Source: an optimization exercise on an open RTL-to-GDS flow (aim: small area). Production flows keep margins and buffers that such runs may drop.
Where RTL was checked, it was by simulation tests only, not by an equivalence proof against the original.
Some runs may be left out. An edit can pass the tests and still lose a function that they never use.
The RTL of runs 2 and 3 was laid out without a check of its function.

--- design/flow/design.v ---
module salu_mac(a, b, c, force_p1, force_m1, force_r1, force_k4, m);
input  [31:0] a, b, c;
input         force_p1, force_m1, force_r1, force_k4;
output [32:0] m;
wire [33:0] bx = {2'b00, b};
wire [34:0] ax = {2'b00, a, 1'b0};    
wire [16:0] one, two, neg;
wire [32:0] row [0:16];
genvar k, j;
generate
  for (k = 0; k <= 16; k = k + 1) begin : g_row
    wire b_hi = bx[2*k+1];
    wire b_md = bx[2*k];
    wire b_lo = (k == 0) ? 1'b0 : bx[2*k-1];
    wire e_one = b_md ^ b_lo;
    wire e_two = (b_hi & ~b_md & ~b_lo) | (~b_hi & b_md & b_lo);
    if (k == 0) begin : g_o0
      assign one[k] = e_one | force_p1 | force_m1;
      assign neg[k] = b_hi | force_m1;
    end else if (k == 1) begin : g_o1
      assign one[k] = e_one | force_r1;
      assign neg[k] = b_hi;
    end else begin : g_on
      assign one[k] = e_one;
      assign neg[k] = b_hi;
    end
    assign two[k] = e_two;
    for (j = 0; j <= 32; j = j + 1) begin : g_bit
      if (j < 2*k) begin : g_z
        assign row[k][j] = 1'b0;
      end else begin : g_pp
        assign row[k][j] = ((one[k] & ax[j-2*k+1]) | (two[k] & ax[j-2*k])) ^ neg[k];
      end
    end
  end
endgenerate
wire [32:0] negv;
generate
  for (j = 0; j <= 32; j = j + 1) begin : g_neg
    if (j % 2 == 0 && j < 32) begin : g_n
      if (j == 2) begin : g_n2
        assign negv[j] = neg[j/2] | force_k4;
      end else begin : g_nn
        assign negv[j] = neg[j/2];
      end
    end else begin : g_nz
      assign negv[j] = 1'b0;
    end
  end
endgenerate
assign m = row[0] + row[1] + row[2] + row[3] + row[4] + row[5] + row[6] + row[7] +
           row[8] + row[9] + row[10] + row[11] + row[12] + row[13] + row[14] +
           row[15] + row[16] + negv + {1'b0, c};
endmodule
module salu(
      issue_source_reg1,
      issue_source_reg2,
      issue_dest_reg,
      issue_imm_value0,
      issue_imm_value1,
      issue_opcode,
      issue_wfid,
      issue_alu_select,
      exec_rd_exec_value,
      exec_rd_vcc_value,
      exec_rd_m0_value,
      exec_rd_scc_value,
      sgpr_source2_data,
      sgpr_source1_data,
      issue_instr_pc,
      exec_wr_exec_en,
      exec_wr_vcc_en,
      exec_wr_m0_en,
      exec_wr_scc_en,
      exec_wr_exec_value,
      exec_wr_vcc_value,
      exec_wr_m0_value,
      exec_wr_scc_value,
      exec_wr_wfid,
      exec_rd_en,
      exec_rd_wfid,
      sgpr_dest_data,
      sgpr_dest_addr,
      sgpr_dest_wr_en,
      sgpr_source2_addr,
      sgpr_source1_addr,
      sgpr_source1_rd_en,
      sgpr_source2_rd_en,
      issue_alu_ready,
      sgpr_instr_done_wfid,
      sgpr_instr_done,
      fetchwaveissue_branch_wfid,
      fetchwaveissue_branch_en,
      fetchwaveissue_branch_taken,
      fetch_branch_pc_value,
      tracemon_retire_pc,
      tracemon_exec_word_sel,
      tracemon_vcc_word_sel,
      clk,
      rst
 );
input clk;
input rst;
input issue_alu_select, exec_rd_scc_value;
input[5:0] issue_wfid;
input[11:0] issue_source_reg1, issue_source_reg2, issue_dest_reg;
input[15:0] issue_imm_value0;
input[31:0] issue_imm_value1, exec_rd_m0_value, issue_instr_pc, issue_opcode;
input[63:0] sgpr_source2_data, sgpr_source1_data,
            exec_rd_exec_value, exec_rd_vcc_value;
output exec_wr_exec_en, exec_wr_vcc_en, exec_wr_m0_en, exec_wr_scc_en,
         exec_wr_scc_value, exec_rd_en, sgpr_source1_rd_en, sgpr_source2_rd_en, issue_alu_ready, sgpr_instr_done,
         fetchwaveissue_branch_en, fetchwaveissue_branch_taken;
output [1:0] sgpr_dest_wr_en, tracemon_exec_word_sel, tracemon_vcc_word_sel;
output[5:0] exec_wr_wfid, exec_rd_wfid, sgpr_instr_done_wfid, fetchwaveissue_branch_wfid;
output[8:0] sgpr_dest_addr, sgpr_source2_addr, sgpr_source1_addr;
output[31:0] exec_wr_m0_value, fetch_branch_pc_value, tracemon_retire_pc;
output[63:0] exec_wr_exec_value, exec_wr_vcc_value, sgpr_dest_data;
localparam [5:0]
  OP_NOP = 6'd0,
  OP_BR = 6'd1, OP_BR_SCC0 = 6'd2, OP_BR_SCC1 = 6'd3, OP_BR_VCCZ = 6'd4,
  OP_BR_VCCNZ = 6'd5, OP_BR_EXECZ = 6'd6, OP_BR_EXECNZ = 6'd7,
  OP_MOV32 = 6'd8, OP_MOV64 = 6'd9, OP_NOT32 = 6'd10, OP_SAVEEXEC = 6'd11,
  OP_ADD_U = 6'd12, OP_SUB_U = 6'd13, OP_ADD_I = 6'd14, OP_SUB_I = 6'd15,
  OP_MIN = 6'd16, OP_MAX = 6'd17, OP_AND32 = 6'd18, OP_AND64 = 6'd19,
  OP_OR32 = 6'd20, OP_OR64 = 6'd21, OP_ANDN2 = 6'd22, OP_SHL = 6'd23,
  OP_SHR = 6'd24, OP_MUL = 6'd25, OP_CMP_EQ = 6'd26, OP_CMP_LEI = 6'd27,
  OP_CMP_GEU = 6'd28, OP_CMP_LEU = 6'd29, OP_CMP_Z = 6'd30, OP_MOVK = 6'd31,
  OP_ADDK = 6'd32, OP_MULK = 6'd33;
localparam [2:0] D_NONE = 3'd0, D_SGPR = 3'd1, D_VLO = 3'd2, D_VHI = 3'd3,
                 D_ELO = 3'd4, D_EHI = 3'd5, D_M0 = 3'd6;
reg [5:0] op_dec;
wire [23:0] opn = issue_opcode[23:0];
always @(*) begin
  op_dec = OP_NOP;
  case (issue_opcode[31:24])
    8'h01: case (opn)
      24'h000002: op_dec = OP_BR;
      24'h000004: op_dec = OP_BR_SCC0;
      24'h000005: op_dec = OP_BR_SCC1;
      24'h000006: op_dec = OP_BR_VCCZ;
      24'h000007: op_dec = OP_BR_VCCNZ;
      24'h000008: op_dec = OP_BR_EXECZ;
      24'h000009: op_dec = OP_BR_EXECNZ;
      default:    op_dec = OP_NOP;
    endcase
    8'h02: case (opn)
      24'h000003: op_dec = OP_MOV32;
      24'h000004: op_dec = OP_MOV64;
      24'h000007: op_dec = OP_NOT32;
      24'h000024: op_dec = OP_SAVEEXEC;
      default:    op_dec = OP_NOP;
    endcase
    8'h08: case (opn)
      24'h000000: op_dec = OP_ADD_U;
      24'h000001: op_dec = OP_SUB_U;
      24'h000002: op_dec = OP_ADD_I;
      24'h000003: op_dec = OP_SUB_I;
      24'h000007: op_dec = OP_MIN;
      24'h000008: op_dec = OP_MAX;
      24'h000009: op_dec = OP_MAX;
      24'h00000E: op_dec = OP_AND32;
      24'h00000F: op_dec = OP_AND64;
      24'h000010: op_dec = OP_OR32;
      24'h000011: op_dec = OP_OR64;
      24'h000015: op_dec = OP_ANDN2;
      24'h00001E: op_dec = OP_SHL;
      24'h000020: op_dec = OP_SHR;
      24'h000022: op_dec = OP_SHR;
      24'h000026: op_dec = OP_MUL;
      default:    op_dec = OP_NOP;
    endcase
    8'h04: case (opn)
      24'h000000: op_dec = OP_CMP_EQ;
      24'h000005: op_dec = OP_CMP_LEI;
      24'h000009: op_dec = OP_CMP_GEU;
      24'h00000B: op_dec = OP_CMP_LEU;
      24'h000001, 24'h000002, 24'h000003, 24'h000004,
      24'h000006, 24'h000007, 24'h000008, 24'h00000A: op_dec = OP_CMP_Z;
      default:    op_dec = OP_NOP;
    endcase
    8'h10: case (opn)
      24'h000000: op_dec = OP_MOVK;
      24'h00000F: op_dec = OP_ADDK;
      24'h000010: op_dec = OP_MULK;
      default:    op_dec = OP_NOP;
    endcase
    default: op_dec = OP_NOP;
  endcase
end
reg [2:0] dk_dec;
always @(*) begin
  casez (issue_dest_reg)
    12'b110?????????: dk_dec = D_SGPR;
    12'hE01: dk_dec = D_VLO;
    12'hE02: dk_dec = D_VHI;
    12'hE08: dk_dec = D_ELO;
    12'hE10: dk_dec = D_EHI;
    12'hE04: dk_dec = D_M0;
    default: dk_dec = D_NONE;
  endcase
end
reg        v1;
reg [5:0]  op1, wfid1;
reg [2:0]  dk1;
reg [8:0]  da1;
reg [11:0] sr1, sr2;
reg [15:0] imm0_1;
reg [31:0] imm1_1, pc1;
always @(posedge clk or posedge rst)
  if (rst) v1 <= 1'b0;
  else     v1 <= issue_alu_select;
always @(posedge clk) begin
  op1    <= op_dec;
  dk1    <= dk_dec;
  da1    <= issue_dest_reg[8:0];
  wfid1  <= issue_wfid;
  sr1    <= issue_source_reg1;
  sr2    <= issue_source_reg2;
  imm0_1 <= issue_imm_value0;
  imm1_1 <= issue_imm_value1;
  pc1    <= issue_instr_pc;
end
assign sgpr_source1_addr  = sr1[8:0];
assign sgpr_source2_addr  = sr2[8:0];
assign sgpr_source1_rd_en = v1;
assign sgpr_source2_rd_en = v1;
assign exec_rd_wfid       = wfid1;
wire is_br1 = (op1[5:3] == 3'b000) & (op1 != OP_NOP);
assign exec_rd_en = v1 & ((sr1[11] & sr1[10]) | (sr2[11] & sr2[10]) | is_br1);
wire vccz  = ~(|exec_rd_vcc_value);
wire execz = ~(|exec_rd_exec_value);
wire sndimm1  = is_br1 | (op1 == OP_MOVK) | (op1 == OP_ADDK) | (op1 == OP_MULK);
wire bit64_1  = (op1 == OP_MOV64) | (op1 == OP_SAVEEXEC) | (op1 == OP_AND64) |
                (op1 == OP_OR64) | (op1 == OP_ANDN2);
wire saveex1  = (op1 == OP_SAVEEXEC);
wire xzero1   = (op1 == OP_MOVK);
wire yzero1   = (op1 == OP_MOV32) | (op1 == OP_MOV64);
function [31:0] special;
  input [7:0] s;
  input [63:0] vcc, exec;
  input [31:0] m0;
  input vz, ez, scc;
  begin
    case (s)
      8'h01: special = vcc[31:0];
      8'h02: special = vcc[63:32];
      8'h04: special = m0;
      8'h08: special = exec[31:0];
      8'h10: special = exec[63:32];
      8'h20: special = {31'b0, vz};
      8'h40: special = {31'b0, ez};
      8'h80: special = {31'b0, scc};
      default: special = 32'b0;
    endcase
  end
endfunction
function [31:0] srclo;
  input [11:0] s;
  input [31:0] sg, imm1, sp;
  begin
    if (s[11])
      srclo = s[10] ? (s[9] ? sp : sg) : 32'b0;
    else if (s[10:0] == 11'h7FF)
      srclo = imm1;
    else
      srclo = {{22{s[9]}}, s[9:0]};
  end
endfunction
function [31:0] srchi;
  input [11:0] s;
  input [31:0] sg, vcc, exec;
  begin
    if (~s[9])                srchi = sg;
    else if (s[7:0] == 8'h08) srchi = exec;
    else if (s[7:0] == 8'h01) srchi = vcc;
    else                      srchi = 32'b0;
  end
endfunction
wire [31:0] sp1 = special(sr1[7:0], exec_rd_vcc_value, exec_rd_exec_value,
                          exec_rd_m0_value, vccz, execz, exec_rd_scc_value);
wire [31:0] sp2 = special(sr2[7:0], exec_rd_vcc_value, exec_rd_exec_value,
                          exec_rd_m0_value, vccz, execz, exec_rd_scc_value);
wire [31:0] x_lo = is_br1 ? pc1 :
                   xzero1 ? 32'b0 :
                   srclo(sr1, sgpr_source1_data[31:0], imm1_1, sp1);
reg [31:0] x_hi;
always @(*) begin
  if (bit64_1)
    x_hi = srchi(sr1, sgpr_source1_data[63:32], exec_rd_vcc_value[63:32],
                 exec_rd_exec_value[63:32]);
  else case (dk1)
    D_VLO:   x_hi = exec_rd_vcc_value[63:32];
    D_VHI:   x_hi = exec_rd_vcc_value[31:0];
    D_ELO:   x_hi = exec_rd_exec_value[63:32];
    D_EHI:   x_hi = exec_rd_exec_value[31:0];
    default: x_hi = 32'b0;
  endcase
end
wire [31:0] y_lo = saveex1 ? exec_rd_exec_value[31:0] :
                   yzero1 ? 32'b0 :
                   sndimm1 ? {{16{imm0_1[15]}}, imm0_1} :
                   srclo(sr2, sgpr_source2_data[31:0], imm1_1, sp2);
wire [31:0] y_hi = saveex1 ? exec_rd_exec_value[63:32] :
                   (bit64_1 & ~yzero1) ?
                     srchi(sr2, sgpr_source2_data[63:32], exec_rd_vcc_value[63:32],
                           exec_rd_exec_value[63:32]) : 32'b0;
reg taken1;
always @(*) begin
  case (op1)
    OP_BR:        taken1 = 1'b1;
    OP_BR_SCC0:   taken1 = ~exec_rd_scc_value;
    OP_BR_SCC1:   taken1 = exec_rd_scc_value;
    OP_BR_VCCZ:   taken1 = vccz;
    OP_BR_VCCNZ:  taken1 = ~vccz;
    OP_BR_EXECZ:  taken1 = execz;
    OP_BR_EXECNZ: taken1 = ~execz;
    default:      taken1 = 1'b0;
  endcase
end
reg [5:0]  op2, wfid2;
reg [2:0]  dk2;
reg [8:0]  da2;
reg        taken2;
reg [31:0] pc2;
reg [63:0] x2, y2;
always @(posedge clk or posedge rst)
  if (rst) begin
    op2 <= OP_NOP;
    dk2 <= D_NONE;
  end else begin
    op2 <= v1 ? op1 : OP_NOP;
    dk2 <= v1 ? dk1 : D_NONE;
  end
always @(posedge clk) begin
  wfid2  <= wfid1;
  da2    <= da1;
  taken2 <= taken1;
  pc2    <= pc1;
  x2     <= {x_hi, x_lo};
  y2     <= {y_hi, y_lo};
end
wire [31:0] xl = x2[31:0], yl = y2[31:0];
wire o_br_t   = (op2 == OP_BR) | (op2 == OP_BR_SCC0) | (op2 == OP_BR_SCC1) |
                (op2 == OP_BR_VCCZ) | (op2 == OP_BR_EXECZ);
wire o_is_br  = (op2[5:3] == 3'b000) & (op2 != OP_NOP);
wire o_add    = (op2 == OP_ADD_U) | (op2 == OP_ADD_I) | (op2 == OP_ADDK);
wire o_sub    = (op2 == OP_SUB_U) | (op2 == OP_SUB_I) | (op2 == OP_MIN) |
                (op2 == OP_MAX) | (op2 == OP_CMP_EQ) | (op2 == OP_CMP_LEI) |
                (op2 == OP_CMP_GEU) | (op2 == OP_CMP_LEU) | (op2 == OP_CMP_Z);
wire o_mul    = (op2 == OP_MUL) | (op2 == OP_MULK);
wire o_shl    = (op2 == OP_SHL);
wire o_shr    = (op2 == OP_SHR);
wire o_bit64  = (op2 == OP_MOV64) | (op2 == OP_SAVEEXEC) | (op2 == OP_AND64) |
                (op2 == OP_OR64) | (op2 == OP_ANDN2);
wire o_saveex = (op2 == OP_SAVEEXEC);
wire o_and    = (op2 == OP_AND32) | (op2 == OP_AND64) | (op2 == OP_SAVEEXEC);
wire o_or     = (op2 == OP_OR32) | (op2 == OP_OR64) | (op2 == OP_MOV32) |
                (op2 == OP_MOV64) | (op2 == OP_MOVK);
wire o_andn   = (op2 == OP_ANDN2);
wire o_not    = (op2 == OP_NOT32);
wire o_minmax = (op2 == OP_MIN) | (op2 == OP_MAX);
wire o_mac_r  = o_br_t | o_add | (op2 == OP_SUB_U) | (op2 == OP_SUB_I) | o_mul | o_shl | o_shr;
wire [31:0] shdec = 32'b1 << yl[4:0];
wire [31:0] xrev;
genvar i;
generate
  for (i = 0; i < 32; i = i + 1) begin : g_rev
    assign xrev[i] = xl[31-i];
  end
endgenerate
wire [31:0] mac_a = (o_shl | o_shr) ? shdec : yl;
wire [31:0] mac_b = (o_mul | o_shl) ? xl : o_shr ? xrev : 32'b0;
wire [31:0] mac_c = (o_add | o_sub | o_br_t) ? xl : 32'b0;
wire [32:0] m;
salu_mac mac(
  .a(mac_a), .b(mac_b), .c(mac_c),
  .force_p1(o_add), .force_m1(o_sub), .force_r1(o_br_t), .force_k4(o_br_t),
  .m(m)
);
wire [31:0] mrev;
generate
  for (i = 0; i < 32; i = i + 1) begin : g_mrev
    assign mrev[i] = m[31-i];
  end
endgenerate
wire lt = m[32];                  
wire eq = ~(|m[31:0]);
wire ovf = m[31] ^ xl[31] ^ yl[31] ^ m[32];
wire pick_x = (op2 == OP_MIN) ? lt : ~lt;
reg [63:0] lg;
always @(*) begin
  if (o_and)       lg = x2 & y2;
  else if (o_or)   lg = x2 | y2;
  else if (o_andn) lg = x2 & ~y2;
  else if (o_not)  lg = ~x2;
  else if (o_minmax) lg = pick_x ? x2 : y2;
  else             lg = 64'b0;
end
wire [31:0] r_lo = o_mac_r ? (o_shr ? mrev : m[31:0]) : lg[31:0];
wire [31:0] r_hi = lg[63:32];
wire zlo = ~(|r_lo);
wire zhi = ~(|r_hi);
reg scc2, scc_en2;
always @(*) begin
  scc2 = 1'b0;
  scc_en2 = 1'b1;
  case (op2)
    OP_NOT32, OP_AND32, OP_OR32, OP_SHL, OP_SHR: scc2 = ~zlo;
    OP_AND64, OP_OR64, OP_ANDN2, OP_SAVEEXEC:    scc2 = ~(zlo & zhi);
    OP_ADD_U, OP_SUB_U, OP_MULK:                 scc2 = m[32];
    OP_ADD_I, OP_SUB_I, OP_ADDK:                 scc2 = ovf;
    OP_MIN:     scc2 = lt;
    OP_MAX:     scc2 = ~lt & ~eq;
    OP_CMP_EQ:  scc2 = eq;
    OP_CMP_LEI: scc2 = (xl[31] & yl[31]) ? ~lt :
                       xl[31] ? 1'b1 :
                       yl[31] ? 1'b0 : (lt | eq);
    OP_CMP_GEU: scc2 = ~lt;
    OP_CMP_LEU: scc2 = lt | eq;
    OP_CMP_Z:   scc2 = 1'b0;
    default:    scc_en2 = 1'b0;
  endcase
end
wire lo32 = ~o_bit64 & ((dk2 == D_VLO) | (dk2 == D_ELO));
wire hi32 = ~o_bit64 & ((dk2 == D_VHI) | (dk2 == D_EHI));
wire [63:0] wa = { lo32 ? x2[63:32] : hi32 ? r_lo : r_hi,
                   hi32 ? x2[63:32] : r_lo };
wire [63:0] wb = o_saveex ? y2 : {r_hi, r_lo};
wire [1:0] ws_full = o_bit64 ? 2'b11 : 2'b01;
wire [1:0] ws_high = o_bit64 ? 2'b11 : 2'b10;
wire [1:0] sgpr_en2 = (dk2 == D_SGPR) ? ws_full : 2'b00;
wire [1:0] vcc_ws2  = (dk2 == D_VLO) ? ws_full : (dk2 == D_VHI) ? ws_high : 2'b00;
wire [1:0] exec_ws2 = ((dk2 == D_ELO) ? ws_full : (dk2 == D_EHI) ? ws_high : 2'b00) |
                      {2{o_saveex}};
wire m0_en2 = (dk2 == D_M0);
reg [1:0]  sgpr_en3, vcc_ws3, exec_ws3;
reg        m0_en3, scc_en3, br_en3;
reg        scc3, taken3;
reg [5:0]  wfid3;
reg [8:0]  da3;
reg [31:0] pc3;
reg [63:0] wa3, wb3;
always @(posedge clk or posedge rst)
  if (rst) begin
    sgpr_en3 <= 2'b00;
    vcc_ws3  <= 2'b00;
    exec_ws3 <= 2'b00;
    m0_en3   <= 1'b0;
    scc_en3  <= 1'b0;
    br_en3   <= 1'b0;
  end else begin
    sgpr_en3 <= sgpr_en2;
    vcc_ws3  <= vcc_ws2;
    exec_ws3 <= exec_ws2;
    m0_en3   <= m0_en2;
    scc_en3  <= scc_en2;
    br_en3   <= o_is_br;
  end
always @(posedge clk) begin
  scc3   <= scc2;
  taken3 <= taken2;
  wfid3  <= wfid2;
  da3    <= da2;
  pc3    <= pc2;
  wa3    <= wa;
  wb3    <= wb;
end
assign exec_wr_exec_en = |exec_ws3;
assign exec_wr_vcc_en  = |vcc_ws3;
assign exec_wr_m0_en   = m0_en3;
assign exec_wr_scc_en  = scc_en3;
assign sgpr_dest_wr_en = sgpr_en3;
assign exec_wr_exec_value = wa3;
assign exec_wr_vcc_value  = wa3;
assign exec_wr_m0_value   = wa3[31:0];
assign exec_wr_scc_value  = scc3;
assign sgpr_dest_data     = wb3;
assign sgpr_dest_addr     = da3;
assign fetch_branch_pc_value = wb3[31:0];
assign exec_wr_wfid = wfid3;
assign sgpr_instr_done_wfid = wfid3;
assign fetchwaveissue_branch_wfid = wfid3;
assign sgpr_instr_done = (|exec_ws3) | (|vcc_ws3) | m0_en3 | scc_en3 | (|sgpr_en3);
assign fetchwaveissue_branch_en = br_en3;
assign fetchwaveissue_branch_taken = taken3;
assign tracemon_retire_pc = pc3;
assign tracemon_exec_word_sel = exec_ws3;
assign tracemon_vcc_word_sel = vcc_ws3;
assign issue_alu_ready = 1'b1;
endmodule
--- design/flow/run.sh ---
#!/bin/bash
# synth_recipe.tcl (not shown) runs the flow's synth.tcl, then flattens the netlist and writes it again
# the make line also repeats each setting of config.mk as NAME=value (left out here)
make -C /OpenROAD-flow-scripts/flow DESIGN_CONFIG=/design/flow/config.mk WORK_HOME=/design/flow/orfs CLKGATE_MAP_FILE= SYNTH_SCRIPT=/design/flow/synth_recipe.tcl finish
--- design/flow/config.mk ---
export PLATFORM = sky130hd
export DESIGN_NAME = salu
export DESIGN_NICKNAME = salu
export VERILOG_FILES = /design/flow/design.v
export SDC_FILE = /design/flow/constraint.sdc
export NUM_CORES = 4
export LEC_CHECK = 0
export CAP_MARGIN = 20
export CORE_MARGIN = 2
export CORE_UTILIZATION = 35
export SLEW_MARGIN = 20
--- design/flow/constraint.sdc ---
create_clock -name core_clock -period 11.0 [get_ports {clk}]
set_input_delay 2.2000 -clock core_clock [delete_from_list [all_inputs] [get_ports {clk}]]
set_output_delay 2.2000 -clock core_clock [all_outputs]
set_load 0.01 [all_outputs]
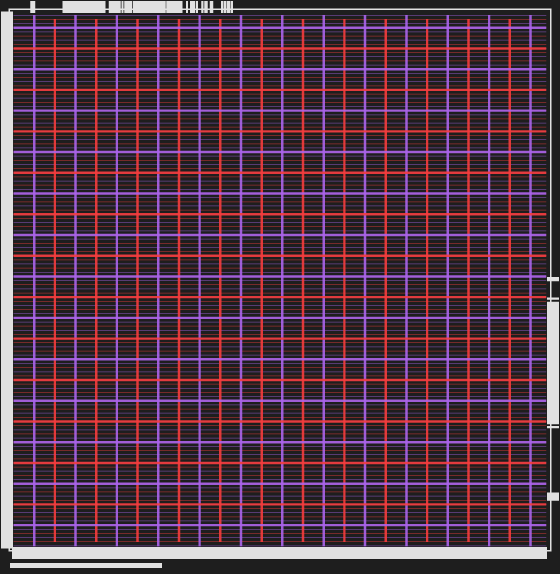
**Above:** run 1 (power grid).
Bar = 100 µm. Pins as bars on the die edge.
- VSS: purple
- VDD: red
- met4 straps: 25
- met5 straps: 25
- met1 rails: 129
- signal pins: 803
core region area: 122000 µm²
DIE HEIGHT: 354 µm

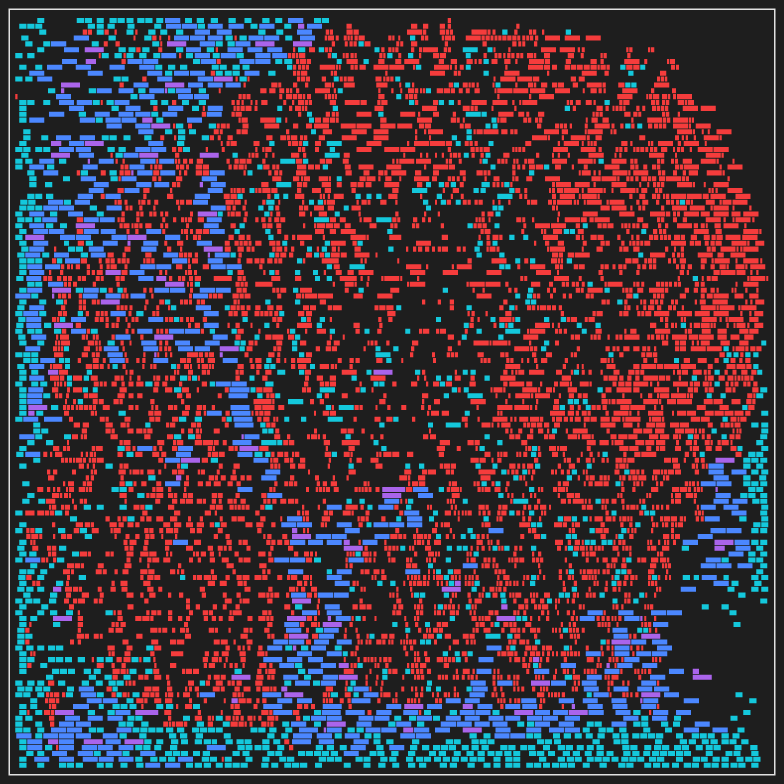
**Above:** run 1 (placement by cell class).
- remaining logic cells: red (cells 4371; share of their area 56%)
- registers: blue (cells 500; share of their area 19%)
- clock drivers and dummy loads: purple (cells 99; share of their area 3.3%)
- remaining buffers and delay cells: cyan (cells 1288; share of their area 22%)

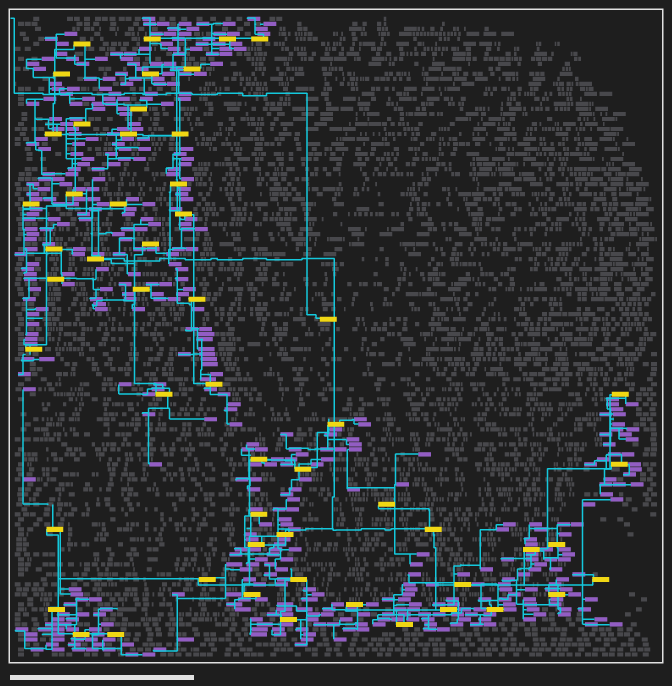
**Above:** run 1 (clock network drawn from the DEF).
Bar = 100 µm.
- flip-flops: purple (count 500)
- clock wires: cyan (length 6680 µm)
- clock-net drivers: yellow (count 54)
- flops lie: widely spread
- routed clock nets: 55
Skew-Pair Late Insertion Delay: 660 ps

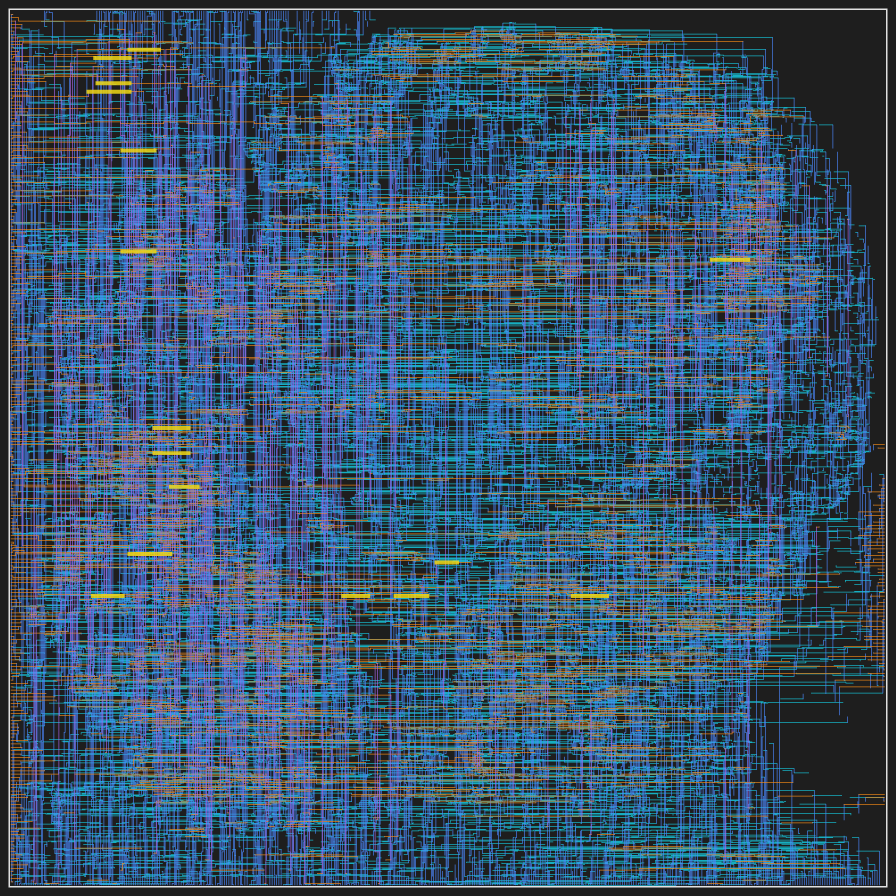
**Above:** run 1 (wiring by layer).
- M5: yellow (wire length 208 µm)
- M2: blue (wire length 116 mm)
- M3: orange (wire length 30.2 mm)
- M4: purple (wire length 20.9 mm)
- M1: cyan (wire length 104 mm)

==> run summary, run 1 <==
status timing/DRC/antenna clean; Post-route DRC 0; Finished Cell Area 55900 µm²; final std cells w/o fill 7904; Final Hold Fails 0; hold buffers post-CTS 0; total number of vias 50300; Hold Crit Class reg2reg; Final Max Tran Viols 0; fmax 94.4 MHz; reg2reg start op2[4]; pin count of the biggest net entering global routing 83; register bit count reported by yosys 500; Syn Nets 6354; Synth async-reset ratio 3.80%; post-synthesis sequential area ratio 23.5%; IO Pins 803; via density per instance 6.37; First DRT Iteration DRCs 7738; wire per inst 34.4 µm; GRT Total Usage 41.7%; hold slack final 321 ps; skew final 21.3 ps; Setup Crit Path Kind reg2reg; number of port buffers 801; Post-synth top flop dfxtp_1; Max Cap Violations 0; Crit path largest cell delay 580 ps; Buf+Inv Stages, Crit Path 9; CP Capture Type flip-flop; Synth area leaders dfxtp_1 (22%), fa_1 (11%), a21oi_1 (6.5%), o21ai_0 (6.3%), nor2_1 (4.4%); Initial Utilization 35.3%; final setup fails 0; Inserted Clock Buffers 54; die area 126000 µm²; final net count 7008; Critical Path Start op2[4]; synthesized instance count 5561; commonest cells in the netlist a21oi_1 (562), o21ai_0 (545), nor2_1 (499); H-tree depth 2; setup TNS 0 ps; Placer Congestion 1.05; first-pass GRT wire length 374 mm; Slew @ Worst Pin 1260 ps; antenna violations before repair 42; routed wire length 272 mm; Worst slew margin 15.1%; Tmin final 10590 ps; Die X 354 µm; GRT overflow 0; Worst Setup Start Kind flip-flop; Synth area leader dfxtp_1; critical path's slowest cell fa_1
==> run 1: cell type report <==
cell class,count,area [µm²]
Tap cell,1625,2030
Sequential cell,500,10100
Antenna cell,21,52.6
Multi-Input combinational cell,4094,28900
Fill cell,12300,65800
Inverter,277,1040
Clock inverter,23,225
Clock buffer,76,1560
Timing Repair Buffer,1288,12000
==> run 1: final timing paths <==
check / endpoint / slack, ps / depth (start not counted)
hold / removal: pc3[4] / 320 / 0
min in group asynchronous: v1 / 2050 / 2
hold reg to reg: pc3[4] / 320 / 0
setup / recovery: scc3 / 410 / 39
setup reg to reg: scc3 / 410 / 39
max in group asynchronous: op2[0] / 8310 / 2
==> run 1: cell families after synthesis <==
kind of cell	Yosys count	synth area share, %
AOI/OAI and AO/OA	2121	31.3
adders and majority gates	348	14.4
muxes	98	2.33
DFF	500	23.5
buffers and inverters	967	10.0
other	1	0.00873
xor gates and xnor gates	181	3.89
and+or+nand+nor	1345	14.5
==> run 1: routing by layer <==
| layer | track usage, % | wire length, µm | up-vias |
|---|---|---|---|
| met4 | 26.6 | 20900 | 32 |
| li1 | - | - | 21300 |
| met5 | 0 | 207 | - |
| met2 | 62.2 | 116000 | 3726 |
| met1 | 53.5 | 104000 | 24500 |
| met3 | 10.6 | 30200 | 791 |
==> run 1: flip-flops by register name (all words and copies together) (netlist names), 3 cells and up <==
| signal | flops |
|---|---|
| da1 | 9 |
| da2 | 9 |
| da3 | 9 |
| dk1 | 3 |
| dk2 | 3 |
| imm0_1 | 16 |
| imm1_1 | 32 |
| op1 | 6 |
| op2 | 6 |
| pc1 | 32 |
| pc2 | 32 |
| pc3 | 32 |
| sr1 | 12 |
| sr2 | 12 |
| wa3 | 64 |
| wb3 | 64 |
| wfid1 | 6 |
| wfid2 | 6 |
| wfid3 | 6 |
| x2 | 64 |
| y2 | 64 |
**Run 1: the clock tree on the layout**

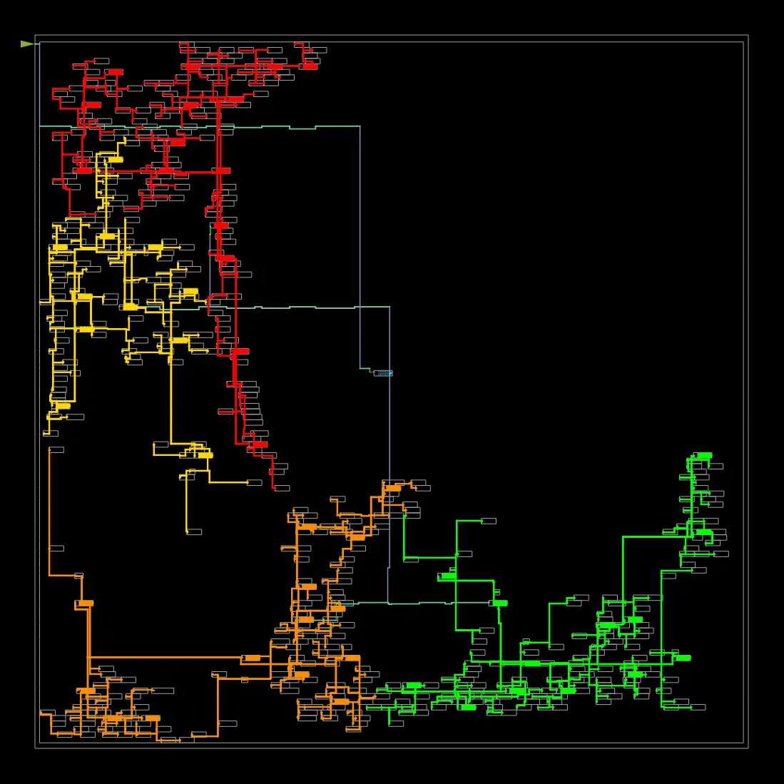

## Run 2: files that changed since run 1, shown whole
==> design/flow/design.v <==
module dff (q, d, clk, rst);
   output         q;
   input          d;
   input          clk;
   input          rst;
   reg            state;
   assign q = state;
   always @(posedge clk or posedge rst)
   begin
      if (rst)
         state <= 1'b0;
      else
         state <= d;
   end
endmodule
module not1 (in1,out);
input in1;
output out;
assign out = ~in1;
endmodule
module nand2 (in1,in2,out);
input in1,in2;
output out;
assign out = ~(in1 & in2);
endmodule
module mux2_1(InA,InB,S,out);
input InA,InB,S;
output out;
wire a1,a2,n1;
not1 n5(S,n1);
nand2 n4(InA,n1,a1);
nand2 n2(InB,S,a2);
nand2 n3(a1,a2,out);
endmodule
module regfile(
	d_in, 
	wr_en, 
	d_out, 
	clk, 
	rst
);  
parameter BITWIDTH = 11;
input [BITWIDTH-1:0] d_in;
input wr_en, clk, rst;
output [BITWIDTH-1:0] d_out;
wire [BITWIDTH-1:0] out;
dff d1[BITWIDTH-1:0](.q(d_out), .d(out), .clk(clk), .rst(rst));
mux2_1 m1[BITWIDTH-1:0](.InA(d_out), .InB(d_in), .out(out), .S(wr_en));
endmodule
module salu_controller(
	control_en,
	dst_reg,
	opcode,
	alu_control,
	branch_on_cc,
	exec_en,
	vcc_en,
	scc_en,
	m0_en,
	sgpr_en,
	vcc_wordsel,
	exec_wordsel,
	exec_sgpr_cpy,
	snd_src_imm,
	bit64_op,
	rst
);
input [11:0] dst_reg;
input [31:0] opcode;
input control_en, rst;
output exec_en, vcc_en, scc_en, m0_en, exec_sgpr_cpy,
		snd_src_imm, bit64_op;
output [1:0] vcc_wordsel, exec_wordsel, sgpr_en;
output [5:0] branch_on_cc;
output [31:0] alu_control;
reg exec_en_dreg, vcc_en, scc_en, m0_en, exec_sgpr_cpy,
	snd_src_imm, bit64_op;
reg [1:0] vcc_ws_dreg, exec_ws_dreg, vcc_ws_op, exec_ws_op, sgpr_en;
reg [5:0] branch_on_cc;
reg [31:0] alu_control;
always@(*) begin
	if(~control_en | rst) begin
		alu_control <= 'd0;
		scc_en <= 1'b0;
		vcc_ws_op <= 2'b00;
		exec_ws_op <= 2'b00;
		exec_sgpr_cpy <= 1'b0;
		branch_on_cc <= 6'b000000;
		snd_src_imm <= 1'b0;
		bit64_op <= 1'b0;
	end
	else begin  
		alu_control <= opcode;
		casex(opcode[31:24])
			{8'h01} : begin
				scc_en <= 1'b0;
				vcc_ws_op <= 2'b00;
				exec_ws_op <= 2'b00;
				exec_sgpr_cpy <= 1'b0;
				branch_on_cc <= 6'b000000;
				snd_src_imm <= 1'b1;
				bit64_op <= 1'b0;
				casex(opcode[23:0])
					24'h000002 : begin branch_on_cc <= 6'b111111; end
					24'h000004 : begin branch_on_cc <= 6'b000001; end
					24'h000005 : begin branch_on_cc <= 6'b000010; end
					24'h000006 : begin branch_on_cc <= 6'b000100; end
					24'h000007 : begin branch_on_cc <= 6'b001000; end
					24'h000008 : begin branch_on_cc <= 6'b010000; end
					24'h000009 : begin branch_on_cc <= 6'b100000; end
					default : begin branch_on_cc <= 6'b000000; end
				endcase
			end
			{8'h02} : begin
				vcc_ws_op <= 2'b00;
				branch_on_cc <= 6'b000000;
				snd_src_imm <= 1'b0;
				casex(opcode[23:0])
					24'h000003 : begin
						scc_en <= 1'b0;
						exec_ws_op <= 2'b00;
						exec_sgpr_cpy <= 1'b0;
						bit64_op <= 1'b0;
					end
					24'h000004 : begin
						scc_en <= 1'b0;
						exec_ws_op <= 2'b00;
						exec_sgpr_cpy <= 1'b0;
						bit64_op <= 1'b1;
					end
					24'h000007 : begin
						scc_en <= 1'b1;
						exec_ws_op <= 2'b00;
						exec_sgpr_cpy <= 1'b0;
						bit64_op <= 1'b0;
					end
					24'h000024 : begin
						scc_en <= 1'b1;
						exec_ws_op <= 2'b11;
						exec_sgpr_cpy <= 1'b1;
						bit64_op <= 1'b1;
					end
					default : begin
						scc_en <= 1'b0;
						exec_ws_op <= 2'b00;
						exec_sgpr_cpy <= 1'b0;
						bit64_op <= 1'b0;
					end
				endcase
			end
			{8'h08} : begin
				vcc_ws_op <= 2'b00;
				exec_ws_op <= 2'b00;
				exec_sgpr_cpy <= 1'b0;
				branch_on_cc <= 6'b000000;
				snd_src_imm <= 1'b0;
				casex(opcode[23:0])
					24'h000000 : begin
						scc_en <= 1'b1;
						bit64_op <= 1'b0;
					end
					24'h000001 : begin
						scc_en <= 1'b1;
						bit64_op <= 1'b0;
					end
					24'h000002 : begin
						scc_en <= 1'b1;
						bit64_op <= 1'b0;
					end
					24'h000003 : begin
						scc_en <= 1'b1;
						bit64_op <= 1'b0;
					end
					24'h000007 : begin
						scc_en <= 1'b1;
						bit64_op <= 1'b0;
					end
					24'h000009 : begin
						scc_en <= 1'b1;
						bit64_op <= 1'b0;
					end
					24'h000008 : begin
						scc_en <= 1'b1;
						bit64_op <= 1'b0;
					end
					24'h00000E : begin
						scc_en <= 1'b1;
						bit64_op <= 1'b0;
					end
					24'h00000F : begin
						scc_en <= 1'b1;
						bit64_op <= 1'b1;
					end
					24'h000011 : begin
						scc_en <= 1'b1;
						bit64_op <= 1'b1;
					end
					24'h000010 : begin
						scc_en <= 1'b1;
						bit64_op <= 1'b0;
					end
					24'h000015 : begin
						scc_en <= 1'b1;
						bit64_op <= 1'b1;
					end
					24'h00001E : begin
						scc_en <= 1'b1;
						bit64_op <= 1'b0;
					end
					24'h000020 : begin
						scc_en <= 1'b1;
						bit64_op <= 1'b0;
					end
					24'h000022 : begin
						scc_en <= 1'b1;
						bit64_op <= 1'b0;
					end
					24'h000026 : begin
						scc_en <= 1'b0;
						bit64_op <= 1'b0;
					end
					default : begin
						scc_en <= 1'b0;
						bit64_op <= 1'b0;
					end
				endcase
			end
			{8'h04} : begin
				vcc_ws_op <= 2'b00;
				exec_ws_op <= 2'b00;
				exec_sgpr_cpy <= 1'b0;
				branch_on_cc <= 6'b000000;
				snd_src_imm <= 1'b0;
				bit64_op <= 1'b0;
				casex(opcode[23:0])
					24'h000000 : begin scc_en <= 1'b1; end
					24'h000001 : begin scc_en <= 1'b1; end
					24'h000002 : begin scc_en <= 1'b1; end
					24'h000003 : begin scc_en <= 1'b1; end
					24'h000004 : begin scc_en <= 1'b1; end
					24'h000005 : begin scc_en <= 1'b1; end
					24'h000006 : begin scc_en <= 1'b1; end
					24'h000007 : begin scc_en <= 1'b1; end
					24'h000008 : begin scc_en <= 1'b1; end
					24'h000009 : begin scc_en <= 1'b1; end
					24'h00000A : begin scc_en <= 1'b1; end
					24'h00000B : begin scc_en <= 1'b1; end
					default : begin scc_en <= 1'b0; end
				endcase
			end
			{8'h10} : begin
				vcc_ws_op <= 2'b00;
				exec_ws_op <= 2'b00;
				exec_sgpr_cpy <= 1'b0;
				branch_on_cc <= 6'b000000;
				snd_src_imm <= 1'b1;
				bit64_op <= 1'b0;
				casex(opcode[23:0])
					24'h000000 : begin scc_en <= 1'b0; end
					24'h00000F : begin scc_en <= 1'b1; end
					24'h000010 : begin scc_en <= 1'b1; end
					default : begin scc_en <= 1'b0; end
				endcase
			end
			default : begin
				scc_en <= 1'b0;
				vcc_ws_op <= 2'b00;
				exec_ws_op <= 2'b00;
				exec_sgpr_cpy <= 1'b0;
				branch_on_cc <= 6'b000000;
				snd_src_imm <= 1'b0;
				bit64_op <= 1'b0;
			end
		endcase
	end
end
always@(*) begin
	casex({control_en, dst_reg})
		{1'b1, 12'b110xxxxxxxxx} : begin
			sgpr_en <= bit64_op ? 2'b11 : 2'b01;
			exec_en_dreg <= 1'b0;
			exec_ws_dreg <= 2'b00;
			vcc_en  <= 1'b0;
			vcc_ws_dreg  <= 2'b00;
			m0_en   <= 1'b0;
		end
		{1'b1, 12'b111000000001} : begin
			sgpr_en <= 2'b00;
			exec_en_dreg <= 1'b0;
			exec_ws_dreg <= 2'b00;
			vcc_en  <= 1'b1;
			vcc_ws_dreg <= bit64_op ? 2'b11 : 2'b01;
			m0_en   <= 1'b0;
		end
		{1'b1, 12'b111000000010} : begin
			sgpr_en <= 2'b00;
			exec_en_dreg <= 1'b0;
			exec_ws_dreg <= 2'b00;
			vcc_en  <= 1'b1;
			vcc_ws_dreg <= bit64_op ? 2'b11 : 2'b10;
			m0_en   <= 1'b0;
		end
		{1'b1, 12'b111000001000} : begin
			sgpr_en <= 2'b00;
			exec_en_dreg <= 1'b1;
			exec_ws_dreg <= bit64_op ? 2'b11 : 2'b01;
			vcc_en  <= 1'b0;
			vcc_ws_dreg  <= 2'b00;
			m0_en   <= 1'b0;
		end
		{1'b1, 12'b111000010000} : begin
			sgpr_en <= 2'b00;
			exec_en_dreg <= 1'b1;
			exec_ws_dreg <= bit64_op ? 2'b11 : 2'b10;
			vcc_en  <= 1'b0;
			vcc_ws_dreg  <= 2'b00;
			m0_en   <= 1'b0;
		end
		{1'b1, 12'b111000000100} : begin
			sgpr_en <= 2'b00;
			exec_en_dreg <= 1'b0;
			exec_ws_dreg <= 2'b00;
			vcc_en  <= 1'b0;
			vcc_ws_dreg  <= 2'b00;
			m0_en <= 1'b1;
		end
		default : begin
			sgpr_en <= 2'b00;
			exec_en_dreg <= 1'b0;
			exec_ws_dreg <= 2'b00;
			vcc_en  <= 1'b0;
			vcc_ws_dreg  <= 2'b00;
			m0_en   <= 1'b0;
		end
	endcase
end
assign exec_wordsel = exec_ws_dreg | exec_ws_op;
assign vcc_wordsel = vcc_ws_dreg | vcc_ws_op;
assign exec_en = |exec_wordsel;
endmodule
module scalar_alu(
    s1,
    s2,
    exec,
    control,
    b64_op,
    out,
    scc_val
);
input[63:0] s1, s2, exec;
input[31:0] control;
input b64_op;
output[63:0] out;
output scc_val;
reg scc_val;
reg infogen;
reg [31:0] partial_sum, out_low, out_hi;
wire [31:0] s1_low, s2_low;
assign s1_low = s1[31:0];
assign s2_low = s2[31:0];
assign out = b64_op ? {out_hi, out_low} : {32'b0, out_low};
always@(*)
begin
    casex(control[31:24])
        {8'h01} : begin
            infogen     = 1'b0;
            partial_sum = 32'b0;
            out_hi = 32'b0;
            casex(control[23:0])
                24'h000002 : begin out_low = s1_low + s2_low*4 + 4; end
                24'h000004 : begin out_low = s1_low + s2_low*4 + 4; end
                24'h000005 : begin out_low = s1_low + s2_low*4 + 4; end
                24'h000006 : begin out_low = s1_low + s2_low*4 + 4; end
                24'h000008 : begin out_low = s1_low + s2_low*4 + 4; end
                default : begin out_low = 32'b0; end
            endcase
        end
        {8'h02} : begin
            infogen     = 1'b0;
            partial_sum = 32'b0;
            casex(control[23:0])
                24'h000003 : begin
                               out_low = s1_low;
                               out_hi = 32'b0;
                             end
                24'h000004 : begin {out_hi, out_low} = s1; end
                24'h000007 : begin
                               out_low = ~s1_low;
                               out_hi = 32'b0;
                             end
                24'h000024 : begin {out_hi, out_low} = s1 & exec; end
                default : begin
                               out_low = 32'b0;
                               out_hi = 32'b0;
                          end
            endcase
        end
        {8'h08} : begin
            casex(control[23:0])
                24'h000000 : begin
                    {infogen, out_low} = s1_low + s2_low;
                    partial_sum = 32'b0;
                    out_hi = 32'b0;
                end
                24'h000001 : begin
                    {infogen, out_low} = s1_low - s2_low;
                    partial_sum = 32'b0;
                    out_hi = 32'b0;
                end
                24'h000002 : begin
                    {infogen, out_low} = s1_low + s2_low;
                    partial_sum = s1_low[30:0] + s2_low[30:0];
                    out_hi = 32'b0;
                end
                24'h000003 : begin
                    {infogen, out_low} = s1_low - s2_low;
                    partial_sum = s1_low[30:0] + (~(s2_low[30:0])) + 31'b1;
                    out_hi = 32'b0;
                end
                24'h000007 : begin
                    out_low     = (s1_low < s2_low) ? s1_low : s2_low;
                    infogen     = s1_low < s2_low;
                    partial_sum = 32'b0;
                    out_hi = 32'b0;
                end
                24'h000008 : begin
                    out_low     = (s1_low > s2_low) ? s1_low : s2_low;
                    infogen     = s1_low > s2_low;
                    partial_sum = 32'b0;
                    out_hi = 32'b0;
                end
                24'h000009 : begin
                    out_low     = (s1_low > s2_low) ? s1_low : s2_low;
                    infogen     = s1_low > s2_low;
                    partial_sum = 32'b0;
                    out_hi = 32'b0;
                end
                24'h00000e : begin
                    out_low     = s1_low & s2_low;
                    infogen     = 1'b0;
                    partial_sum = 32'b0;
                    out_hi = 32'b0;
                end
                24'h00000f : begin
                    {out_hi, out_low} = s1 & s2;
                    infogen           = 1'b0;
                    partial_sum       = 32'b0;
                end
                24'h000011 : begin
                    {out_hi, out_low} = s1 | s2;
                    infogen           = 1'b0;
                    partial_sum       = 32'b0;
                end
                24'h000010 : begin
                    out_low     = s1_low | s2_low;
                    infogen     = 1'b0;
                    partial_sum = 32'b0;
                    out_hi = 32'b0;
                end
                24'h000015 : begin
                    {out_hi, out_low} = s1 & ~s2;
                    infogen           = 1'b0;
                    partial_sum       = 32'b0;
                end
                24'h00001e : begin
                    out_low     = s1_low << s2_low[4:0];
                    infogen     = 1'b0;
                    partial_sum = 32'b0;
                    out_hi = 32'b0;
                end
                24'h000020 : begin
                    out_low     = s1_low >> s2_low[4:0];
                    infogen     = 1'b0;
                    partial_sum = 32'b0;
                    out_hi = 32'b0;
                end
                24'h000022 : begin
                    out_low     = s1_low >>> s2_low[4:0];
                    infogen     = 1'b0;
                    partial_sum = 32'b0;
                    out_hi = 32'b0;
                end
                24'h000026 : begin
                    out_low     = s1_low * s2_low;
                    infogen     = 1'b0;
                    partial_sum = 32'b0;
                    out_hi = 32'b0;
                end
                default : begin
                    out_low     = 32'b0;
                    infogen     = 1'b0;
                    partial_sum = 32'b0;
                    out_hi = 32'b0;
                end
            endcase
        end
        {8'h04} : begin
            out_low     = 32'b0;
            partial_sum = 32'b0;
            casex(control[23:0])
                24'h000000 : begin infogen = s1_low == s2_low;
                                   out_hi = 32'b0;
                             end
                24'h000001 : begin infogen = s1_low != s2_low;
                                   out_hi = 32'b0;
                             end
                24'h000002 : begin
										if(s1_low[31] == 1'b1 & s2_low[31] == 1'b1)
											begin
												infogen = s1_low < s2_low;
                        out_hi = 32'b0;
                      end
										else if(s1_low[31] == 1'b1)
											begin
												infogen = 1'b0;
                        out_hi = 32'b0;
										  end
										else if(s2_low[31] == 1'b1)
											begin
												infogen = 1'b1;
                        out_hi = 32'b0;
											end
										else
											begin
												infogen = s1_low > s2_low;
                        out_hi = 32'b0;
											end
								end
                24'h000003 : begin
										if(s1_low[31] == 1'b1 & s2_low[31] == 1'b1)
											begin
												infogen = s1_low <= s2_low;
                        out_hi = 32'b0;
                      end
										else if(s1_low[31] == 1'b1)
											begin
												infogen = 1'b0;
                        out_hi = 32'b0;
										  end
										else if(s2_low[31] == 1'b1)
											begin
												infogen = 1'b1;
                        out_hi = 32'b0;
											end
										else
											begin
												infogen = s1_low >= s2_low;
                        out_hi = 32'b0;
											end
								end
                24'h000004 : begin
                    if (s1_low[31] == 1'b1 & s2_low[31] == 1'b1)
                      begin
                        infogen = s1_low > s2_low;
                        out_hi = 32'b0;
                      end
                    else if (s1_low[31] == 1'b1)
                      begin
                        infogen = 1'b1;
                        out_hi = 32'b0;
                      end
                    else if (s2_low[31] == 1'b1)
                      begin
                        infogen = 1'b0;
                        out_hi = 32'b0;
                      end
                    else
                      begin
                        infogen = s1_low < s2_low;
                        out_hi = 32'b0;
                      end
                end
                24'h000005 : begin
                    if (s1_low[31] == 1'b1 & s2_low[31] == 1'b1)
                      begin
                        infogen = s1_low >= s2_low;
                        out_hi = 32'b0;
                      end
                    else if (s1_low[31] == 1'b1)
                      begin
                        infogen = 1'b1;
                        out_hi = 32'b0;
                      end
                    else if (s2_low[31] == 1'b1)
                      begin
                        infogen = 1'b0;
                        out_hi = 32'b0;
                      end
                    else
                      begin
                        infogen = s1_low <= s2_low;
                        out_hi = 32'b0;
                      end
                end
                24'h000006 : begin infogen = s1_low == s2_low;
                                   out_hi = 32'b0;
														 end
                24'h000007 : begin infogen = s1_low != s2_low;
                                   out_hi = 32'b0;
														 end
                24'h000008 : begin infogen = s1_low > s2_low;
                                   out_hi = 32'b0;
														 end
                24'h000009 : begin infogen = s1_low >= s2_low;
                                   out_hi = 32'b0;
														 end
                24'h00000A : begin infogen = s1_low < s2_low;
                                   out_hi = 32'b0;
                             end
                24'h00000B : begin infogen = s1_low <= s2_low;
                                   out_hi = 32'b0;
                             end
                default : begin infogen = 1'b0;
                                out_hi = 32'b0;
                          end
            endcase
        end
        {8'h10} : begin
            casex(control[23:0])
                24'h000000 : begin
                    out_low = s2_low;
                    infogen = 1'b0;
                    partial_sum = 32'b0;
                    out_hi = 32'b0;
                end
                24'h00000F : begin
                    {infogen, out_low} = s1_low + s2_low;
                    partial_sum = s1_low[30:0] + s2_low[30:0];
                    out_hi = 32'b0;
                end
                24'h000010 : begin
                    {infogen, out_low} = s1_low * s2_low;
                    partial_sum = 32'b0;
                    out_hi = 32'b0;
                end
                default : begin
                    out_low = 32'b0;
                    infogen = 1'b0;
                    partial_sum = 32'b0;
                    out_hi = 32'b0;
                end
            endcase
        end
        default : begin
            out_low     = 32'b0;
            infogen     = 1'b0;
            partial_sum = 32'b0;
            out_hi = 32'b0;
        end
    endcase
end
always@(*)
begin
    scc_val = 1'b0;
    casex(control[31:24])
        {8'h02} : begin
            casex(control[23:0])
                24'h000007 : begin scc_val = (|out_low); end
                24'h000024 : begin scc_val = (|out); end
                default : begin scc_val = 1'b0; end
            endcase
        end
        {8'h08} : begin
            casex(control[23:0])
                24'h000000 : begin scc_val = infogen; end
                24'h000001 : begin scc_val = infogen; end
                24'h000002 : begin scc_val = partial_sum[31] ^ infogen; end
                24'h000003 : begin scc_val = partial_sum[31] ^ infogen; end
                24'h000007 : begin scc_val = infogen; end
                24'h000008 : begin scc_val = infogen; end
                24'h000009 : begin scc_val = infogen; end
                24'h00000E : begin scc_val = |out_low; end
                24'h00000F : begin scc_val = |out; end
                24'h000010 : begin scc_val = |out_low; end
                24'h000011 : begin scc_val = |out; end
                24'h000015 : begin scc_val = |out; end
                24'h00001E : begin scc_val = |out_low; end
                24'h000020 : begin scc_val = |out_low; end
                24'h000022 : begin scc_val = |out_low; end
                default : begin scc_val = 1'b0; end
            endcase
        end
        {8'h04} : begin
            casex(control[23:0])
                24'h000000 : begin scc_val = infogen; end
                24'h000005 : begin scc_val = infogen; end
                24'h000009 : begin scc_val = infogen; end
                24'h00000B : begin scc_val = infogen; end
                default : begin scc_val = 1'b0; end
            endcase
        end
        {8'h10} : begin
            casex(control[23:0])
                24'h00000F : begin scc_val = partial_sum[31] ^ infogen; end
                24'h000010 : begin scc_val = infogen; end
                default : begin scc_val = 1'b0; end
            endcase
        end
    endcase
end
endmodule
module salu(
      issue_source_reg1,
      issue_source_reg2,
      issue_dest_reg,
      issue_imm_value0,
      issue_imm_value1,
      issue_opcode,
      issue_wfid,
      issue_alu_select,
      exec_rd_exec_value,
      exec_rd_vcc_value,
      exec_rd_m0_value,
      exec_rd_scc_value,
      sgpr_source2_data,
      sgpr_source1_data,
      issue_instr_pc,
      exec_wr_exec_en,
      exec_wr_vcc_en,
      exec_wr_m0_en,
      exec_wr_scc_en,
      exec_wr_exec_value,
      exec_wr_vcc_value,
      exec_wr_m0_value,
      exec_wr_scc_value,
      exec_wr_wfid,
      exec_rd_en,
      exec_rd_wfid,
      sgpr_dest_data,
      sgpr_dest_addr,
      sgpr_dest_wr_en,
      sgpr_source2_addr,
      sgpr_source1_addr,
      sgpr_source1_rd_en,
      sgpr_source2_rd_en,
      issue_alu_ready,
      sgpr_instr_done_wfid,
      sgpr_instr_done,
      fetchwaveissue_branch_wfid,
      fetchwaveissue_branch_en,
      fetchwaveissue_branch_taken,
      fetch_branch_pc_value,
      tracemon_retire_pc,
      tracemon_exec_word_sel,
      tracemon_vcc_word_sel,
      clk,
      rst
 );
input clk;
input rst;
input issue_alu_select, exec_rd_scc_value;
input[5:0] issue_wfid;
input[11:0] issue_source_reg1, issue_source_reg2, issue_dest_reg;
input[15:0] issue_imm_value0;
input[31:0] issue_imm_value1, exec_rd_m0_value, issue_instr_pc, issue_opcode;
input[63:0] sgpr_source2_data, sgpr_source1_data,
            exec_rd_exec_value, exec_rd_vcc_value;
output exec_wr_exec_en, exec_wr_vcc_en, exec_wr_m0_en, exec_wr_scc_en,
         exec_wr_scc_value, exec_rd_en, sgpr_source1_rd_en, sgpr_source2_rd_en, issue_alu_ready, sgpr_instr_done,
         fetchwaveissue_branch_en, fetchwaveissue_branch_taken;
output [1:0] sgpr_dest_wr_en, tracemon_exec_word_sel, tracemon_vcc_word_sel;
output[5:0] exec_wr_wfid, exec_rd_wfid, sgpr_instr_done_wfid, fetchwaveissue_branch_wfid;
output[8:0] sgpr_dest_addr, sgpr_source2_addr, sgpr_source1_addr;
output[31:0] exec_wr_m0_value, fetch_branch_pc_value, tracemon_retire_pc;
output[63:0] exec_wr_exec_value, exec_wr_vcc_value, sgpr_dest_data;
wire alu_select_i, alu_select_ii, exec_en_i, vcc_en_i, scc_en_i,
      m0_en_i, branch_en, branch_taken, branch_taken_i, branch_en_i,
      branch_taken_ii, branch_en_ii, bit64_op, bit64_op_i;
wire [1:0] sgpr_en_i, vcc_wordsel, exec_wordsel, vcc_wordsel_i,
      exec_wordsel_i, vcc_wordsel_ii, exec_wordsel_ii;
wire [5:0] wfid_i, wfid_ii;
wire [5:0] branch_on_cc;
wire [11:0] source_reg1_i, source_reg2_i, dest_reg_i,
            dest_reg_ii, salu_dst_reg;
wire [15:0] imm_value0_i;
wire [31:0] exec_rd_val1, exec_rd_val2, instr_pc_i,
      instr_pc_ii, opcode_i, imm_value1_i;
wire [63:0] source2_value, source1_value, source1_value_i,
      source2_value_i, dest_data;
wire [63:0] exec_val_i, vcc_val_i, exec_val_ii, vcc_val_ii, alu_out;
wire [31:0] alu_control, alu_control_i;  
wire vccz, execz, exec_en, vcc_en, scc_en, m0_en, scc_data,
  exec_sgpr_cpy, exec_sgpr_cpy_i, exec_sgpr_cpy_ii, snd_src_imm;
wire [1:0] sgpr_en;
wire exec_rd1, vcc_rd1, sgpr_rd1, exec_rd2, vcc_rd2, sgpr_rd2;
assign sgpr_source1_addr = source_reg1_i[8:0];
assign sgpr_source2_addr = source_reg2_i[8:0];
assign sgpr_source1_rd_en = alu_select_i;
assign sgpr_source2_rd_en = alu_select_i;
assign exec_rd_wfid = wfid_i;
assign vccz  = ~(|exec_rd_vcc_value);
assign execz = ~(|exec_rd_exec_value);
assign branch_en = (|branch_on_cc);
assign branch_taken = (branch_on_cc[0] & ~exec_rd_scc_value) |
                      (branch_on_cc[1] & exec_rd_scc_value) |
                      (branch_on_cc[2] & vccz) |
                      (branch_on_cc[3] & ~vccz) |
                      (branch_on_cc[4] & execz) |
                      (branch_on_cc[5] & ~execz);
assign exec_rd_en =
      alu_select_i &&
      ((source_reg1_i[11] && source_reg1_i[10]) |
       (source_reg2_i[11] && source_reg2_i[10]) |
       branch_en);
assign sgpr_rd1 = ~source_reg1_i[9];
assign vcc_rd1 = (source_reg1_i[7:0] == 8'h01);
assign exec_rd1 = (source_reg1_i[7:0] == 8'h08);
assign source1_value[63:32] = bit64_op ?
      sgpr_rd1 ? sgpr_source1_data[63:32] :
               ((exec_rd1 ? exec_rd_exec_value[63:32] :
                         (vcc_rd1 ? exec_rd_vcc_value[63:32] : 32'b0)))
               : 32'b0;
assign source1_value[31:0] =
      branch_en ? instr_pc_i :
        source_reg1_i[11] ?
          (
            source_reg1_i[10] ?
            (source_reg1_i[9] ? exec_rd_val1 : sgpr_source1_data[31:0]) :
            32'b0
          ) : (source_reg1_i[10:0]==11'h7FF) ?
          imm_value1_i : { {22{source_reg1_i[9]}}, source_reg1_i[9:0] };
assign sgpr_rd2 = ~source_reg2_i[9];
assign vcc_rd2 = (source_reg2_i[7:0] == 8'h01);
assign exec_rd2 = (source_reg2_i[7:0] == 8'h08);
assign source2_value[63:32] = bit64_op ?
      sgpr_rd2 ? sgpr_source2_data[63:32] :
               ((exec_rd2 ? exec_rd_exec_value[63:32] :
                         (vcc_rd2 ? exec_rd_vcc_value[63:32] : 32'b0)))
               : 32'b0;
assign source2_value[31:0] =
      snd_src_imm ? { {16{imm_value0_i[15]}}, imm_value0_i } :
        source_reg2_i[11] ?
          (
            source_reg2_i[10] ?
            (source_reg2_i[9] ? exec_rd_val2 : sgpr_source2_data[31:0]) :
            32'b0
          ) : (source_reg2_i[10:0]==11'h7FF) ?
          imm_value1_i : { {22{source_reg2_i[9]}}, source_reg2_i[9:0] };
assign exec_rd_val1 =
      (source_reg1_i[7:0] == 8'h01) ? exec_rd_vcc_value[31:0]    :
      (source_reg1_i[7:0] == 8'h02) ? exec_rd_vcc_value[63:32]   :
      (source_reg1_i[7:0] == 8'h04) ? exec_rd_m0_value           :
      (source_reg1_i[7:0] == 8'h08) ? exec_rd_exec_value[31:0]   :
      (source_reg1_i[7:0] == 8'h10) ? exec_rd_exec_value[63:32]  :
      (source_reg1_i[7:0] == 8'h20) ? {31'b0, vccz}              :
      (source_reg1_i[7:0] == 8'h40) ? {31'b0, execz}             :
      (source_reg1_i[7:0] == 8'h80) ? {31'b0, exec_rd_scc_value} : 32'b0;
assign exec_rd_val2 =
      (source_reg2_i[7:0] == 8'h01) ? exec_rd_vcc_value[31:0]    :
      (source_reg2_i[7:0] == 8'h02) ? exec_rd_vcc_value[63:32]   :
      (source_reg2_i[7:0] == 8'h04) ? exec_rd_m0_value           :
      (source_reg2_i[7:0] == 8'h08) ? exec_rd_exec_value[31:0]   :
      (source_reg2_i[7:0] == 8'h10) ? exec_rd_exec_value[63:32]  :
      (source_reg2_i[7:0] == 8'h20) ? {31'b0, vccz}              :
      (source_reg2_i[7:0] == 8'h40) ? {31'b0, execz}             :
      (source_reg2_i[7:0] == 8'h80) ? {31'b0, exec_rd_scc_value} : 32'b0;
regfile #(155) salu_instr(
   { issue_alu_select, issue_wfid, issue_source_reg1,
     issue_source_reg2, issue_dest_reg, issue_imm_value0,
     issue_imm_value1, issue_opcode, issue_instr_pc },
   1'b1,
   { alu_select_i, wfid_i, source_reg1_i,
     source_reg2_i, dest_reg_i, imm_value0_i,
     imm_value1_i, opcode_i, instr_pc_i },
   clk, rst
);
regfile #(97) salu_decode(
   { alu_select_i, dest_reg_i, wfid_i,
     instr_pc_i, alu_control, exec_en, vcc_en, scc_en,
     m0_en, sgpr_en, vcc_wordsel, exec_wordsel,
     branch_en, branch_taken, exec_sgpr_cpy, bit64_op },
   1'b1,
   { alu_select_ii, dest_reg_ii, wfid_ii,
     instr_pc_ii, alu_control_i, exec_en_i, vcc_en_i, scc_en_i,
     m0_en_i, sgpr_en_i, vcc_wordsel_i, exec_wordsel_i,
     branch_en_i, branch_taken_i, exec_sgpr_cpy_i, bit64_op_i },
   clk, rst
);
regfile #(256) source_input(
    { source1_value, source2_value, exec_rd_exec_value, exec_rd_vcc_value },
    1'b1,
    { source1_value_i, source2_value_i, exec_val_i, vcc_val_i },
    clk, rst
);
regfile #(256) writeback(
    { instr_pc_ii, exec_en_i, vcc_en_i, scc_en_i, m0_en_i,
      sgpr_en_i, dest_reg_ii, wfid_ii, alu_out, scc_data,
      vcc_wordsel_i, exec_wordsel_i, exec_val_i, vcc_val_i,
      branch_en_i, branch_taken_i, exec_sgpr_cpy_i },
    1'b1,
    { tracemon_retire_pc, exec_wr_exec_en, exec_wr_vcc_en,
      exec_wr_scc_en, exec_wr_m0_en, sgpr_dest_wr_en,
      salu_dst_reg, sgpr_instr_done_wfid, dest_data,
      exec_wr_scc_value, vcc_wordsel_ii, exec_wordsel_ii,
      exec_val_ii, vcc_val_ii, fetchwaveissue_branch_en,
      fetchwaveissue_branch_taken, exec_sgpr_cpy_ii },
    clk, rst
);
salu_controller scontrol(
   alu_select_i, dest_reg_i, opcode_i, alu_control,
   branch_on_cc, exec_en, vcc_en, scc_en, m0_en, sgpr_en,
   vcc_wordsel, exec_wordsel, exec_sgpr_cpy, snd_src_imm,
   bit64_op, rst
);
scalar_alu salu_gpu(
   source1_value_i, source2_value_i, exec_val_i, alu_control_i,
   bit64_op_i, alu_out, scc_data
);
assign sgpr_dest_addr = salu_dst_reg[8:0];
assign sgpr_dest_data = exec_sgpr_cpy_ii ? exec_val_ii : dest_data;
assign exec_wr_exec_value = (exec_wordsel_ii == 2'b11) ?
          dest_data : (exec_wordsel_ii == 2'b10) ?
          {dest_data[31:0], exec_val_ii[31:0]} : (exec_wordsel_ii == 2'b01) ?
          {exec_val_ii[63:32], dest_data[31:0]} : exec_val_ii;
assign exec_wr_vcc_value = (vcc_wordsel_ii == 2'b11) ?
          dest_data : (vcc_wordsel_ii == 2'b10) ?
          {dest_data[31:0], vcc_val_ii[31:0]} : (vcc_wordsel_ii == 2'b01) ?
          {vcc_val_ii[63:32], dest_data[31:0]} : vcc_val_ii;
assign exec_wr_m0_value = dest_data[31:0];
assign exec_wr_wfid = sgpr_instr_done_wfid;
assign fetch_branch_pc_value = dest_data[31:0];
assign fetchwaveissue_branch_wfid = sgpr_instr_done_wfid;
assign sgpr_instr_done = exec_wr_exec_en | exec_wr_vcc_en | exec_wr_m0_en | exec_wr_scc_en | (|sgpr_dest_wr_en);
assign tracemon_exec_word_sel = exec_wordsel_ii;
assign tracemon_vcc_word_sel  = vcc_wordsel_ii;
assign issue_alu_ready = 1'b1;
endmodule
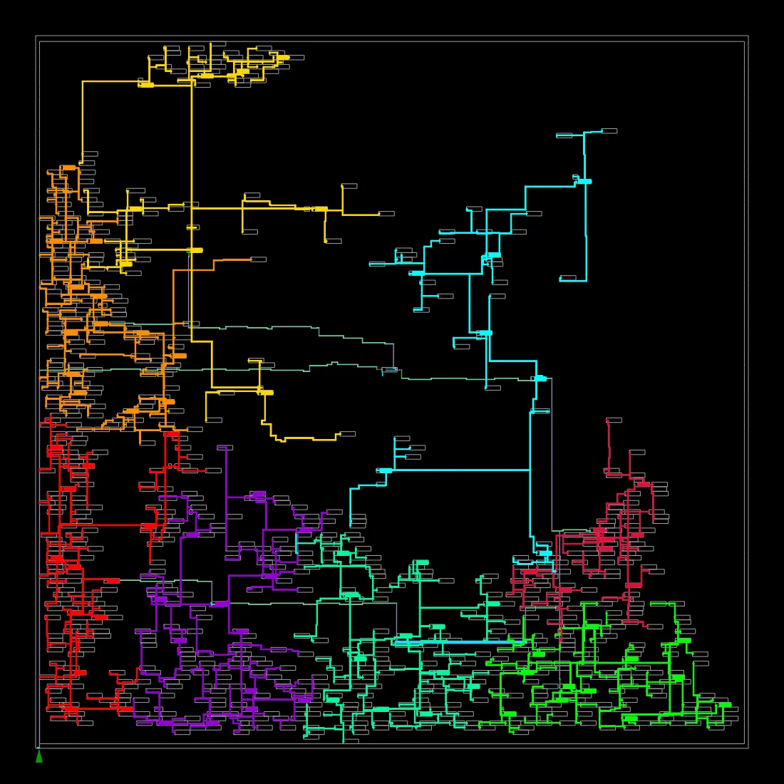
**Above:** run 2 (the clock tree on the layout).
Num Clock Sinks: 757
H-tree depth: 3

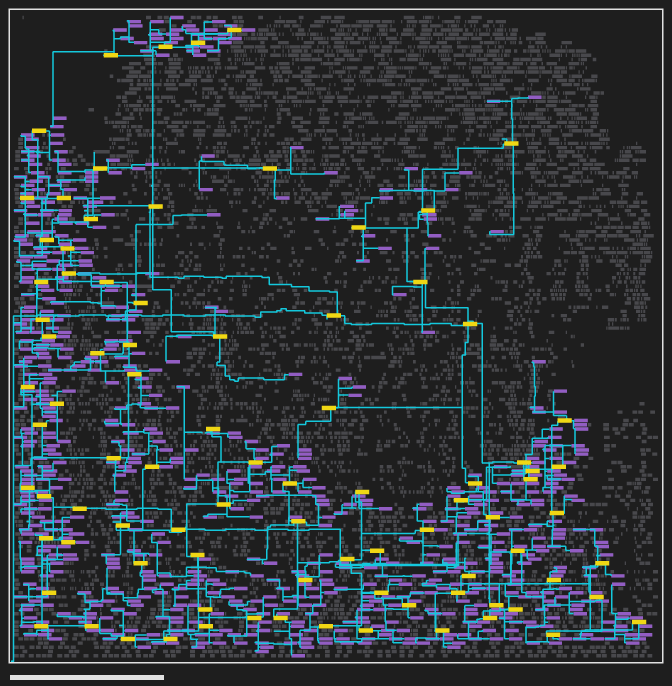
**Above:** run 2 (clock network drawn from the DEF).
Bar = 100 µm.
- clock-net drivers: yellow (count 88)
- clock wires: cyan (length 11600 µm)
- flip-flops: purple (count 757)
- flops lie: widely spread
Skew-Pair Late Insertion Delay: 780 ps
skew final: 65.4 ps

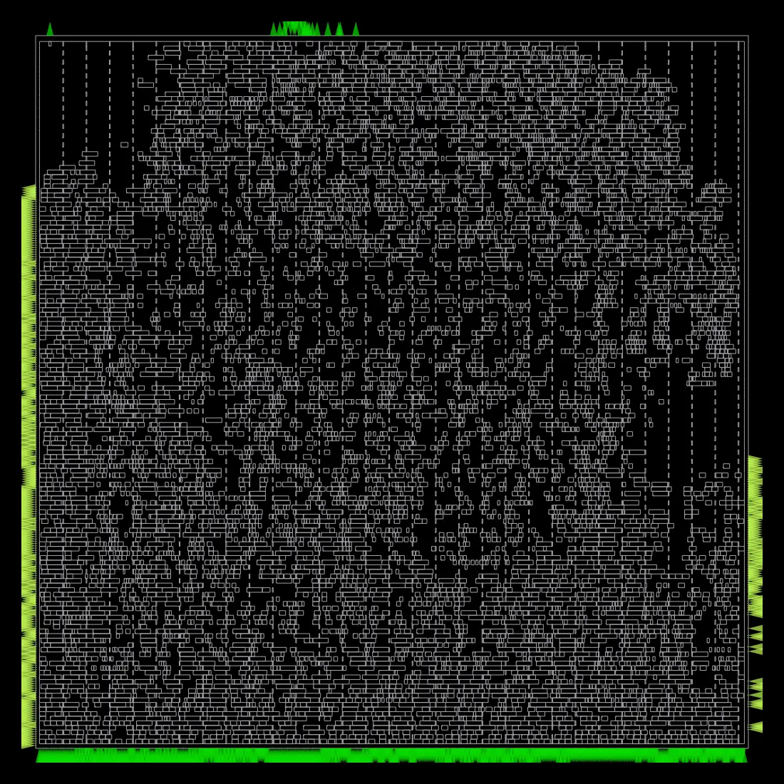
**Above:** run 2 (placement view).
Seq/total area: 25.3%
final std cells w/o fill: 9619

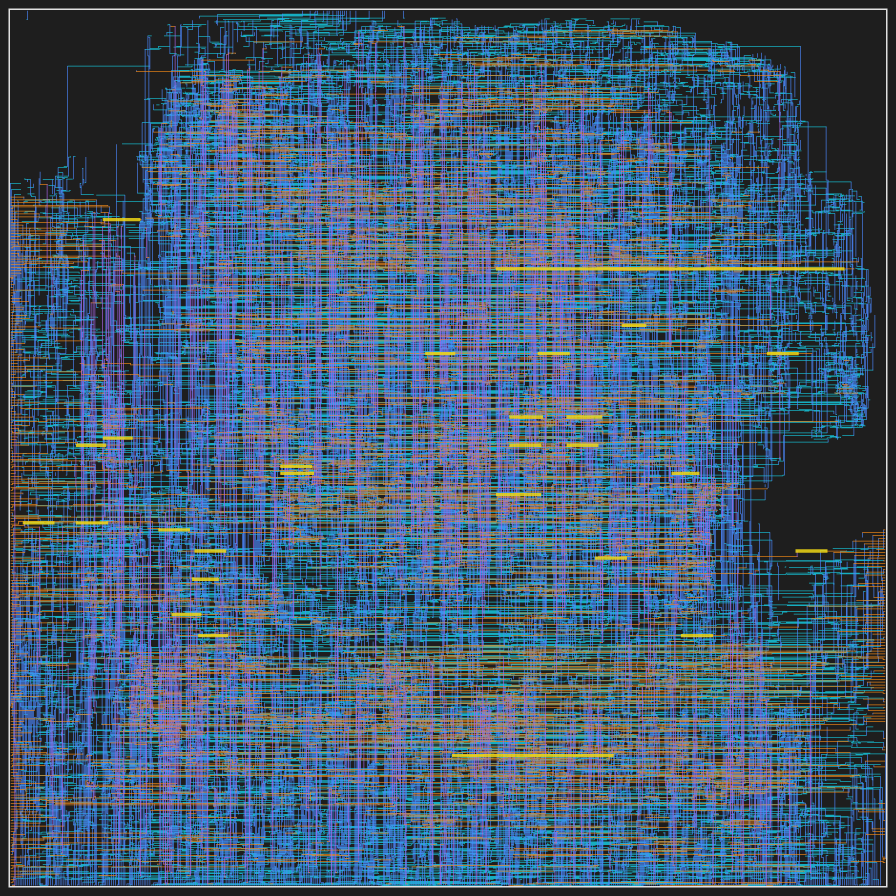
**Above:** run 2 (wiring by layer).
- M5: yellow (wire length 588 µm)
- M3: orange (wire length 58.7 mm)
- M4: purple (wire length 32.8 mm)
- M2: blue (wire length 161 mm)
- M1: cyan (wire length 153 mm)
wire per inst: 42.2 µm
total number of vias: 62100
GRT Total Usage: 44.4%
routed wire length: 406 mm

==> run 2 against run 1 <==
Against the previous run:
- die area rose by 42%
- non-clock buffer count fell by 228
- critical endpoint is now writeback.d1[135].state
- cell area rose by 34%
- still clean
- maximum frequency rose by 5.5%
- clock skew rose by 44 ps
- worst setup slack improved by 550 ps
- largest cell class unchanged
==> run summary, run 2 <==
synthesized instance count 6629 (was 5561); CP Capture Type flip-flop (unchanged); GR Util met1 56.0% (was 53.5%); status timing/DRC/antenna clean (unchanged); antenna violations before repair 116 (was 42); gr busiest metal met2 (unchanged); register bit count reported by yosys 757 (was 500); Fillers 17200 (was 12300); Slew @ Worst Pin 1440 ps (was 1260 ps); Worst Setup Start Kind flip-flop (unchanged); via density per instance 6.46 (was 6.37); Placer Congestion 1.12 (was 1.05); number of port buffers 801 (unchanged); core region area 174000 µm² (was 122000 µm²); area of the multi-input gates 37400 µm² (was 28900 µm²); Seq. cell area 19000 µm² (was 10100 µm²); largest registers source_input.d1.state (256), writeback.d1.state (253), salu_instr.d1.state (155); Setup Crit Path Kind reg2reg (unchanged); die area 178000 µm² (was 126000 µm²); max FFs per register 256; first-pass GRT wire length 538 mm (was 374 mm); Die X 422 µm (was 354 µm); pin count of the biggest net entering global routing 149 (was 83); Inserted Clock Buffers 88 (was 54); Worst slew margin 4.12% (was 15.1%); final net count 8329 (was 7008); critical path's slowest cell o211ai_1 (was fa_1); Synth async-reset ratio 100% (was 3.80%); fmax 99.5 MHz (was 94.4 MHz); IO Pins 803 (unchanged); Tmin final 10050 ps (was 10590 ps); Final Max Tran Viols 0 (unchanged); Buf+Inv Stages, Crit Path 6 (was 9); GRT overflow 0 (unchanged); met2 Resource Use GR 60.4% (was 62.2%); final setup fails 0 (unchanged); First DRT Iteration DRCs 10600 (was 7738); Largest Register source_input.d1.state
-- run 2: worst paths after layout --
path,startpoint,end,slack (ps),cells past startpoint
min,source_input.d1[83].state,writeback.d1[86].state,340,0
min in group asynchronous,rst,source_input.d1[218].state,2150,2
max in group asynchronous,rst,salu_instr.d1[148].state,4910,6
min reg2reg,source_input.d1[83].state,writeback.d1[86].state,340,0
max,source_input.d1[140].state,writeback.d1[135].state,950,28
max reg2reg,source_input.d1[140].state,writeback.d1[135].state,950,28
-- run 2: metrics by stage --
step,cells,hold slack [ps],util (%),instance area [µm²]
final,9619,335,43.1,74900
after global routing,9580,349,43.0,74800
after CTS,9554,336,42.9,74700
after detailed placement,9397,335,41.1,71500
after global placement,9394,331,41.1,71400
after floorplan,6629,331,-,61300
-- run 2: cells by family after synthesis --
| family | after synthesis | share of synthesized area [%] |
|---|---|---|
| fa+ha+maj | 720 | 20.1 |
| other cells | 1 | 0.00612 |
| buf+inv | 1218 | 8.46 |
| xor+xnor | 155 | 2.22 |
| simple gates | 1885 | 13.8 |
| mux | 341 | 7.15 |
| compound gates | 1552 | 17.3 |
| flops | 757 | 30.9 |
-- run 2: cell type report --
class | count | share of cell area, %
multi-input cells | 4654 | 49.9
repair buffers | 1060 | 13.4
flip-flops and latches | 757 | 25.3
clock inverters | 37 | 0.754
well taps | 2325 | 3.88
inverters | 602 | 3.03
clock buffers | 120 | 3.48
diodes | 64 | 0.214
-- run 2: worst register-to-register path: cells and delay by family (launching register included) --
family / cells / cell delay [ps]
AOI/OAI and AO/OA: 5 / 1970
xor gates and xnor gates: 1 / 190
adders and majority gates: 9 / 4290
buffers and inverters: 6 / 1070
DFF: 1 / 700
and+or+nand+nor: 7 / 1720
-- run 2: metal layers --
metal,vias up,wire length [µm]
met1,31500,153000
li1,24100,-
met3,1255,58700
met5,-,588
met4,54,32800
met2,5166,161000
**Run 2: power grid**

Bar = 100 µm. Pins as bars on the die edge.
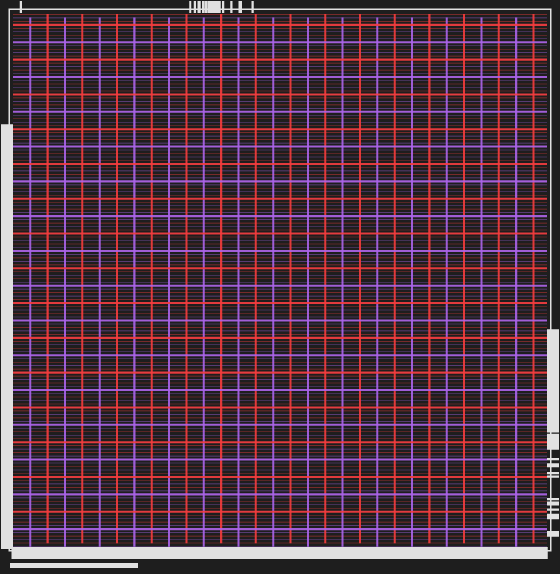

## Run 3: large edit since run 2, in outline
design/flow/design.v: 927 -> 1376 lines; modules unchanged: 0
  salu_mac: new, 930 lines
  salu_fa: new, 6 lines
  salu_ha: new, 6 lines
  salu: edited, 226 -> 434 lines
  removed: dff, not1, nand2, mux2_1, regfile, salu_controller, scalar_alu
==> module salu_ha as of run 3 <==
module salu_ha(a, b, s, co);
input a, b;
output s, co;
assign s = a ^ b;
assign co = a & b;
endmodule
==> module salu_fa as of run 3 <==
module salu_fa(a, b, c, s, co);
input a, b, c;
output s, co;
assign s = a ^ b ^ c;
assign co = (a & b) | (a & c) | (b & c);
endmodule
==> design/flow/flow/run.sh (new file) <==
#!/bin/bash
# The standard layout, with the smallest buffer on the ports instead of
# ORFS's default choice; each step's full log stays in orfs/logs/.
set -euo pipefail
export BUFFER_PORTS_ARGS="-buffer_cell sky130_fd_sc_hd__buf_1"
bash standard.sh finish > standard_make.log 2>&1
==> design/flow/standard.sh (new file) <==
#!/bin/bash
# synth_recipe.tcl (not shown) runs the flow's synth.tcl, then flattens the netlist and writes it again
# the make line also repeats each setting of config.mk as NAME=value (left out here)
make -C /OpenROAD-flow-scripts/flow DESIGN_CONFIG=/design/flow/config.mk WORK_HOME=/design/flow/orfs CLKGATE_MAP_FILE= SYNTH_SCRIPT=/design/flow/synth_recipe.tcl "${@:-finish}"
--- a/design/flow/config.mk
+++ b/design/flow/config.mk
@@ -10,2 +10,4 @@
 export CORE_UTILIZATION = 35
 export SLEW_MARGIN = 20
+export SYNTH_HIERARCHICAL = 1
+export SYNTH_MINIMUM_KEEP_SIZE = 0
removed: design/flow/run.sh
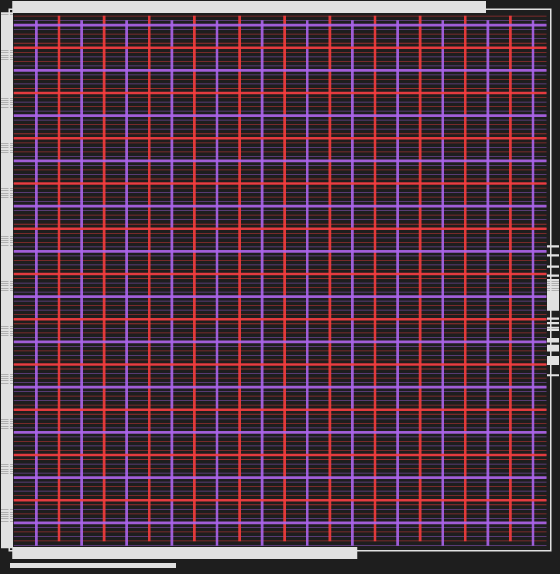
**Above:** run 3 (power grid).
Bar = 100 µm. Pins as bars on the die edge.
- VDD: red
- VSS: purple
- met5 straps: 23
- signal pins: 803

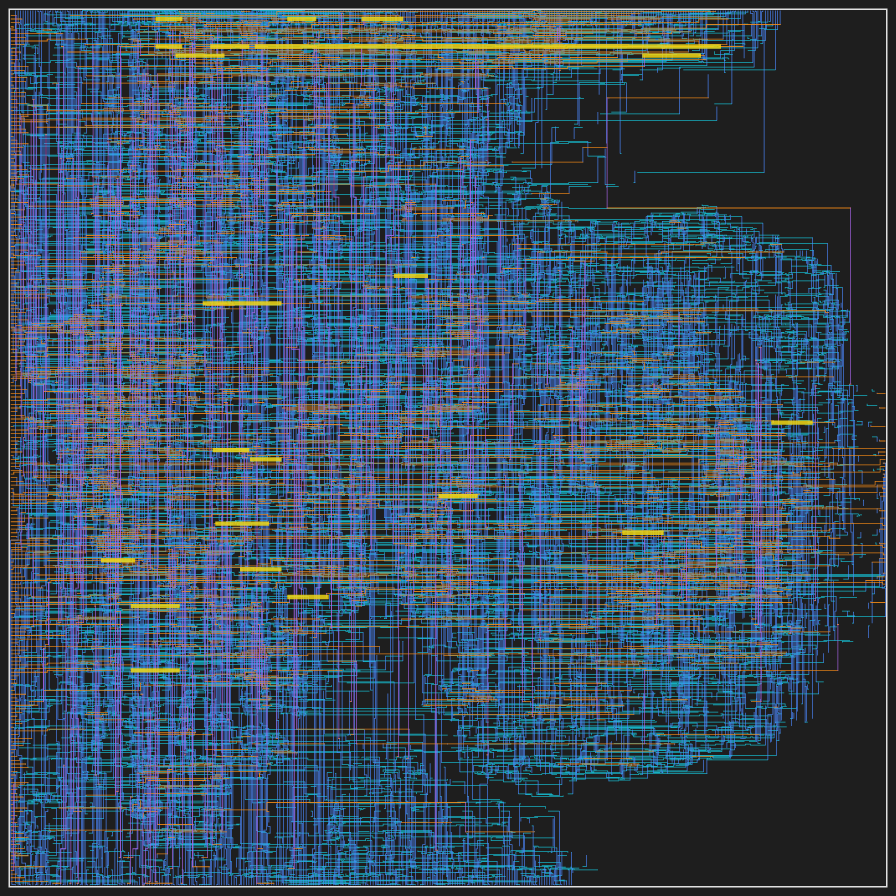
**Above:** run 3 (wiring by layer).
- M5: yellow (wire length 452 µm)
- M1: cyan (wire length 78.5 mm)
- M4: purple (wire length 17300 µm)
- M2: blue (wire length 91.8 mm)
- M3: orange (wire length 28.0 mm)
total number of vias: 38000
GRT Total Usage: 39.1%

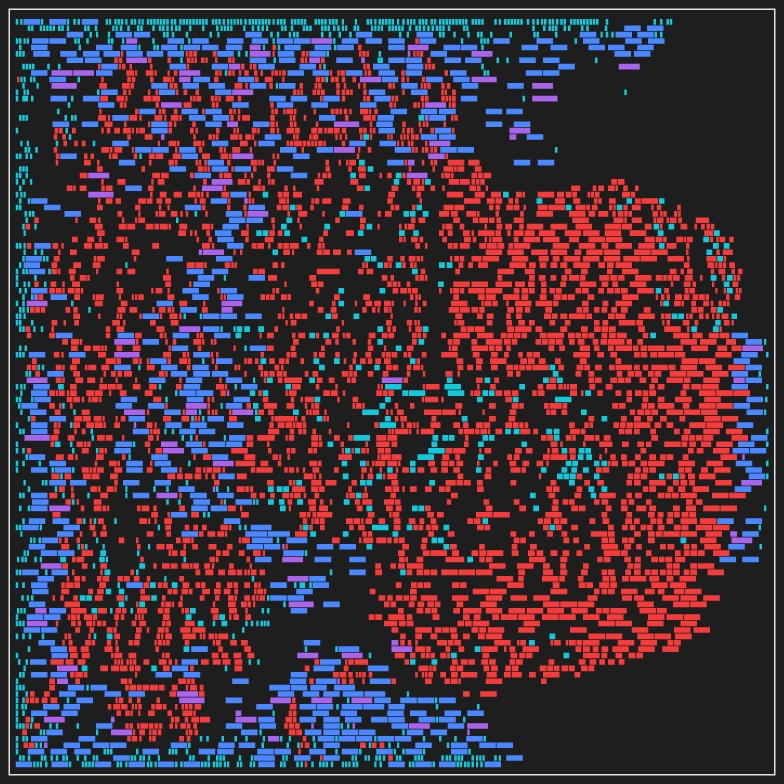
**Above:** run 3 (placement by cell class).
- registers: blue (cells 500; share of their area 25%)
- clock drivers and dummy loads: purple (cells 103; share of their area 5.0%)
- remaining logic cells: red (cells 2976; share of their area 58%)
- remaining buffers and delay cells: cyan (cells 1047; share of their area 12%)

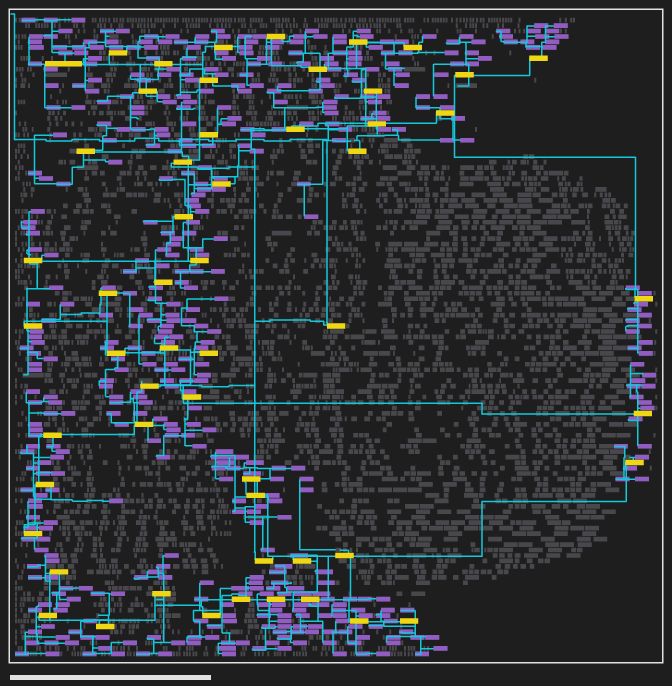
**Above:** run 3 (clock network drawn from the DEF).
Bar = 100 µm.
- flip-flops: purple (count 500)
- clock wires: cyan (length 7110 µm)
- clock-net drivers: yellow (count 56)
- routed clock nets: 57
- flops lie: widely spread
skew final: 49.8 ps
Skew-Pair Late Insertion Delay: 700 ps

==> run 3 against run 2 <==
Against the previous run:
- maximum frequency shrank 4.1%
- global-route usage down 5.3 points
- highest routed layer unchanged
- wire length is 47% lower
- synthesized area decreased by 41%
- sequential cell count decreased by 257
- first-iteration DRC count shrank 39%
- die area is 41% lower
- still clean
==> run summary, run 3 <==
status timing/DRC/antenna clean (unchanged); Post-route DRC 0 (unchanged); First DRT Iteration DRCs 6437 (was 10600); core region area 102000 µm² (was 174000 µm²); Worst R2R Setup Slack 520 ps (was 950 ps); reg2reg start op2[3] (was source_input.d1[140].state); synthesized instance count 3966 (was 6629); Synth area leaders dfxtp_1 (27%), fa_1 (13%), a22oi_1 (8.1%), xnor2_1 (7.7%), nand2_1 (3.7%) (was dfrtp_1 (31%), fa_1 (14%), ha_1 (5.7%), nor2_1 (4.5%), inv_1 (3.6%)); Worst Setup EP scc3 (was writeback.d1[135].state); largest family of logic cells by synthesized area compound AO/OA/AOI/OAI gates (was adder cells); Placer Congestion 1.04 (was 1.12); Num Clock Sinks 500 (was 757); antenna violations before repair 82 (was 116); post-synthesis sequential area ratio 28.1% (was 30.9%); H-tree depth 2 (was 3); wire per inst 35.7 µm (was 42.2 µm); critical path's slowest cell fa_1 (was o211ai_1); number of port buffers 801 (unchanged); Inserted Clock Buffers 56 (was 88); pin count of the biggest net entering global routing 106 (was 149); Max Cap Violations 0 (unchanged); dpl cell area 40400 µm² (was 71500 µm²); Worst Setup Start Kind flip-flop (unchanged); Crit path largest cell delay 580 ps (was 830 ps); Synth area leader dfxtp_1 (was dfrtp_1); routed wire length 216 mm (was 406 mm)
run 3: cell count changes in the layout (fill, tap and decap cells not counted), moves of 192 or more:
cell and delta:
a22oi_1 +240, clkdlybuf4s50_1 -801, xnor2_1 +192, buf_1 +801, fa_1 -199, dfrtp_1 -726, dfxtp_1 +481, nand2_1 -208
nor2_1 -511, ha_1 -200, inv_1 -508, a21oi_1 -229
run 3: timing repair:
item                       4_1_cts  5_1_grt
gates resized for setup          0       18
setup endpoints to repair        0       15
buffers inserted                 0        2
run 3: Yosys stat by module, one instance, submodules excluded:
module	copies in the design	cell area (µm²)	cells inside	flops+latches
salu	1	23100	2636	500
salu_fa	241	20.0	1	0
salu_ha	32	12.5	1	0
salu_mac	1	7700	1057	0
run 3: worst max-delay path, delay by kind of cell, from the launching register on:
| family | cells | cell delay (ps) |
|---|---|---|
| fa+ha+maj | 7 | 2990 |
| simple gates | 8 | 2210 |
| mux | 1 | 220 |
| compound gates | 5 | 1200 |
| buf+inv | 4 | 890 |
| xor+xnor | 10 | 2350 |
| flops | 1 | 490 |
run 3: layout make-up:
cell class	count	area, µm²	share of cell area [%]
multi-input combinational	2893	23400	54.8
tap	1368	1710	4.02
antenna	50	125	0.294
clock buffer	79	1630	3.82
clock inverter	24	393	0.922
sequential	500	10100	23.7
inverter	83	315	0.740
timing repair buffer	1047	4990	11.7
run 3: per-layer routing:
| metal | wire length [µm] | up-vias | track usage, % |
|---|---|---|---|
| li1 | - | 15700 | - |
| met1 | 78500 | 18600 | 46.8 |
| met2 | 91800 | 2946 | 58.2 |
| met3 | 28000 | 687 | 14.6 |
| met4 | 17300 | 42 | 26.1 |
| met5 | 451 | - | 0 |
run 3: per-stage QoR:
stage | hold WS, ps | std cells
2_1_floorplan | 310 | 3966
4_1_cts | 324 | 5991
6_report | 292 | 6044
5_1_grt | 327 | 6019
3_3_place_gp | 310 | 5888
3_5_place_dp | 312 | 5888
**Run 3: the clock tree on the layout**

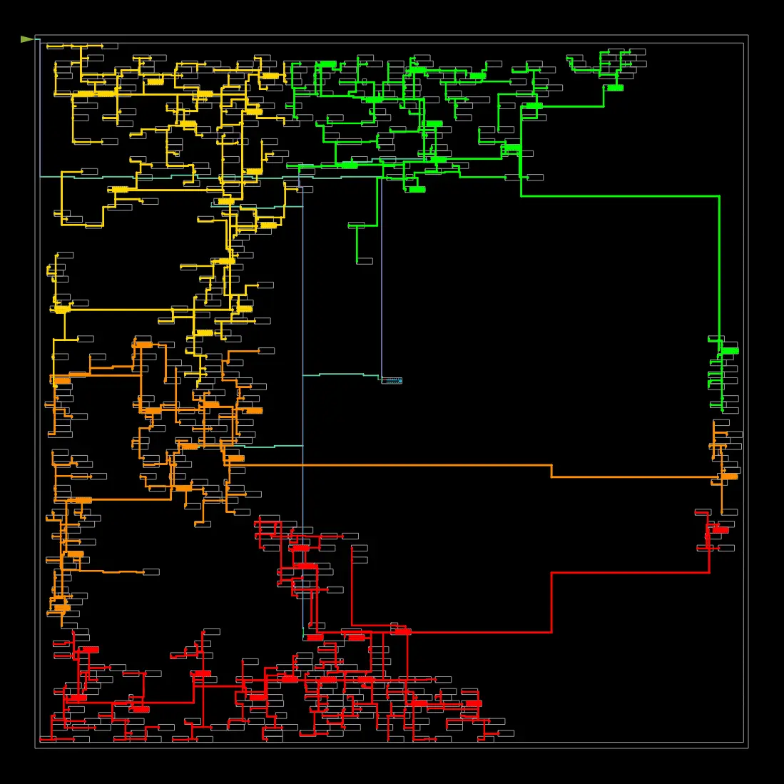

==> run 4: changes to the inputs <==
--- a/design/flow/design.v
+++ b/design/flow/design.v
@@ -925,7 +925,123 @@
 wire [31:0] r1 = {c271, c270, c269, c268, c267, c266, c265, c264, c263, c262, c261, c260, c259, c258, c257, c256, c255, c254, c253, c252, c251, c250, c249, c248, c247, c246, c245, c244, c243, c242, c241, c[0]};
 wire [31:0] r2 = {s272, s271, s270, s269, s268, s267, s266, s265, s264, s263, s262, s261, s260, s259, s258, s257, s256, s255, s254, s253, s252, s251, s250, s249, s248, s247, s246, s245, s244, s243, s242, s241};
-wire [32:0] fs = r1 + r2;
-assign m[31:0] = fs[31:0];
-assign m[32] = fs[32] ^ pp0_32 ^ pp1_30 ^ pp2_28 ^ pp3_26 ^ pp4_24 ^ pp5_22 ^ pp6_20 ^ pp7_18 ^ pp8_16 ^ pp9_14 ^ pp10_12 ^ pp11_10 ^ pp12_8 ^ pp13_6 ^ pp14_4 ^ pp15_2 ^ pp16_0 ^ c25 ^ c26 ^ c27 ^ c28 ^ c29 ^ c86 ^ c87 ^ c88 ^ c89 ^ c153 ^ c154 ^ c155 ^ c209 ^ c210 ^ c240 ^ c272;
+wire [31:0] gp = r1 & r2;
+wire [31:0] pp = r1 ^ r2;
+wire g_1_0 = gp[1] | (pp[1] & gp[0]);
+wire p_1_0 = pp[1] & pp[0];
+wire g_3_2 = gp[3] | (pp[3] & gp[2]);
+wire p_3_2 = pp[3] & pp[2];
+wire g_5_4 = gp[5] | (pp[5] & gp[4]);
+wire p_5_4 = pp[5] & pp[4];
+wire g_7_6 = gp[7] | (pp[7] & gp[6]);
+wire p_7_6 = pp[7] & pp[6];
+wire g_9_8 = gp[9] | (pp[9] & gp[8]);
+wire p_9_8 = pp[9] & pp[8];
+wire g_11_10 = gp[11] | (pp[11] & gp[10]);
+wire p_11_10 = pp[11] & pp[10];
+wire g_13_12 = gp[13] | (pp[13] & gp[12]);
+wire p_13_12 = pp[13] & pp[12];
+wire g_15_14 = gp[15] | (pp[15] & gp[14]);
+wire p_15_14 = pp[15] & pp[14];
+wire g_17_16 = gp[17] | (pp[17] & gp[16]);
+wire p_17_16 = pp[17] & pp[16];
+wire g_19_18 = gp[19] | (pp[19] & gp[18]);
+wire p_19_18 = pp[19] & pp[18];
+wire g_21_20 = gp[21] | (pp[21] & gp[20]);
+wire p_21_20 = pp[21] & pp[20];
+wire g_23_22 = gp[23] | (pp[23] & gp[22]);
+wire p_23_22 = pp[23] & pp[22];
+wire g_25_24 = gp[25] | (pp[25] & gp[24]);
+wire p_25_24 = pp[25] & pp[24];
+wire g_27_26 = gp[27] | (pp[27] & gp[26]);
+wire p_27_26 = pp[27] & pp[26];
+wire g_29_28 = gp[29] | (pp[29] & gp[28]);
+wire p_29_28 = pp[29] & pp[28];
+wire g_31_30 = gp[31] | (pp[31] & gp[30]);
+wire p_31_30 = pp[31] & pp[30];
+wire g_3_0 = g_3_2 | (p_3_2 & g_1_0);
+wire p_3_0 = p_3_2 & p_1_0;
+wire g_7_4 = g_7_6 | (p_7_6 & g_5_4);
+wire p_7_4 = p_7_6 & p_5_4;
+wire g_11_8 = g_11_10 | (p_11_10 & g_9_8);
+wire p_11_8 = p_11_10 & p_9_8;
+wire g_15_12 = g_15_14 | (p_15_14 & g_13_12);
+wire p_15_12 = p_15_14 & p_13_12;
+wire g_19_16 = g_19_18 | (p_19_18 & g_17_16);
+wire p_19_16 = p_19_18 & p_17_16;
+wire g_23_20 = g_23_22 | (p_23_22 & g_21_20);
+wire p_23_20 = p_23_22 & p_21_20;
+wire g_27_24 = g_27_26 | (p_27_26 & g_25_24);
+wire p_27_24 = p_27_26 & p_25_24;
+wire g_31_28 = g_31_30 | (p_31_30 & g_29_28);
+wire p_31_28 = p_31_30 & p_29_28;
+wire g_7_0 = g_7_4 | (p_7_4 & g_3_0);
+wire p_7_0 = p_7_4 & p_3_0;
+wire g_15_8 = g_15_12 | (p_15_12 & g_11_8);
+wire p_15_8 = p_15_12 & p_11_8;
+wire g_23_16 = g_23_20 | (p_23_20 & g_19_16);
+wire p_23_16 = p_23_20 & p_19_16;
+wire g_31_24 = g_31_28 | (p_31_28 & g_27_24);
+wire p_31_24 = p_31_28 & p_27_24;
+wire g_15_0 = g_15_8 | (p_15_8 & g_7_0);
+wire p_15_0 = p_15_8 & p_7_0;
+wire g_31_16 = g_31_24 | (p_31_24 & g_23_16);
+wire p_31_16 = p_31_24 & p_23_16;
+wire g_31_0 = g_31_16 | (p_31_16 & g_15_0);
+wire p_31_0 = p_31_16 & p_15_0;
+wire g_23_0 = g_23_16 | (p_23_16 & g_15_0);
+wire p_23_0 = p_23_16 & p_15_0;
+wire g_11_0 = g_11_8 | (p_11_8 & g_7_0);
+wire p_11_0 = p_11_8 & p_7_0;
+wire g_19_0 = g_19_16 | (p_19_16 & g_15_0);
+wire p_19_0 = p_19_16 & p_15_0;
+wire g_27_0 = g_27_24 | (p_27_24 & g_23_0);
+wire p_27_0 = p_27_24 & p_23_0;
+wire g_5_0 = g_5_4 | (p_5_4 & g_3_0);
+wire p_5_0 = p_5_4 & p_3_0;
+wire g_9_0 = g_9_8 | (p_9_8 & g_7_0);
+wire p_9_0 = p_9_8 & p_7_0;
+wire g_13_0 = g_13_12 | (p_13_12 & g_11_0);
+wire p_13_0 = p_13_12 & p_11_0;
+wire g_17_0 = g_17_16 | (p_17_16 & g_15_0);
+wire p_17_0 = p_17_16 & p_15_0;
+wire g_21_0 = g_21_20 | (p_21_20 & g_19_0);
+wire p_21_0 = p_21_20 & p_19_0;
+wire g_25_0 = g_25_24 | (p_25_24 & g_23_0);
+wire p_25_0 = p_25_24 & p_23_0;
+wire g_29_0 = g_29_28 | (p_29_28 & g_27_0);
+wire p_29_0 = p_29_28 & p_27_0;
+wire g_2_0 = gp[2] | (pp[2] & g_1_0);
+wire p_2_0 = pp[2] & p_1_0;
+wire g_4_0 = gp[4] | (pp[4] & g_3_0);
+wire p_4_0 = pp[4] & p_3_0;
+wire g_6_0 = gp[6] | (pp[6] & g_5_0);
+wire p_6_0 = pp[6] & p_5_0;
+wire g_8_0 = gp[8] | (pp[8] & g_7_0);
+wire p_8_0 = pp[8] & p_7_0;
+wire g_10_0 = gp[10] | (pp[10] & g_9_0);
+wire p_10_0 = pp[10] & p_9_0;
+wire g_12_0 = gp[12] | (pp[12] & g_11_0);
+wire p_12_0 = pp[12] & p_11_0;
+wire g_14_0 = gp[14] | (pp[14] & g_13_0);
+wire p_14_0 = pp[14] & p_13_0;
+wire g_16_0 = gp[16] | (pp[16] & g_15_0);
+wire p_16_0 = pp[16] & p_15_0;
+wire g_18_0 = gp[18] | (pp[18] & g_17_0);
+wire p_18_0 = pp[18] & p_17_0;
+wire g_20_0 = gp[20] | (pp[20] & g_19_0);
+wire p_20_0 = pp[20] & p_19_0;
+wire g_22_0 = gp[22] | (pp[22] & g_21_0);
+wire p_22_0 = pp[22] & p_21_0;
+wire g_24_0 = gp[24] | (pp[24] & g_23_0);
+wire p_24_0 = pp[24] & p_23_0;
+wire g_26_0 = gp[26] | (pp[26] & g_25_0);
+wire p_26_0 = pp[26] & p_25_0;
+wire g_28_0 = gp[28] | (pp[28] & g_27_0);
+wire p_28_0 = pp[28] & p_27_0;
+wire g_30_0 = gp[30] | (pp[30] & g_29_0);
+wire p_30_0 = pp[30] & p_29_0;
+wire [32:0] cy = {g_31_0, g_30_0, g_29_0, g_28_0, g_27_0, g_26_0, g_25_0, g_24_0, g_23_0, g_22_0, g_21_0, g_20_0, g_19_0, g_18_0, g_17_0, g_16_0, g_15_0, g_14_0, g_13_0, g_12_0, g_11_0, g_10_0, g_9_0, g_8_0, g_7_0, g_6_0, g_5_0, g_4_0, g_3_0, g_2_0, g_1_0, gp[0], 1'b0};
+assign m[31:0] = pp ^ cy[31:0];
+assign m[32] = cy[32] ^ pp0_32 ^ pp1_30 ^ pp2_28 ^ pp3_26 ^ pp4_24 ^ pp5_22 ^ pp6_20 ^ pp7_18 ^ pp8_16 ^ pp9_14 ^ pp10_12 ^ pp11_10 ^ pp12_8 ^ pp13_6 ^ pp14_4 ^ pp15_2 ^ pp16_0 ^ c25 ^ c26 ^ c27 ^ c28 ^ c29 ^ c86 ^ c87 ^ c88 ^ c89 ^ c153 ^ c154 ^ c155 ^ c209 ^ c210 ^ c240 ^ c272;
 endmodule
 module salu_fa(a, b, c, s, co);
@@ -1188,4 +1304,27 @@
 wire [31:0] y_hi = ({32{yh_sg}} & sgpr_source2_data[63:32]) | ({32{yh_eh}} & exe_hi) |
                    ({32{yh_vh}} & vcc_hi);
+wire br_t1   = (op1 == OP_BR) | (op1 == OP_BR_SCC0) | (op1 == OP_BR_SCC1) |
+               (op1 == OP_BR_VCCZ) | (op1 == OP_BR_EXECZ);
+wire add1    = (op1 == OP_ADD_U) | (op1 == OP_ADD_I) | (op1 == OP_ADDK);
+wire sub1    = (op1 == OP_SUB_U) | (op1 == OP_SUB_I) | (op1 == OP_MIN) |
+               (op1 == OP_MAX) | (op1 == OP_CMP_EQ) | (op1 == OP_CMP_LEI) |
+               (op1 == OP_CMP_GEU) | (op1 == OP_CMP_LEU) | (op1 == OP_CMP_Z);
+wire shl1    = (op1 == OP_SHL);
+wire shr1    = (op1 == OP_SHR);
+wire mul1    = (op1 == OP_MUL) | (op1 == OP_MULK);
+wire macr1   = br_t1 | add1 | (op1 == OP_SUB_U) | (op1 == OP_SUB_I) | mul1 | shl1 | shr1;
+wire [10:0] mc1 = {
+  shr1,                                                       
+  saveex1,                                                    
+  ~bit64_1 & ((dk1 == D_VHI) | (dk1 == D_EHI)),               
+  ~macr1,                                                     
+  macr1 & ~shr1,                                              
+  br_t1,                                                      
+  sub1,                                                       
+  add1,                                                       
+  add1 | sub1 | br_t1,                                        
+  shl1 | shr1,                                                
+  mul1 | shl1                                                 
+};
 reg taken1;
 always @(*) begin
@@ -1207,4 +1346,5 @@
 reg [31:0] pc2;
 reg [63:0] x2, y2;
+reg [10:0] mc2;
 always @(posedge clk or posedge rst)
   if (rst) begin
@@ -1221,4 +1361,5 @@
   pc2    <= pc1;
   x2     <= {x_hi, x_lo};
+  mc2    <= mc1;
   y2     <= {y_hi, y_lo};
 end
@@ -1237,5 +1378,5 @@
                 (op2 == OP_OR64) | (op2 == OP_ANDN2);
 wire o_saveex = (op2 == OP_SAVEEXEC);
-wire o_and    = (op2 == OP_AND32) | (op2 == OP_AND64) | (op2 == OP_SAVEEXEC);
+wire o_and    = (op2 == OP_AND32) | (op2 == OP_AND64);
 wire o_or     = (op2 == OP_OR32) | (op2 == OP_OR64) | (op2 == OP_MOV32) |
                 (op2 == OP_MOV64) | (op2 == OP_MOVK);
@@ -1252,11 +1393,11 @@
   end
 endgenerate
-wire [31:0] mac_a = ({32{o_shl | o_shr}} & shdec) | ({32{~(o_shl | o_shr)}} & yl);
-wire [31:0] mac_b = ({32{o_mul | o_shl}} & xl) | ({32{o_shr}} & xrev);
-wire [31:0] mac_c = {32{o_add | o_sub | o_br_t}} & xl;
+wire [31:0] mac_a = ({32{mc2[1]}} & shdec) | ({32{~mc2[1]}} & yl);
+wire [31:0] mac_b = ({32{mc2[0]}} & xl) | ({32{mc2[10]}} & xrev);
+wire [31:0] mac_c = {32{mc2[2]}} & xl;
 wire [32:0] m;
 salu_mac mac(
   .a(mac_a), .b(mac_b), .c(mac_c),
-  .force_p1(o_add), .force_m1(o_sub), .force_r1(o_br_t), .force_k4(o_br_t),
+  .force_p1(mc2[3]), .force_m1(mc2[4]), .force_r1(mc2[5]), .force_k4(mc2[5]),
   .m(m)
 );
@@ -1272,11 +1413,11 @@
 wire pick_x = (op2 == OP_MIN) ? lt : ~lt;
 wire o_or_hi = o_or | ~o_bit64;
-wire t11_lo = o_and | o_or | o_minmax;
+wire t11_lo = o_and | o_or | o_minmax | o_saveex;
 wire t10_lo = o_or | o_andn | (o_minmax & pick_x);
-wire t01_lo = o_or | o_not | (o_minmax & ~pick_x);
+wire t01_lo = o_or | o_not | (o_minmax & ~pick_x) | o_saveex;
 wire t00_lo = o_not;
-wire t11_hi = o_and | o_or_hi;
+wire t11_hi = o_and | o_or_hi | o_saveex;
 wire t10_hi = o_or_hi | o_andn;
-wire t01_hi = o_or_hi;
+wire t01_hi = o_or_hi | o_saveex;
 wire [31:0] xh = x2[63:32], yh = y2[63:32];
 wire [31:0] l_lo = ({32{t11_lo}} & xl & yl) | ({32{t10_lo}} & xl & ~yl) |
@@ -1284,9 +1425,14 @@
 wire [31:0] l_hi = ({32{t11_hi}} & xh & yh) | ({32{t10_hi}} & xh & ~yh) |
                    ({32{t01_hi}} & ~xh & yh);
-wire [31:0] r_lo = ({32{o_mac_r & ~o_shr}} & m[31:0]) | ({32{o_shr}} & mrev) |
-                   ({32{~o_mac_r}} & l_lo);
+wire [31:0] r_lo = ({32{mc2[6]}} & m[31:0]) | ({32{mc2[10]}} & mrev) |
+                   ({32{mc2[7]}} & l_lo);
 wire [31:0] r_hi = l_hi;
-wire zlo = ~(|r_lo);
-wire zhi = ~(|r_hi);
+wire hi32 = mc2[8];
+wire [63:0] wa = ({64{hi32}} & {r_lo, r_hi}) | ({64{~hi32 & ~mc2[9]}} & {r_hi, r_lo}) |
+                ({64{mc2[9]}} & x2 & y2);
+wire [63:0] wb = {r_hi, r_lo};
+wire zlo = ~(|wa[31:0]);
+wire zhi = ~(|wa[63:32]);
+wire z32 = hi32 ? zhi : zlo;
 reg scc2, scc_en2;
 always @(*) begin
@@ -1294,5 +1440,6 @@
   scc_en2 = 1'b1;
   case (op2)
-    OP_NOT32, OP_AND32, OP_OR32, OP_SHL, OP_SHR: scc2 = ~zlo;
+    OP_NOT32, OP_AND32, OP_OR32: scc2 = ~z32;
+    OP_SHL, OP_SHR: scc2 = ~eq;
     OP_AND64, OP_OR64, OP_ANDN2, OP_SAVEEXEC:    scc2 = ~(zlo & zhi);
     OP_ADD_U, OP_SUB_U, OP_MULK:                 scc2 = m[32];
@@ -1310,7 +1457,4 @@
   endcase
 end
-wire hi32 = ~o_bit64 & ((dk2 == D_VHI) | (dk2 == D_EHI));
-wire [63:0] wa = ({64{hi32}} & {r_lo, r_hi}) | ({64{~hi32}} & {r_hi, r_lo});
-wire [63:0] wb = ({64{o_saveex}} & y2) | ({64{~o_saveex}} & {r_hi, r_lo});
 wire [1:0] ws_full = o_bit64 ? 2'b11 : 2'b01;
 wire [1:0] ws_high = o_bit64 ? 2'b11 : 2'b10;
==> design/flow/flow/run.sh (replaced) <==
#!/bin/bash
# The standard layout (standard.sh), with these changes to how it is made:
#  - ABC maps the logic with an area-oriented recipe (flow/abc_area_map.script)
#    in place of ORFS's speed recipe; everything else in synthesis is unchanged;
#  - the port buffers that global placement inserts use the smallest buffer;
#  - clock tree synthesis uses clkbuf_8 with smaller sink clusters and no
#    dummy loads.
# Each step's full log stays in orfs/logs/; make's own output goes to
# standard_make.log.
set -euo pipefail
here=$(pwd)
rm -rf "$here/scripts"
cp -r "$FLOW_HOME/scripts" "$here/scripts"
cp "$here/flow/abc_area_map.script" "$here/scripts/abc_speed.script"
export BUFFER_PORTS_ARGS="-buffer_cell sky130_fd_sc_hd__buf_1"
export CTS_ARGS="-sink_clustering_enable -repair_clock_nets -dont_use_dummy_load -buf_list sky130_fd_sc_hd__clkbuf_8 -sink_clustering_size 14 -sink_clustering_max_diameter 50"
bash standard.sh SCRIPTS_DIR="$here/scripts" finish > standard_make.log 2>&1
==> design/flow/flow/abc_area_map.script (new file) <==
&get -n
&st
&dch
&nf -a
&st
&syn2
&dch
&nf -a
&st
&syn2
&dch
&nf -a
&put
topo
stime -c
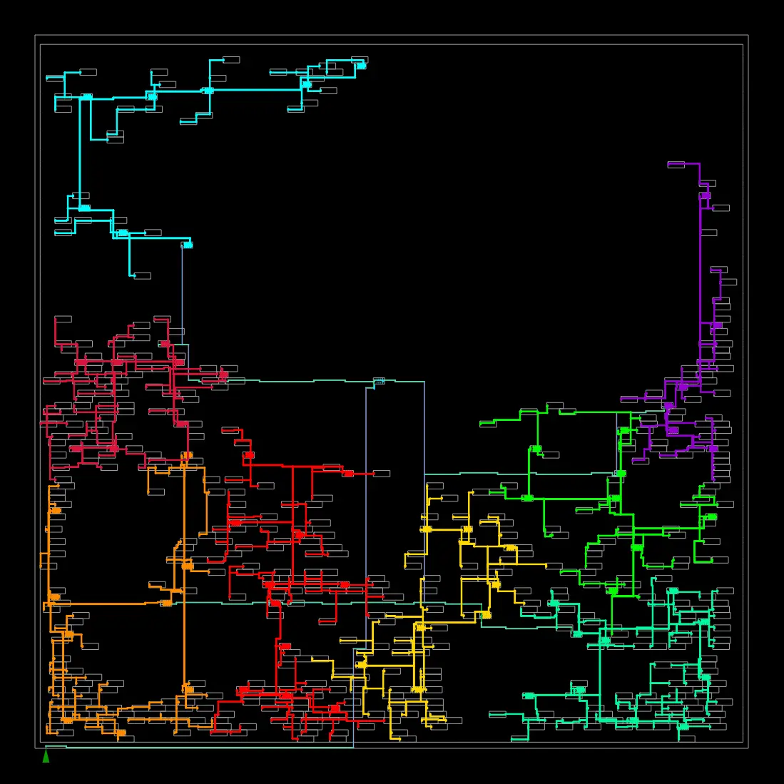
**Above:** run 4 (the clock tree on the layout).
FF+latch count: 511
clock root buffer master: clkbuf_8

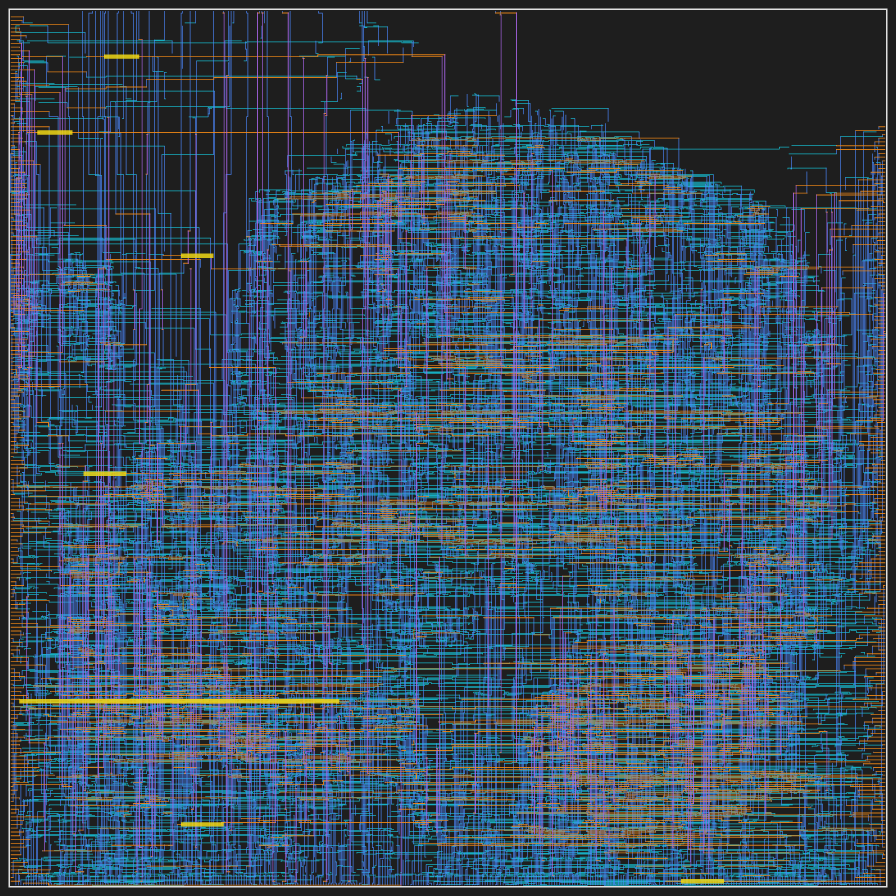
**Above:** run 4 (wiring by layer).
- M3: orange (wire length 24.7 mm)
- M1: cyan (wire length 73.8 mm)
- M5: yellow (wire length 187 µm)
- M4: purple (wire length 14900 µm)
- M2: blue (wire length 82.5 mm)
wire per inst: 34.6 µm
routed wire length: 196 mm
total number of vias: 36200

==> run 4 against run 3 <==
Against the previous run:
- still clean on timing, DRC and antenna
- synthesized area fell by 6.4%
- cell area fell by 6.1%
- worst setup slack barely moved
- critical path depth fell by 3
- sequential share of layout area rose by 2.1 points
- register-to-register slack barely moved
- critical path type unchanged
==> run summary, run 4 <==
Worst slew margin 17.5% (was 15.6%); Hold Crit Class reg2reg (unchanged); Crit path largest cell delay 590 ps (was 580 ps); Final Max Tran Viols 0 (unchanged); CP Capture Type flip-flop (unchanged); First DRT Iteration DRCs 6057 (was 6437); GRT overflow 0 (unchanged); Slew @ Worst Pin 1230 ps (was 1260 ps); first-pass GRT wire length 268 mm (was 289 mm); placed insts 5576 (was 5888); commonest cells in the netlist dfxtp_1 (492), a22oi_1 (433), xnor2_1 (304) (was dfxtp_1 (481), a22oi_1 (387), nand2_1 (357)); synthesized instance count 3443 (was 3966); final net count 5166 (was 5350); H-tree depth 3 (was 2); Synth area leaders dfxtp_1 (29%), fa_1 (15%), a22oi_1 (9.7%), xnor2_1 (7.9%), buf_4 (3.6%) (was dfxtp_1 (27%), fa_1 (13%), a22oi_1 (8.1%), xnor2_1 (7.7%), nand2_1 (3.7%)); Final Hold Fails 0 (unchanged); number of port buffers 801 (unchanged); skew final 122 ps (was 49.8 ps); final std cells w/o fill 5671 (was 6044); postcts setup bufs 0 (unchanged); status timing/DRC/antenna clean (unchanged); Post-synth top flop dfxtp_1 (unchanged); Worst Setup Start Kind flip-flop (unchanged); Tmin final 10480 ps (about the same); Placer Congestion 1.07 (was 1.04); register bit count reported by yosys 511 (was 500); setup TNS 0 ps (unchanged); Finished Cell Area 40000 µm² (was 42600 µm²); IO Pins 803 (unchanged); fmax 95.4 MHz (about the same); Max Cap Violations 0 (unchanged); Die X 314 µm (was 325 µm); core region area 95200 µm² (was 102000 µm²); Num Clock Sinks 511 (was 500); Fillers 9647 (was 10500); Inserted Clock Buffers 69 (was 56); GRT Total Usage 38.5% (was 39.1%); die area 98700 µm² (was 105000 µm²)
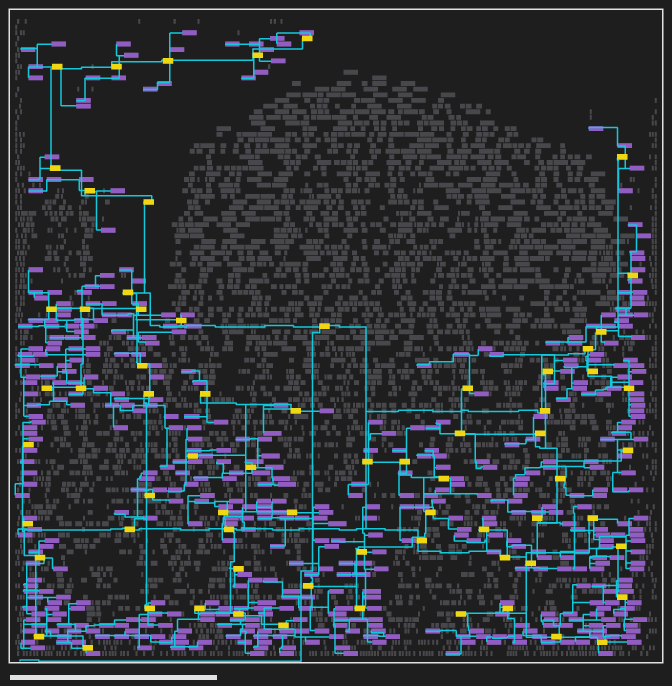
**Above:** run 4 (clock network drawn from the DEF).
Bar = 100 µm.
- flip-flops: purple (count 511)
- clock-net drivers: yellow (count 69)
- clock wires: cyan (length 6940 µm)
- routed clock nets: 70

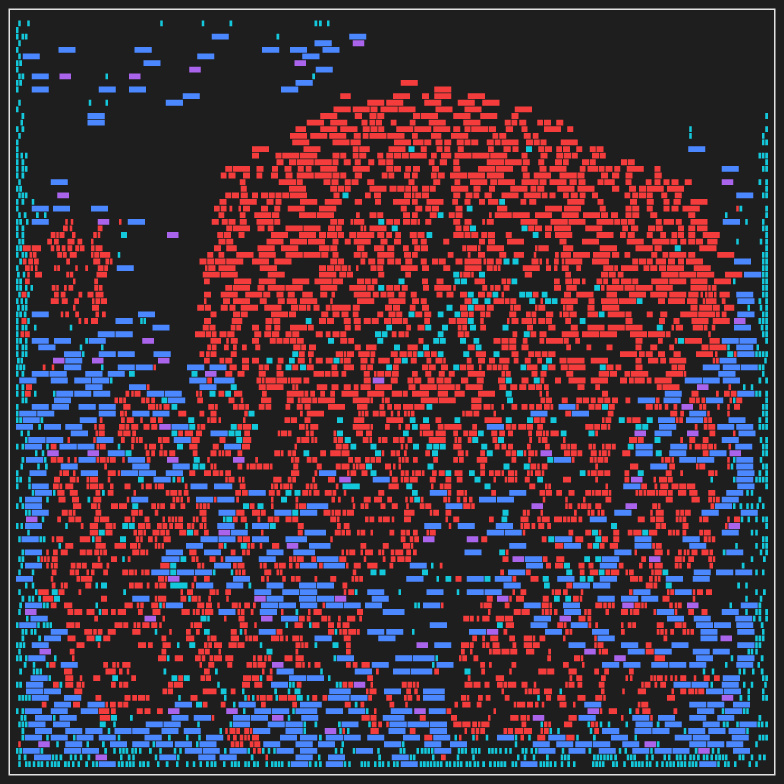
**Above:** run 4 (placement by cell class).
- remaining buffers and delay cells: cyan (cells 1029; share of their area 12%)
- remaining logic cells: red (cells 2772; share of their area 58%)
- registers: blue (cells 511; share of their area 27%)
- clock-net drivers: purple (cells 69; share of their area 2.5%)

[run 4: logic make-up (layout without fill, tap and decap cells)]
family	count (synthesis)	after routing	synth area share, %
adder cells (fa/ha/maj)	337	337	18.2
XOR/XNOR	340	340	8.88
AO/OA/AOI/OAI	1089	1089	24.1
other	1	26	0.0111
buffers and inverters	273	1211	4.83
flip-flops	511	511	30.7
AND/OR/NAND/NOR	884	884	13.0
multiplexers	8	8	0.238
[run 4: cell type report]
cell class | count | area (µm²) | area share, %
flip-flops and latches | 511 | 10300 | 25.8
inverters | 113 | 424 | 1.06
diodes | 25 | 62.6 | 0.156
multi-input cells | 2659 | 21900 | 54.8
clock buffers | 69 | 950 | 2.37
repair buffers | 1029 | 4740 | 11.8
well taps | 1265 | 1580 | 3.95
[run 4: worst max-delay path, delay by kind of cell (launching register included)]
kind                     cells  cell delay (ps)
AO/OA/AOI/OAI                7             1800
XOR/XNOR                     8             1760
adder cells (fa/ha/maj)      7             2950
buffers and inverters        5             1830
flip-flops                   1              560
AND/OR/NAND/NOR              5             1440
[run 4: final timing paths]
kind                             start          to  slack [ps]  depth (start not counted)
worst max-delay path            mc2[0]        scc3         520                         32
worst min-delay path            pc2[8]      pc3[8]         320                          0
worst max register to register  mc2[0]        scc3         520                         32
worst min register to register  pc2[8]      pc3[8]         320                          0
max in group asynchronous          rst  vcc_ws3[0]        9120                          2
min in group asynchronous          rst     scc_en3        1450                          2
[run 4: metal layers]
metal | vias to the layer above | part of all wire (%) | GRT usage [%]
met4 | 14 | 7.6 | 24.8
met3 | 619 | 13 | 11.7
met5 | - | 0.095 | 0.822
li1 | 14800 | - | -
met2 | 3076 | 42 | 56.6
met1 | 17700 | 38 | 48.9
[run 4: per-module statistics from Yosys, one instance, submodules excluded]
module	copies in the design	cells inside	cell area, µm²	flops+latches
salu	1	2327	21700	511
salu_fa	241	1	20.0	0
salu_ha	32	1	12.5	0
salu_mac	1	843	6800	0
[run 4: per-stage QoR]
step                util [%]  hold slack [ps]
floorplan                  -              310
global placement        41.0              310
detailed placement      41.0              312
CTS                     42.0              319
global route            42.1              316
finish                  42.1              318
**Run 4: power grid**

Bar = 100 µm. Pins as bars on the die edge.
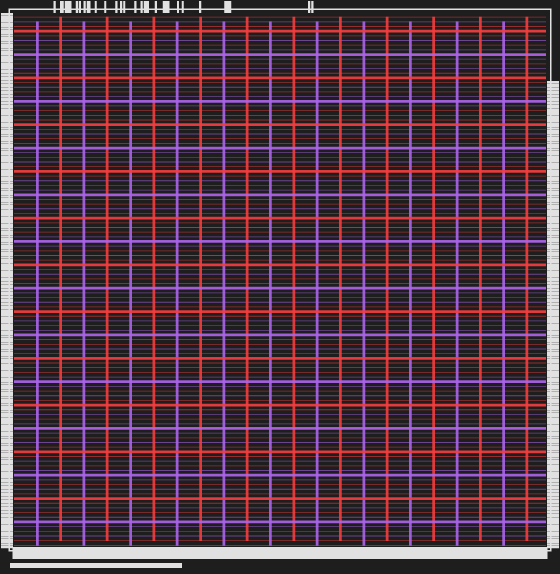

==> run 5: changes to the inputs <==
--- a/design/flow/config.mk
+++ b/design/flow/config.mk
@@ -8,5 +8,5 @@
 export CAP_MARGIN = 20
 export CORE_MARGIN = 2
-export CORE_UTILIZATION = 35
+export CORE_UTILIZATION = 50
 export SLEW_MARGIN = 20
 export SYNTH_HIERARCHICAL = 1
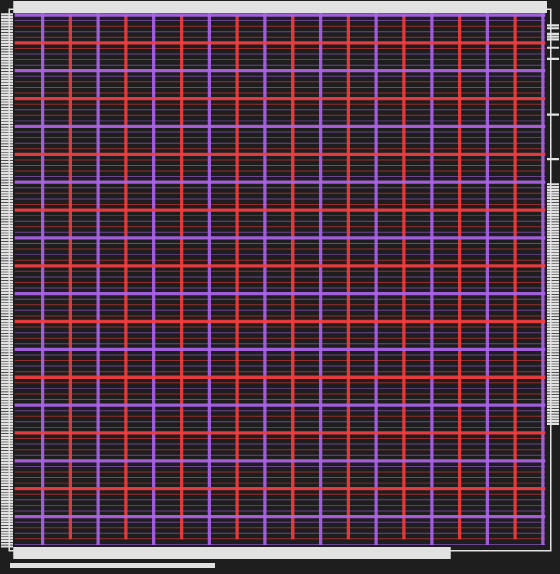
**Above:** run 5 (power grid).
Bar = 100 µm. Pins as bars on the die edge.
- VDD: red
- VSS: purple
- met4 straps: 19
- met5 straps: 19
- met1 rails: 96
- rows: 95

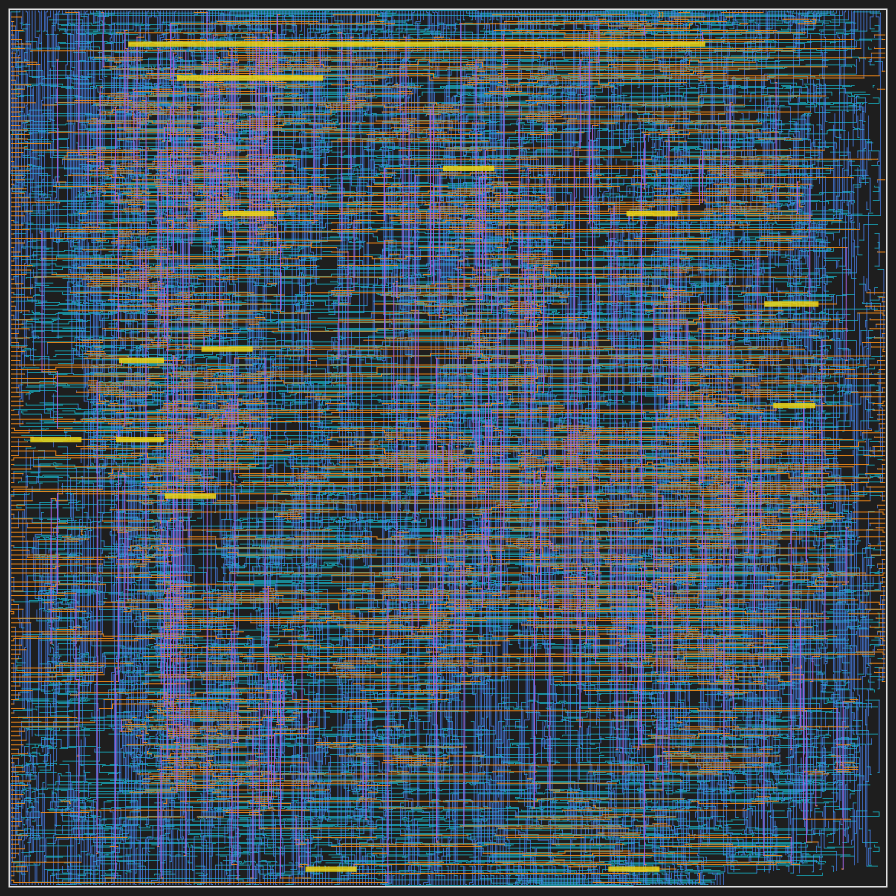
**Above:** run 5 (wiring by layer).
- M3: orange (wire length 32.0 mm)
- M2: blue (wire length 74.1 mm)
- M4: purple (wire length 10600 µm)
- M1: cyan (wire length 66.8 mm)
- M5: yellow (wire length 375 µm)

==> run 5 against run 4 <==
Against the previous run:
- first-iteration DRC count up 19%
- final cell count down 8.0%
- wire length down 6.3%
- count of clock-buffer cells in the layout down 10
- sequential cell count unchanged
- die area down 30%
==> run summary, run 5 <==
wire per inst 35.2 µm (was 34.6 µm); first-pass GRT wire length 252 mm (was 268 mm); HP Start da1[0] (was pc2[8]); Synth area leaders dfxtp_1 (29%), fa_1 (15%), a22oi_1 (9.7%), xnor2_1 (7.9%), buf_4 (3.6%) (unchanged); Slew @ Worst Pin 1170 ps (was 1230 ps); Reg2Reg Depth 29 (was 32); reg2reg start mc2[1] (was mc2[0]); total number of vias 36300 (was 36200); Die X 264 µm (was 314 µm); placed insts 5136 (was 5576); status timing/DRC/antenna clean (unchanged); Hold Crit Class reg2reg (unchanged); postcts setup bufs 0 (unchanged); Synth async-reset ratio 3.72% (unchanged); WHS Endpoint da2[0] (was pc3[8]); Crit path largest cell delay 870 ps (was 590 ps); post-synthesis sequential area ratio 30.7% (unchanged); Setup Crit Path Kind reg2reg (unchanged); number of port buffers 801 (unchanged); Max Cap Violations 0 (unchanged); Final Max Tran Viols 0 (unchanged); Synth Area in Simple Gates 13.0% (unchanged); die area 69500 µm² (was 98700 µm²); final std cells w/o fill 5219 (was 5671); critical path's slowest cell o22ai_2 (was fa_1); Resized Gates After CTS 2 (was 0); DIE HEIGHT 264 µm (was 314 µm); Post-route DRC 0 (unchanged)
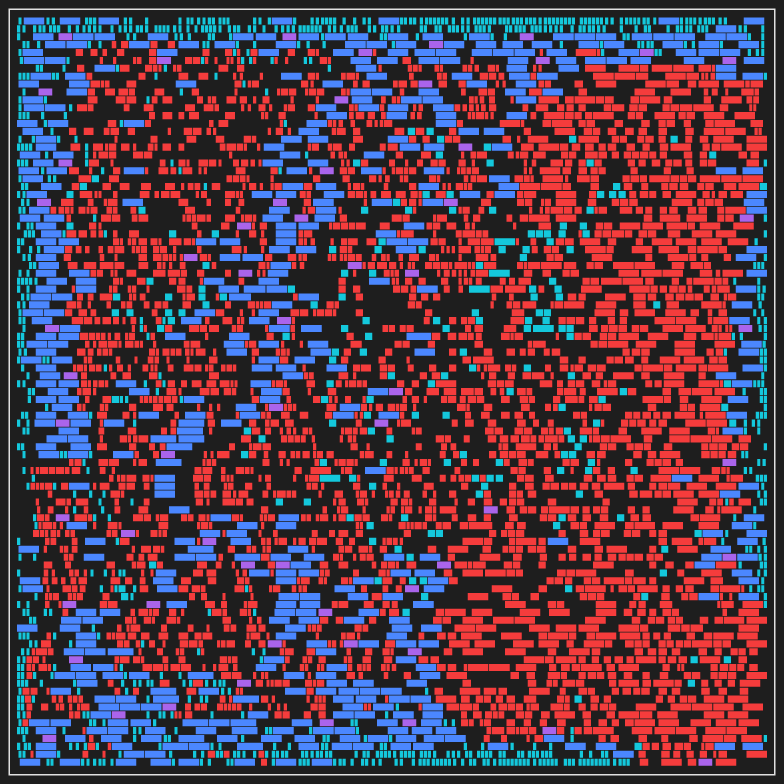
**Above:** run 5 (placement by cell class).
- clock-net drivers: purple (cells 59; share of their area 2.1%)
- remaining buffers and delay cells: cyan (cells 980; share of their area 12%)
- remaining logic cells: red (cells 2772; share of their area 59%)
- registers: blue (cells 511; share of their area 27%)
Finished Cell Area: 39100 µm²
fin util: 58.4%
core region area: 66900 µm²
Seq/total area: 26.4%
Core Rows: 95

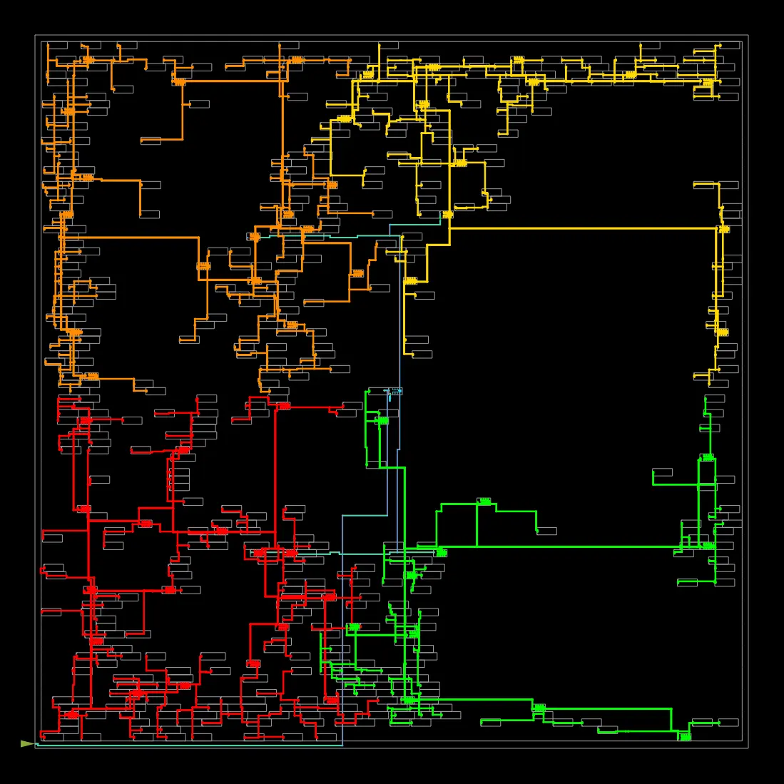
**Above:** run 5 (the clock tree on the layout).
H-tree depth: 2
Inserted Clock Buffers: 59
Num Clock Sinks: 511

-- run 5: cell counts after synthesis --
Identical to the previous run, type by type.
-- run 5: routing by layer --
| metal | share of wire [%] | vias to the layer above | global-route usage, % |
|---|---|---|---|
| met1 | 36 | 17500 | 65.4 |
| met5 | 0.20 | - | 1.73 |
| met4 | 5.8 | 28 | 22.5 |
| li1 | - | 14700 | - |
| met2 | 40 | 3341 | 71.3 |
| met3 | 17 | 707 | 25.4 |
-- run 5: worst max path at each step --
stage / slack (ps) / endpoint / startpoint / cells past startpoint
global placement: -70 / scc3 / mc2[10] / 31
detailed placement: -120 / scc3 / mc2[10] / 31
CTS: 150 / scc3 / mc2[10] / 31
global route: 90 / scc3 / mc2[10] / 31
floorplan: 220 / scc3 / mc2[10] / 30
finish: 260 / scc3 / mc2[1] / 29
-- run 5: per-stage QoR --
stage	worst slack (ps)	TNS, ps
2_1_floorplan	217	0
3_3_place_gp	-67.5	-67.5
3_5_place_dp	-125	-125
4_1_cts	155	0
5_1_grt	85.0	0
6_report	259	0
-- run 5: critical path, delay by kind of cell (launching register included) --
| family | cells | cell delay (ps) |
|---|---|---|
| xor+xnor | 2 | 740 |
| flops | 1 | 450 |
| compound gates | 12 | 4240 |
| simple gates | 8 | 2170 |
| buf+inv | 1 | 200 |
| fa+ha+maj | 6 | 2740 |
-- run 5: area by class of cell --
type	count	area (µm²)	area share, %
Tap cell	873	1090	2.79
Inverter	113	424	1.09
Timing Repair Buffer	980	4410	11.3
Sequential cell	511	10300	26.4
Multi-Input combinational cell	2659	22000	56.2
Antenna cell	24	60.1	0.154
Clock buffer	59	812	2.08
-- run 5: logic make-up (layout without fill, tap and decap cells) --
| family | Yosys count | after routing |
|---|---|---|
| flip-flops | 511 | 511 |
| other | 1 | 25 |
| XOR/XNOR | 340 | 340 |
| AND/OR/NAND/NOR | 884 | 884 |
| AO/OA/AOI/OAI | 1089 | 1089 |
| adder cells (fa/ha/maj) | 337 | 337 |
| buffers and inverters | 273 | 1152 |
| multiplexers | 8 | 8 |
-- run 5: modules after synthesis (local to each module, per instance) --
module	cells inside	area, µm²
salu	2327	21700
salu_mac	843	6800
salu_ha	1	12.5
salu_fa	1	20.0

-- port drivers added, routing unchanged --
The flow's constraints put no driver on any port. The routed layouts listed below were extracted and timed again, unchanged, in two steps.
Step 1 sets driving cells, clkbuf_16 on the clock port and buf_2 on the other inputs (assumed; they add their load-dependent delay and slew).
Step 2 adds t to the input delays and takes it off the output delays; t is the mean of the earliest and latest rising clock arrival at the registers after step 1. Input paths then give back, and output paths get back, about the clock's delay inside the block.
a / b / c = no drivers / after step 1 / after step 2; a / b = the first two.
run	t, ns	setup WS [ns]	worst setup path at the end	worst slew at a driven data input, ns
run 1	0.732	0.405 / 0.405 / 0.405	register to register	0.22
run 2	0.853	0.954 / 0.954 / 0.954	register to register	0.23
run 3	0.762	0.521 / 0.521 / 0.521	register to register	0.33
run 4	0.772	0.520 / 0.520 / 0.520	register to register	0.25
run 5	0.770	0.259 / 0.259 / 0.259	register to register	0.26
After both steps setup and hold are still met in every run listed.
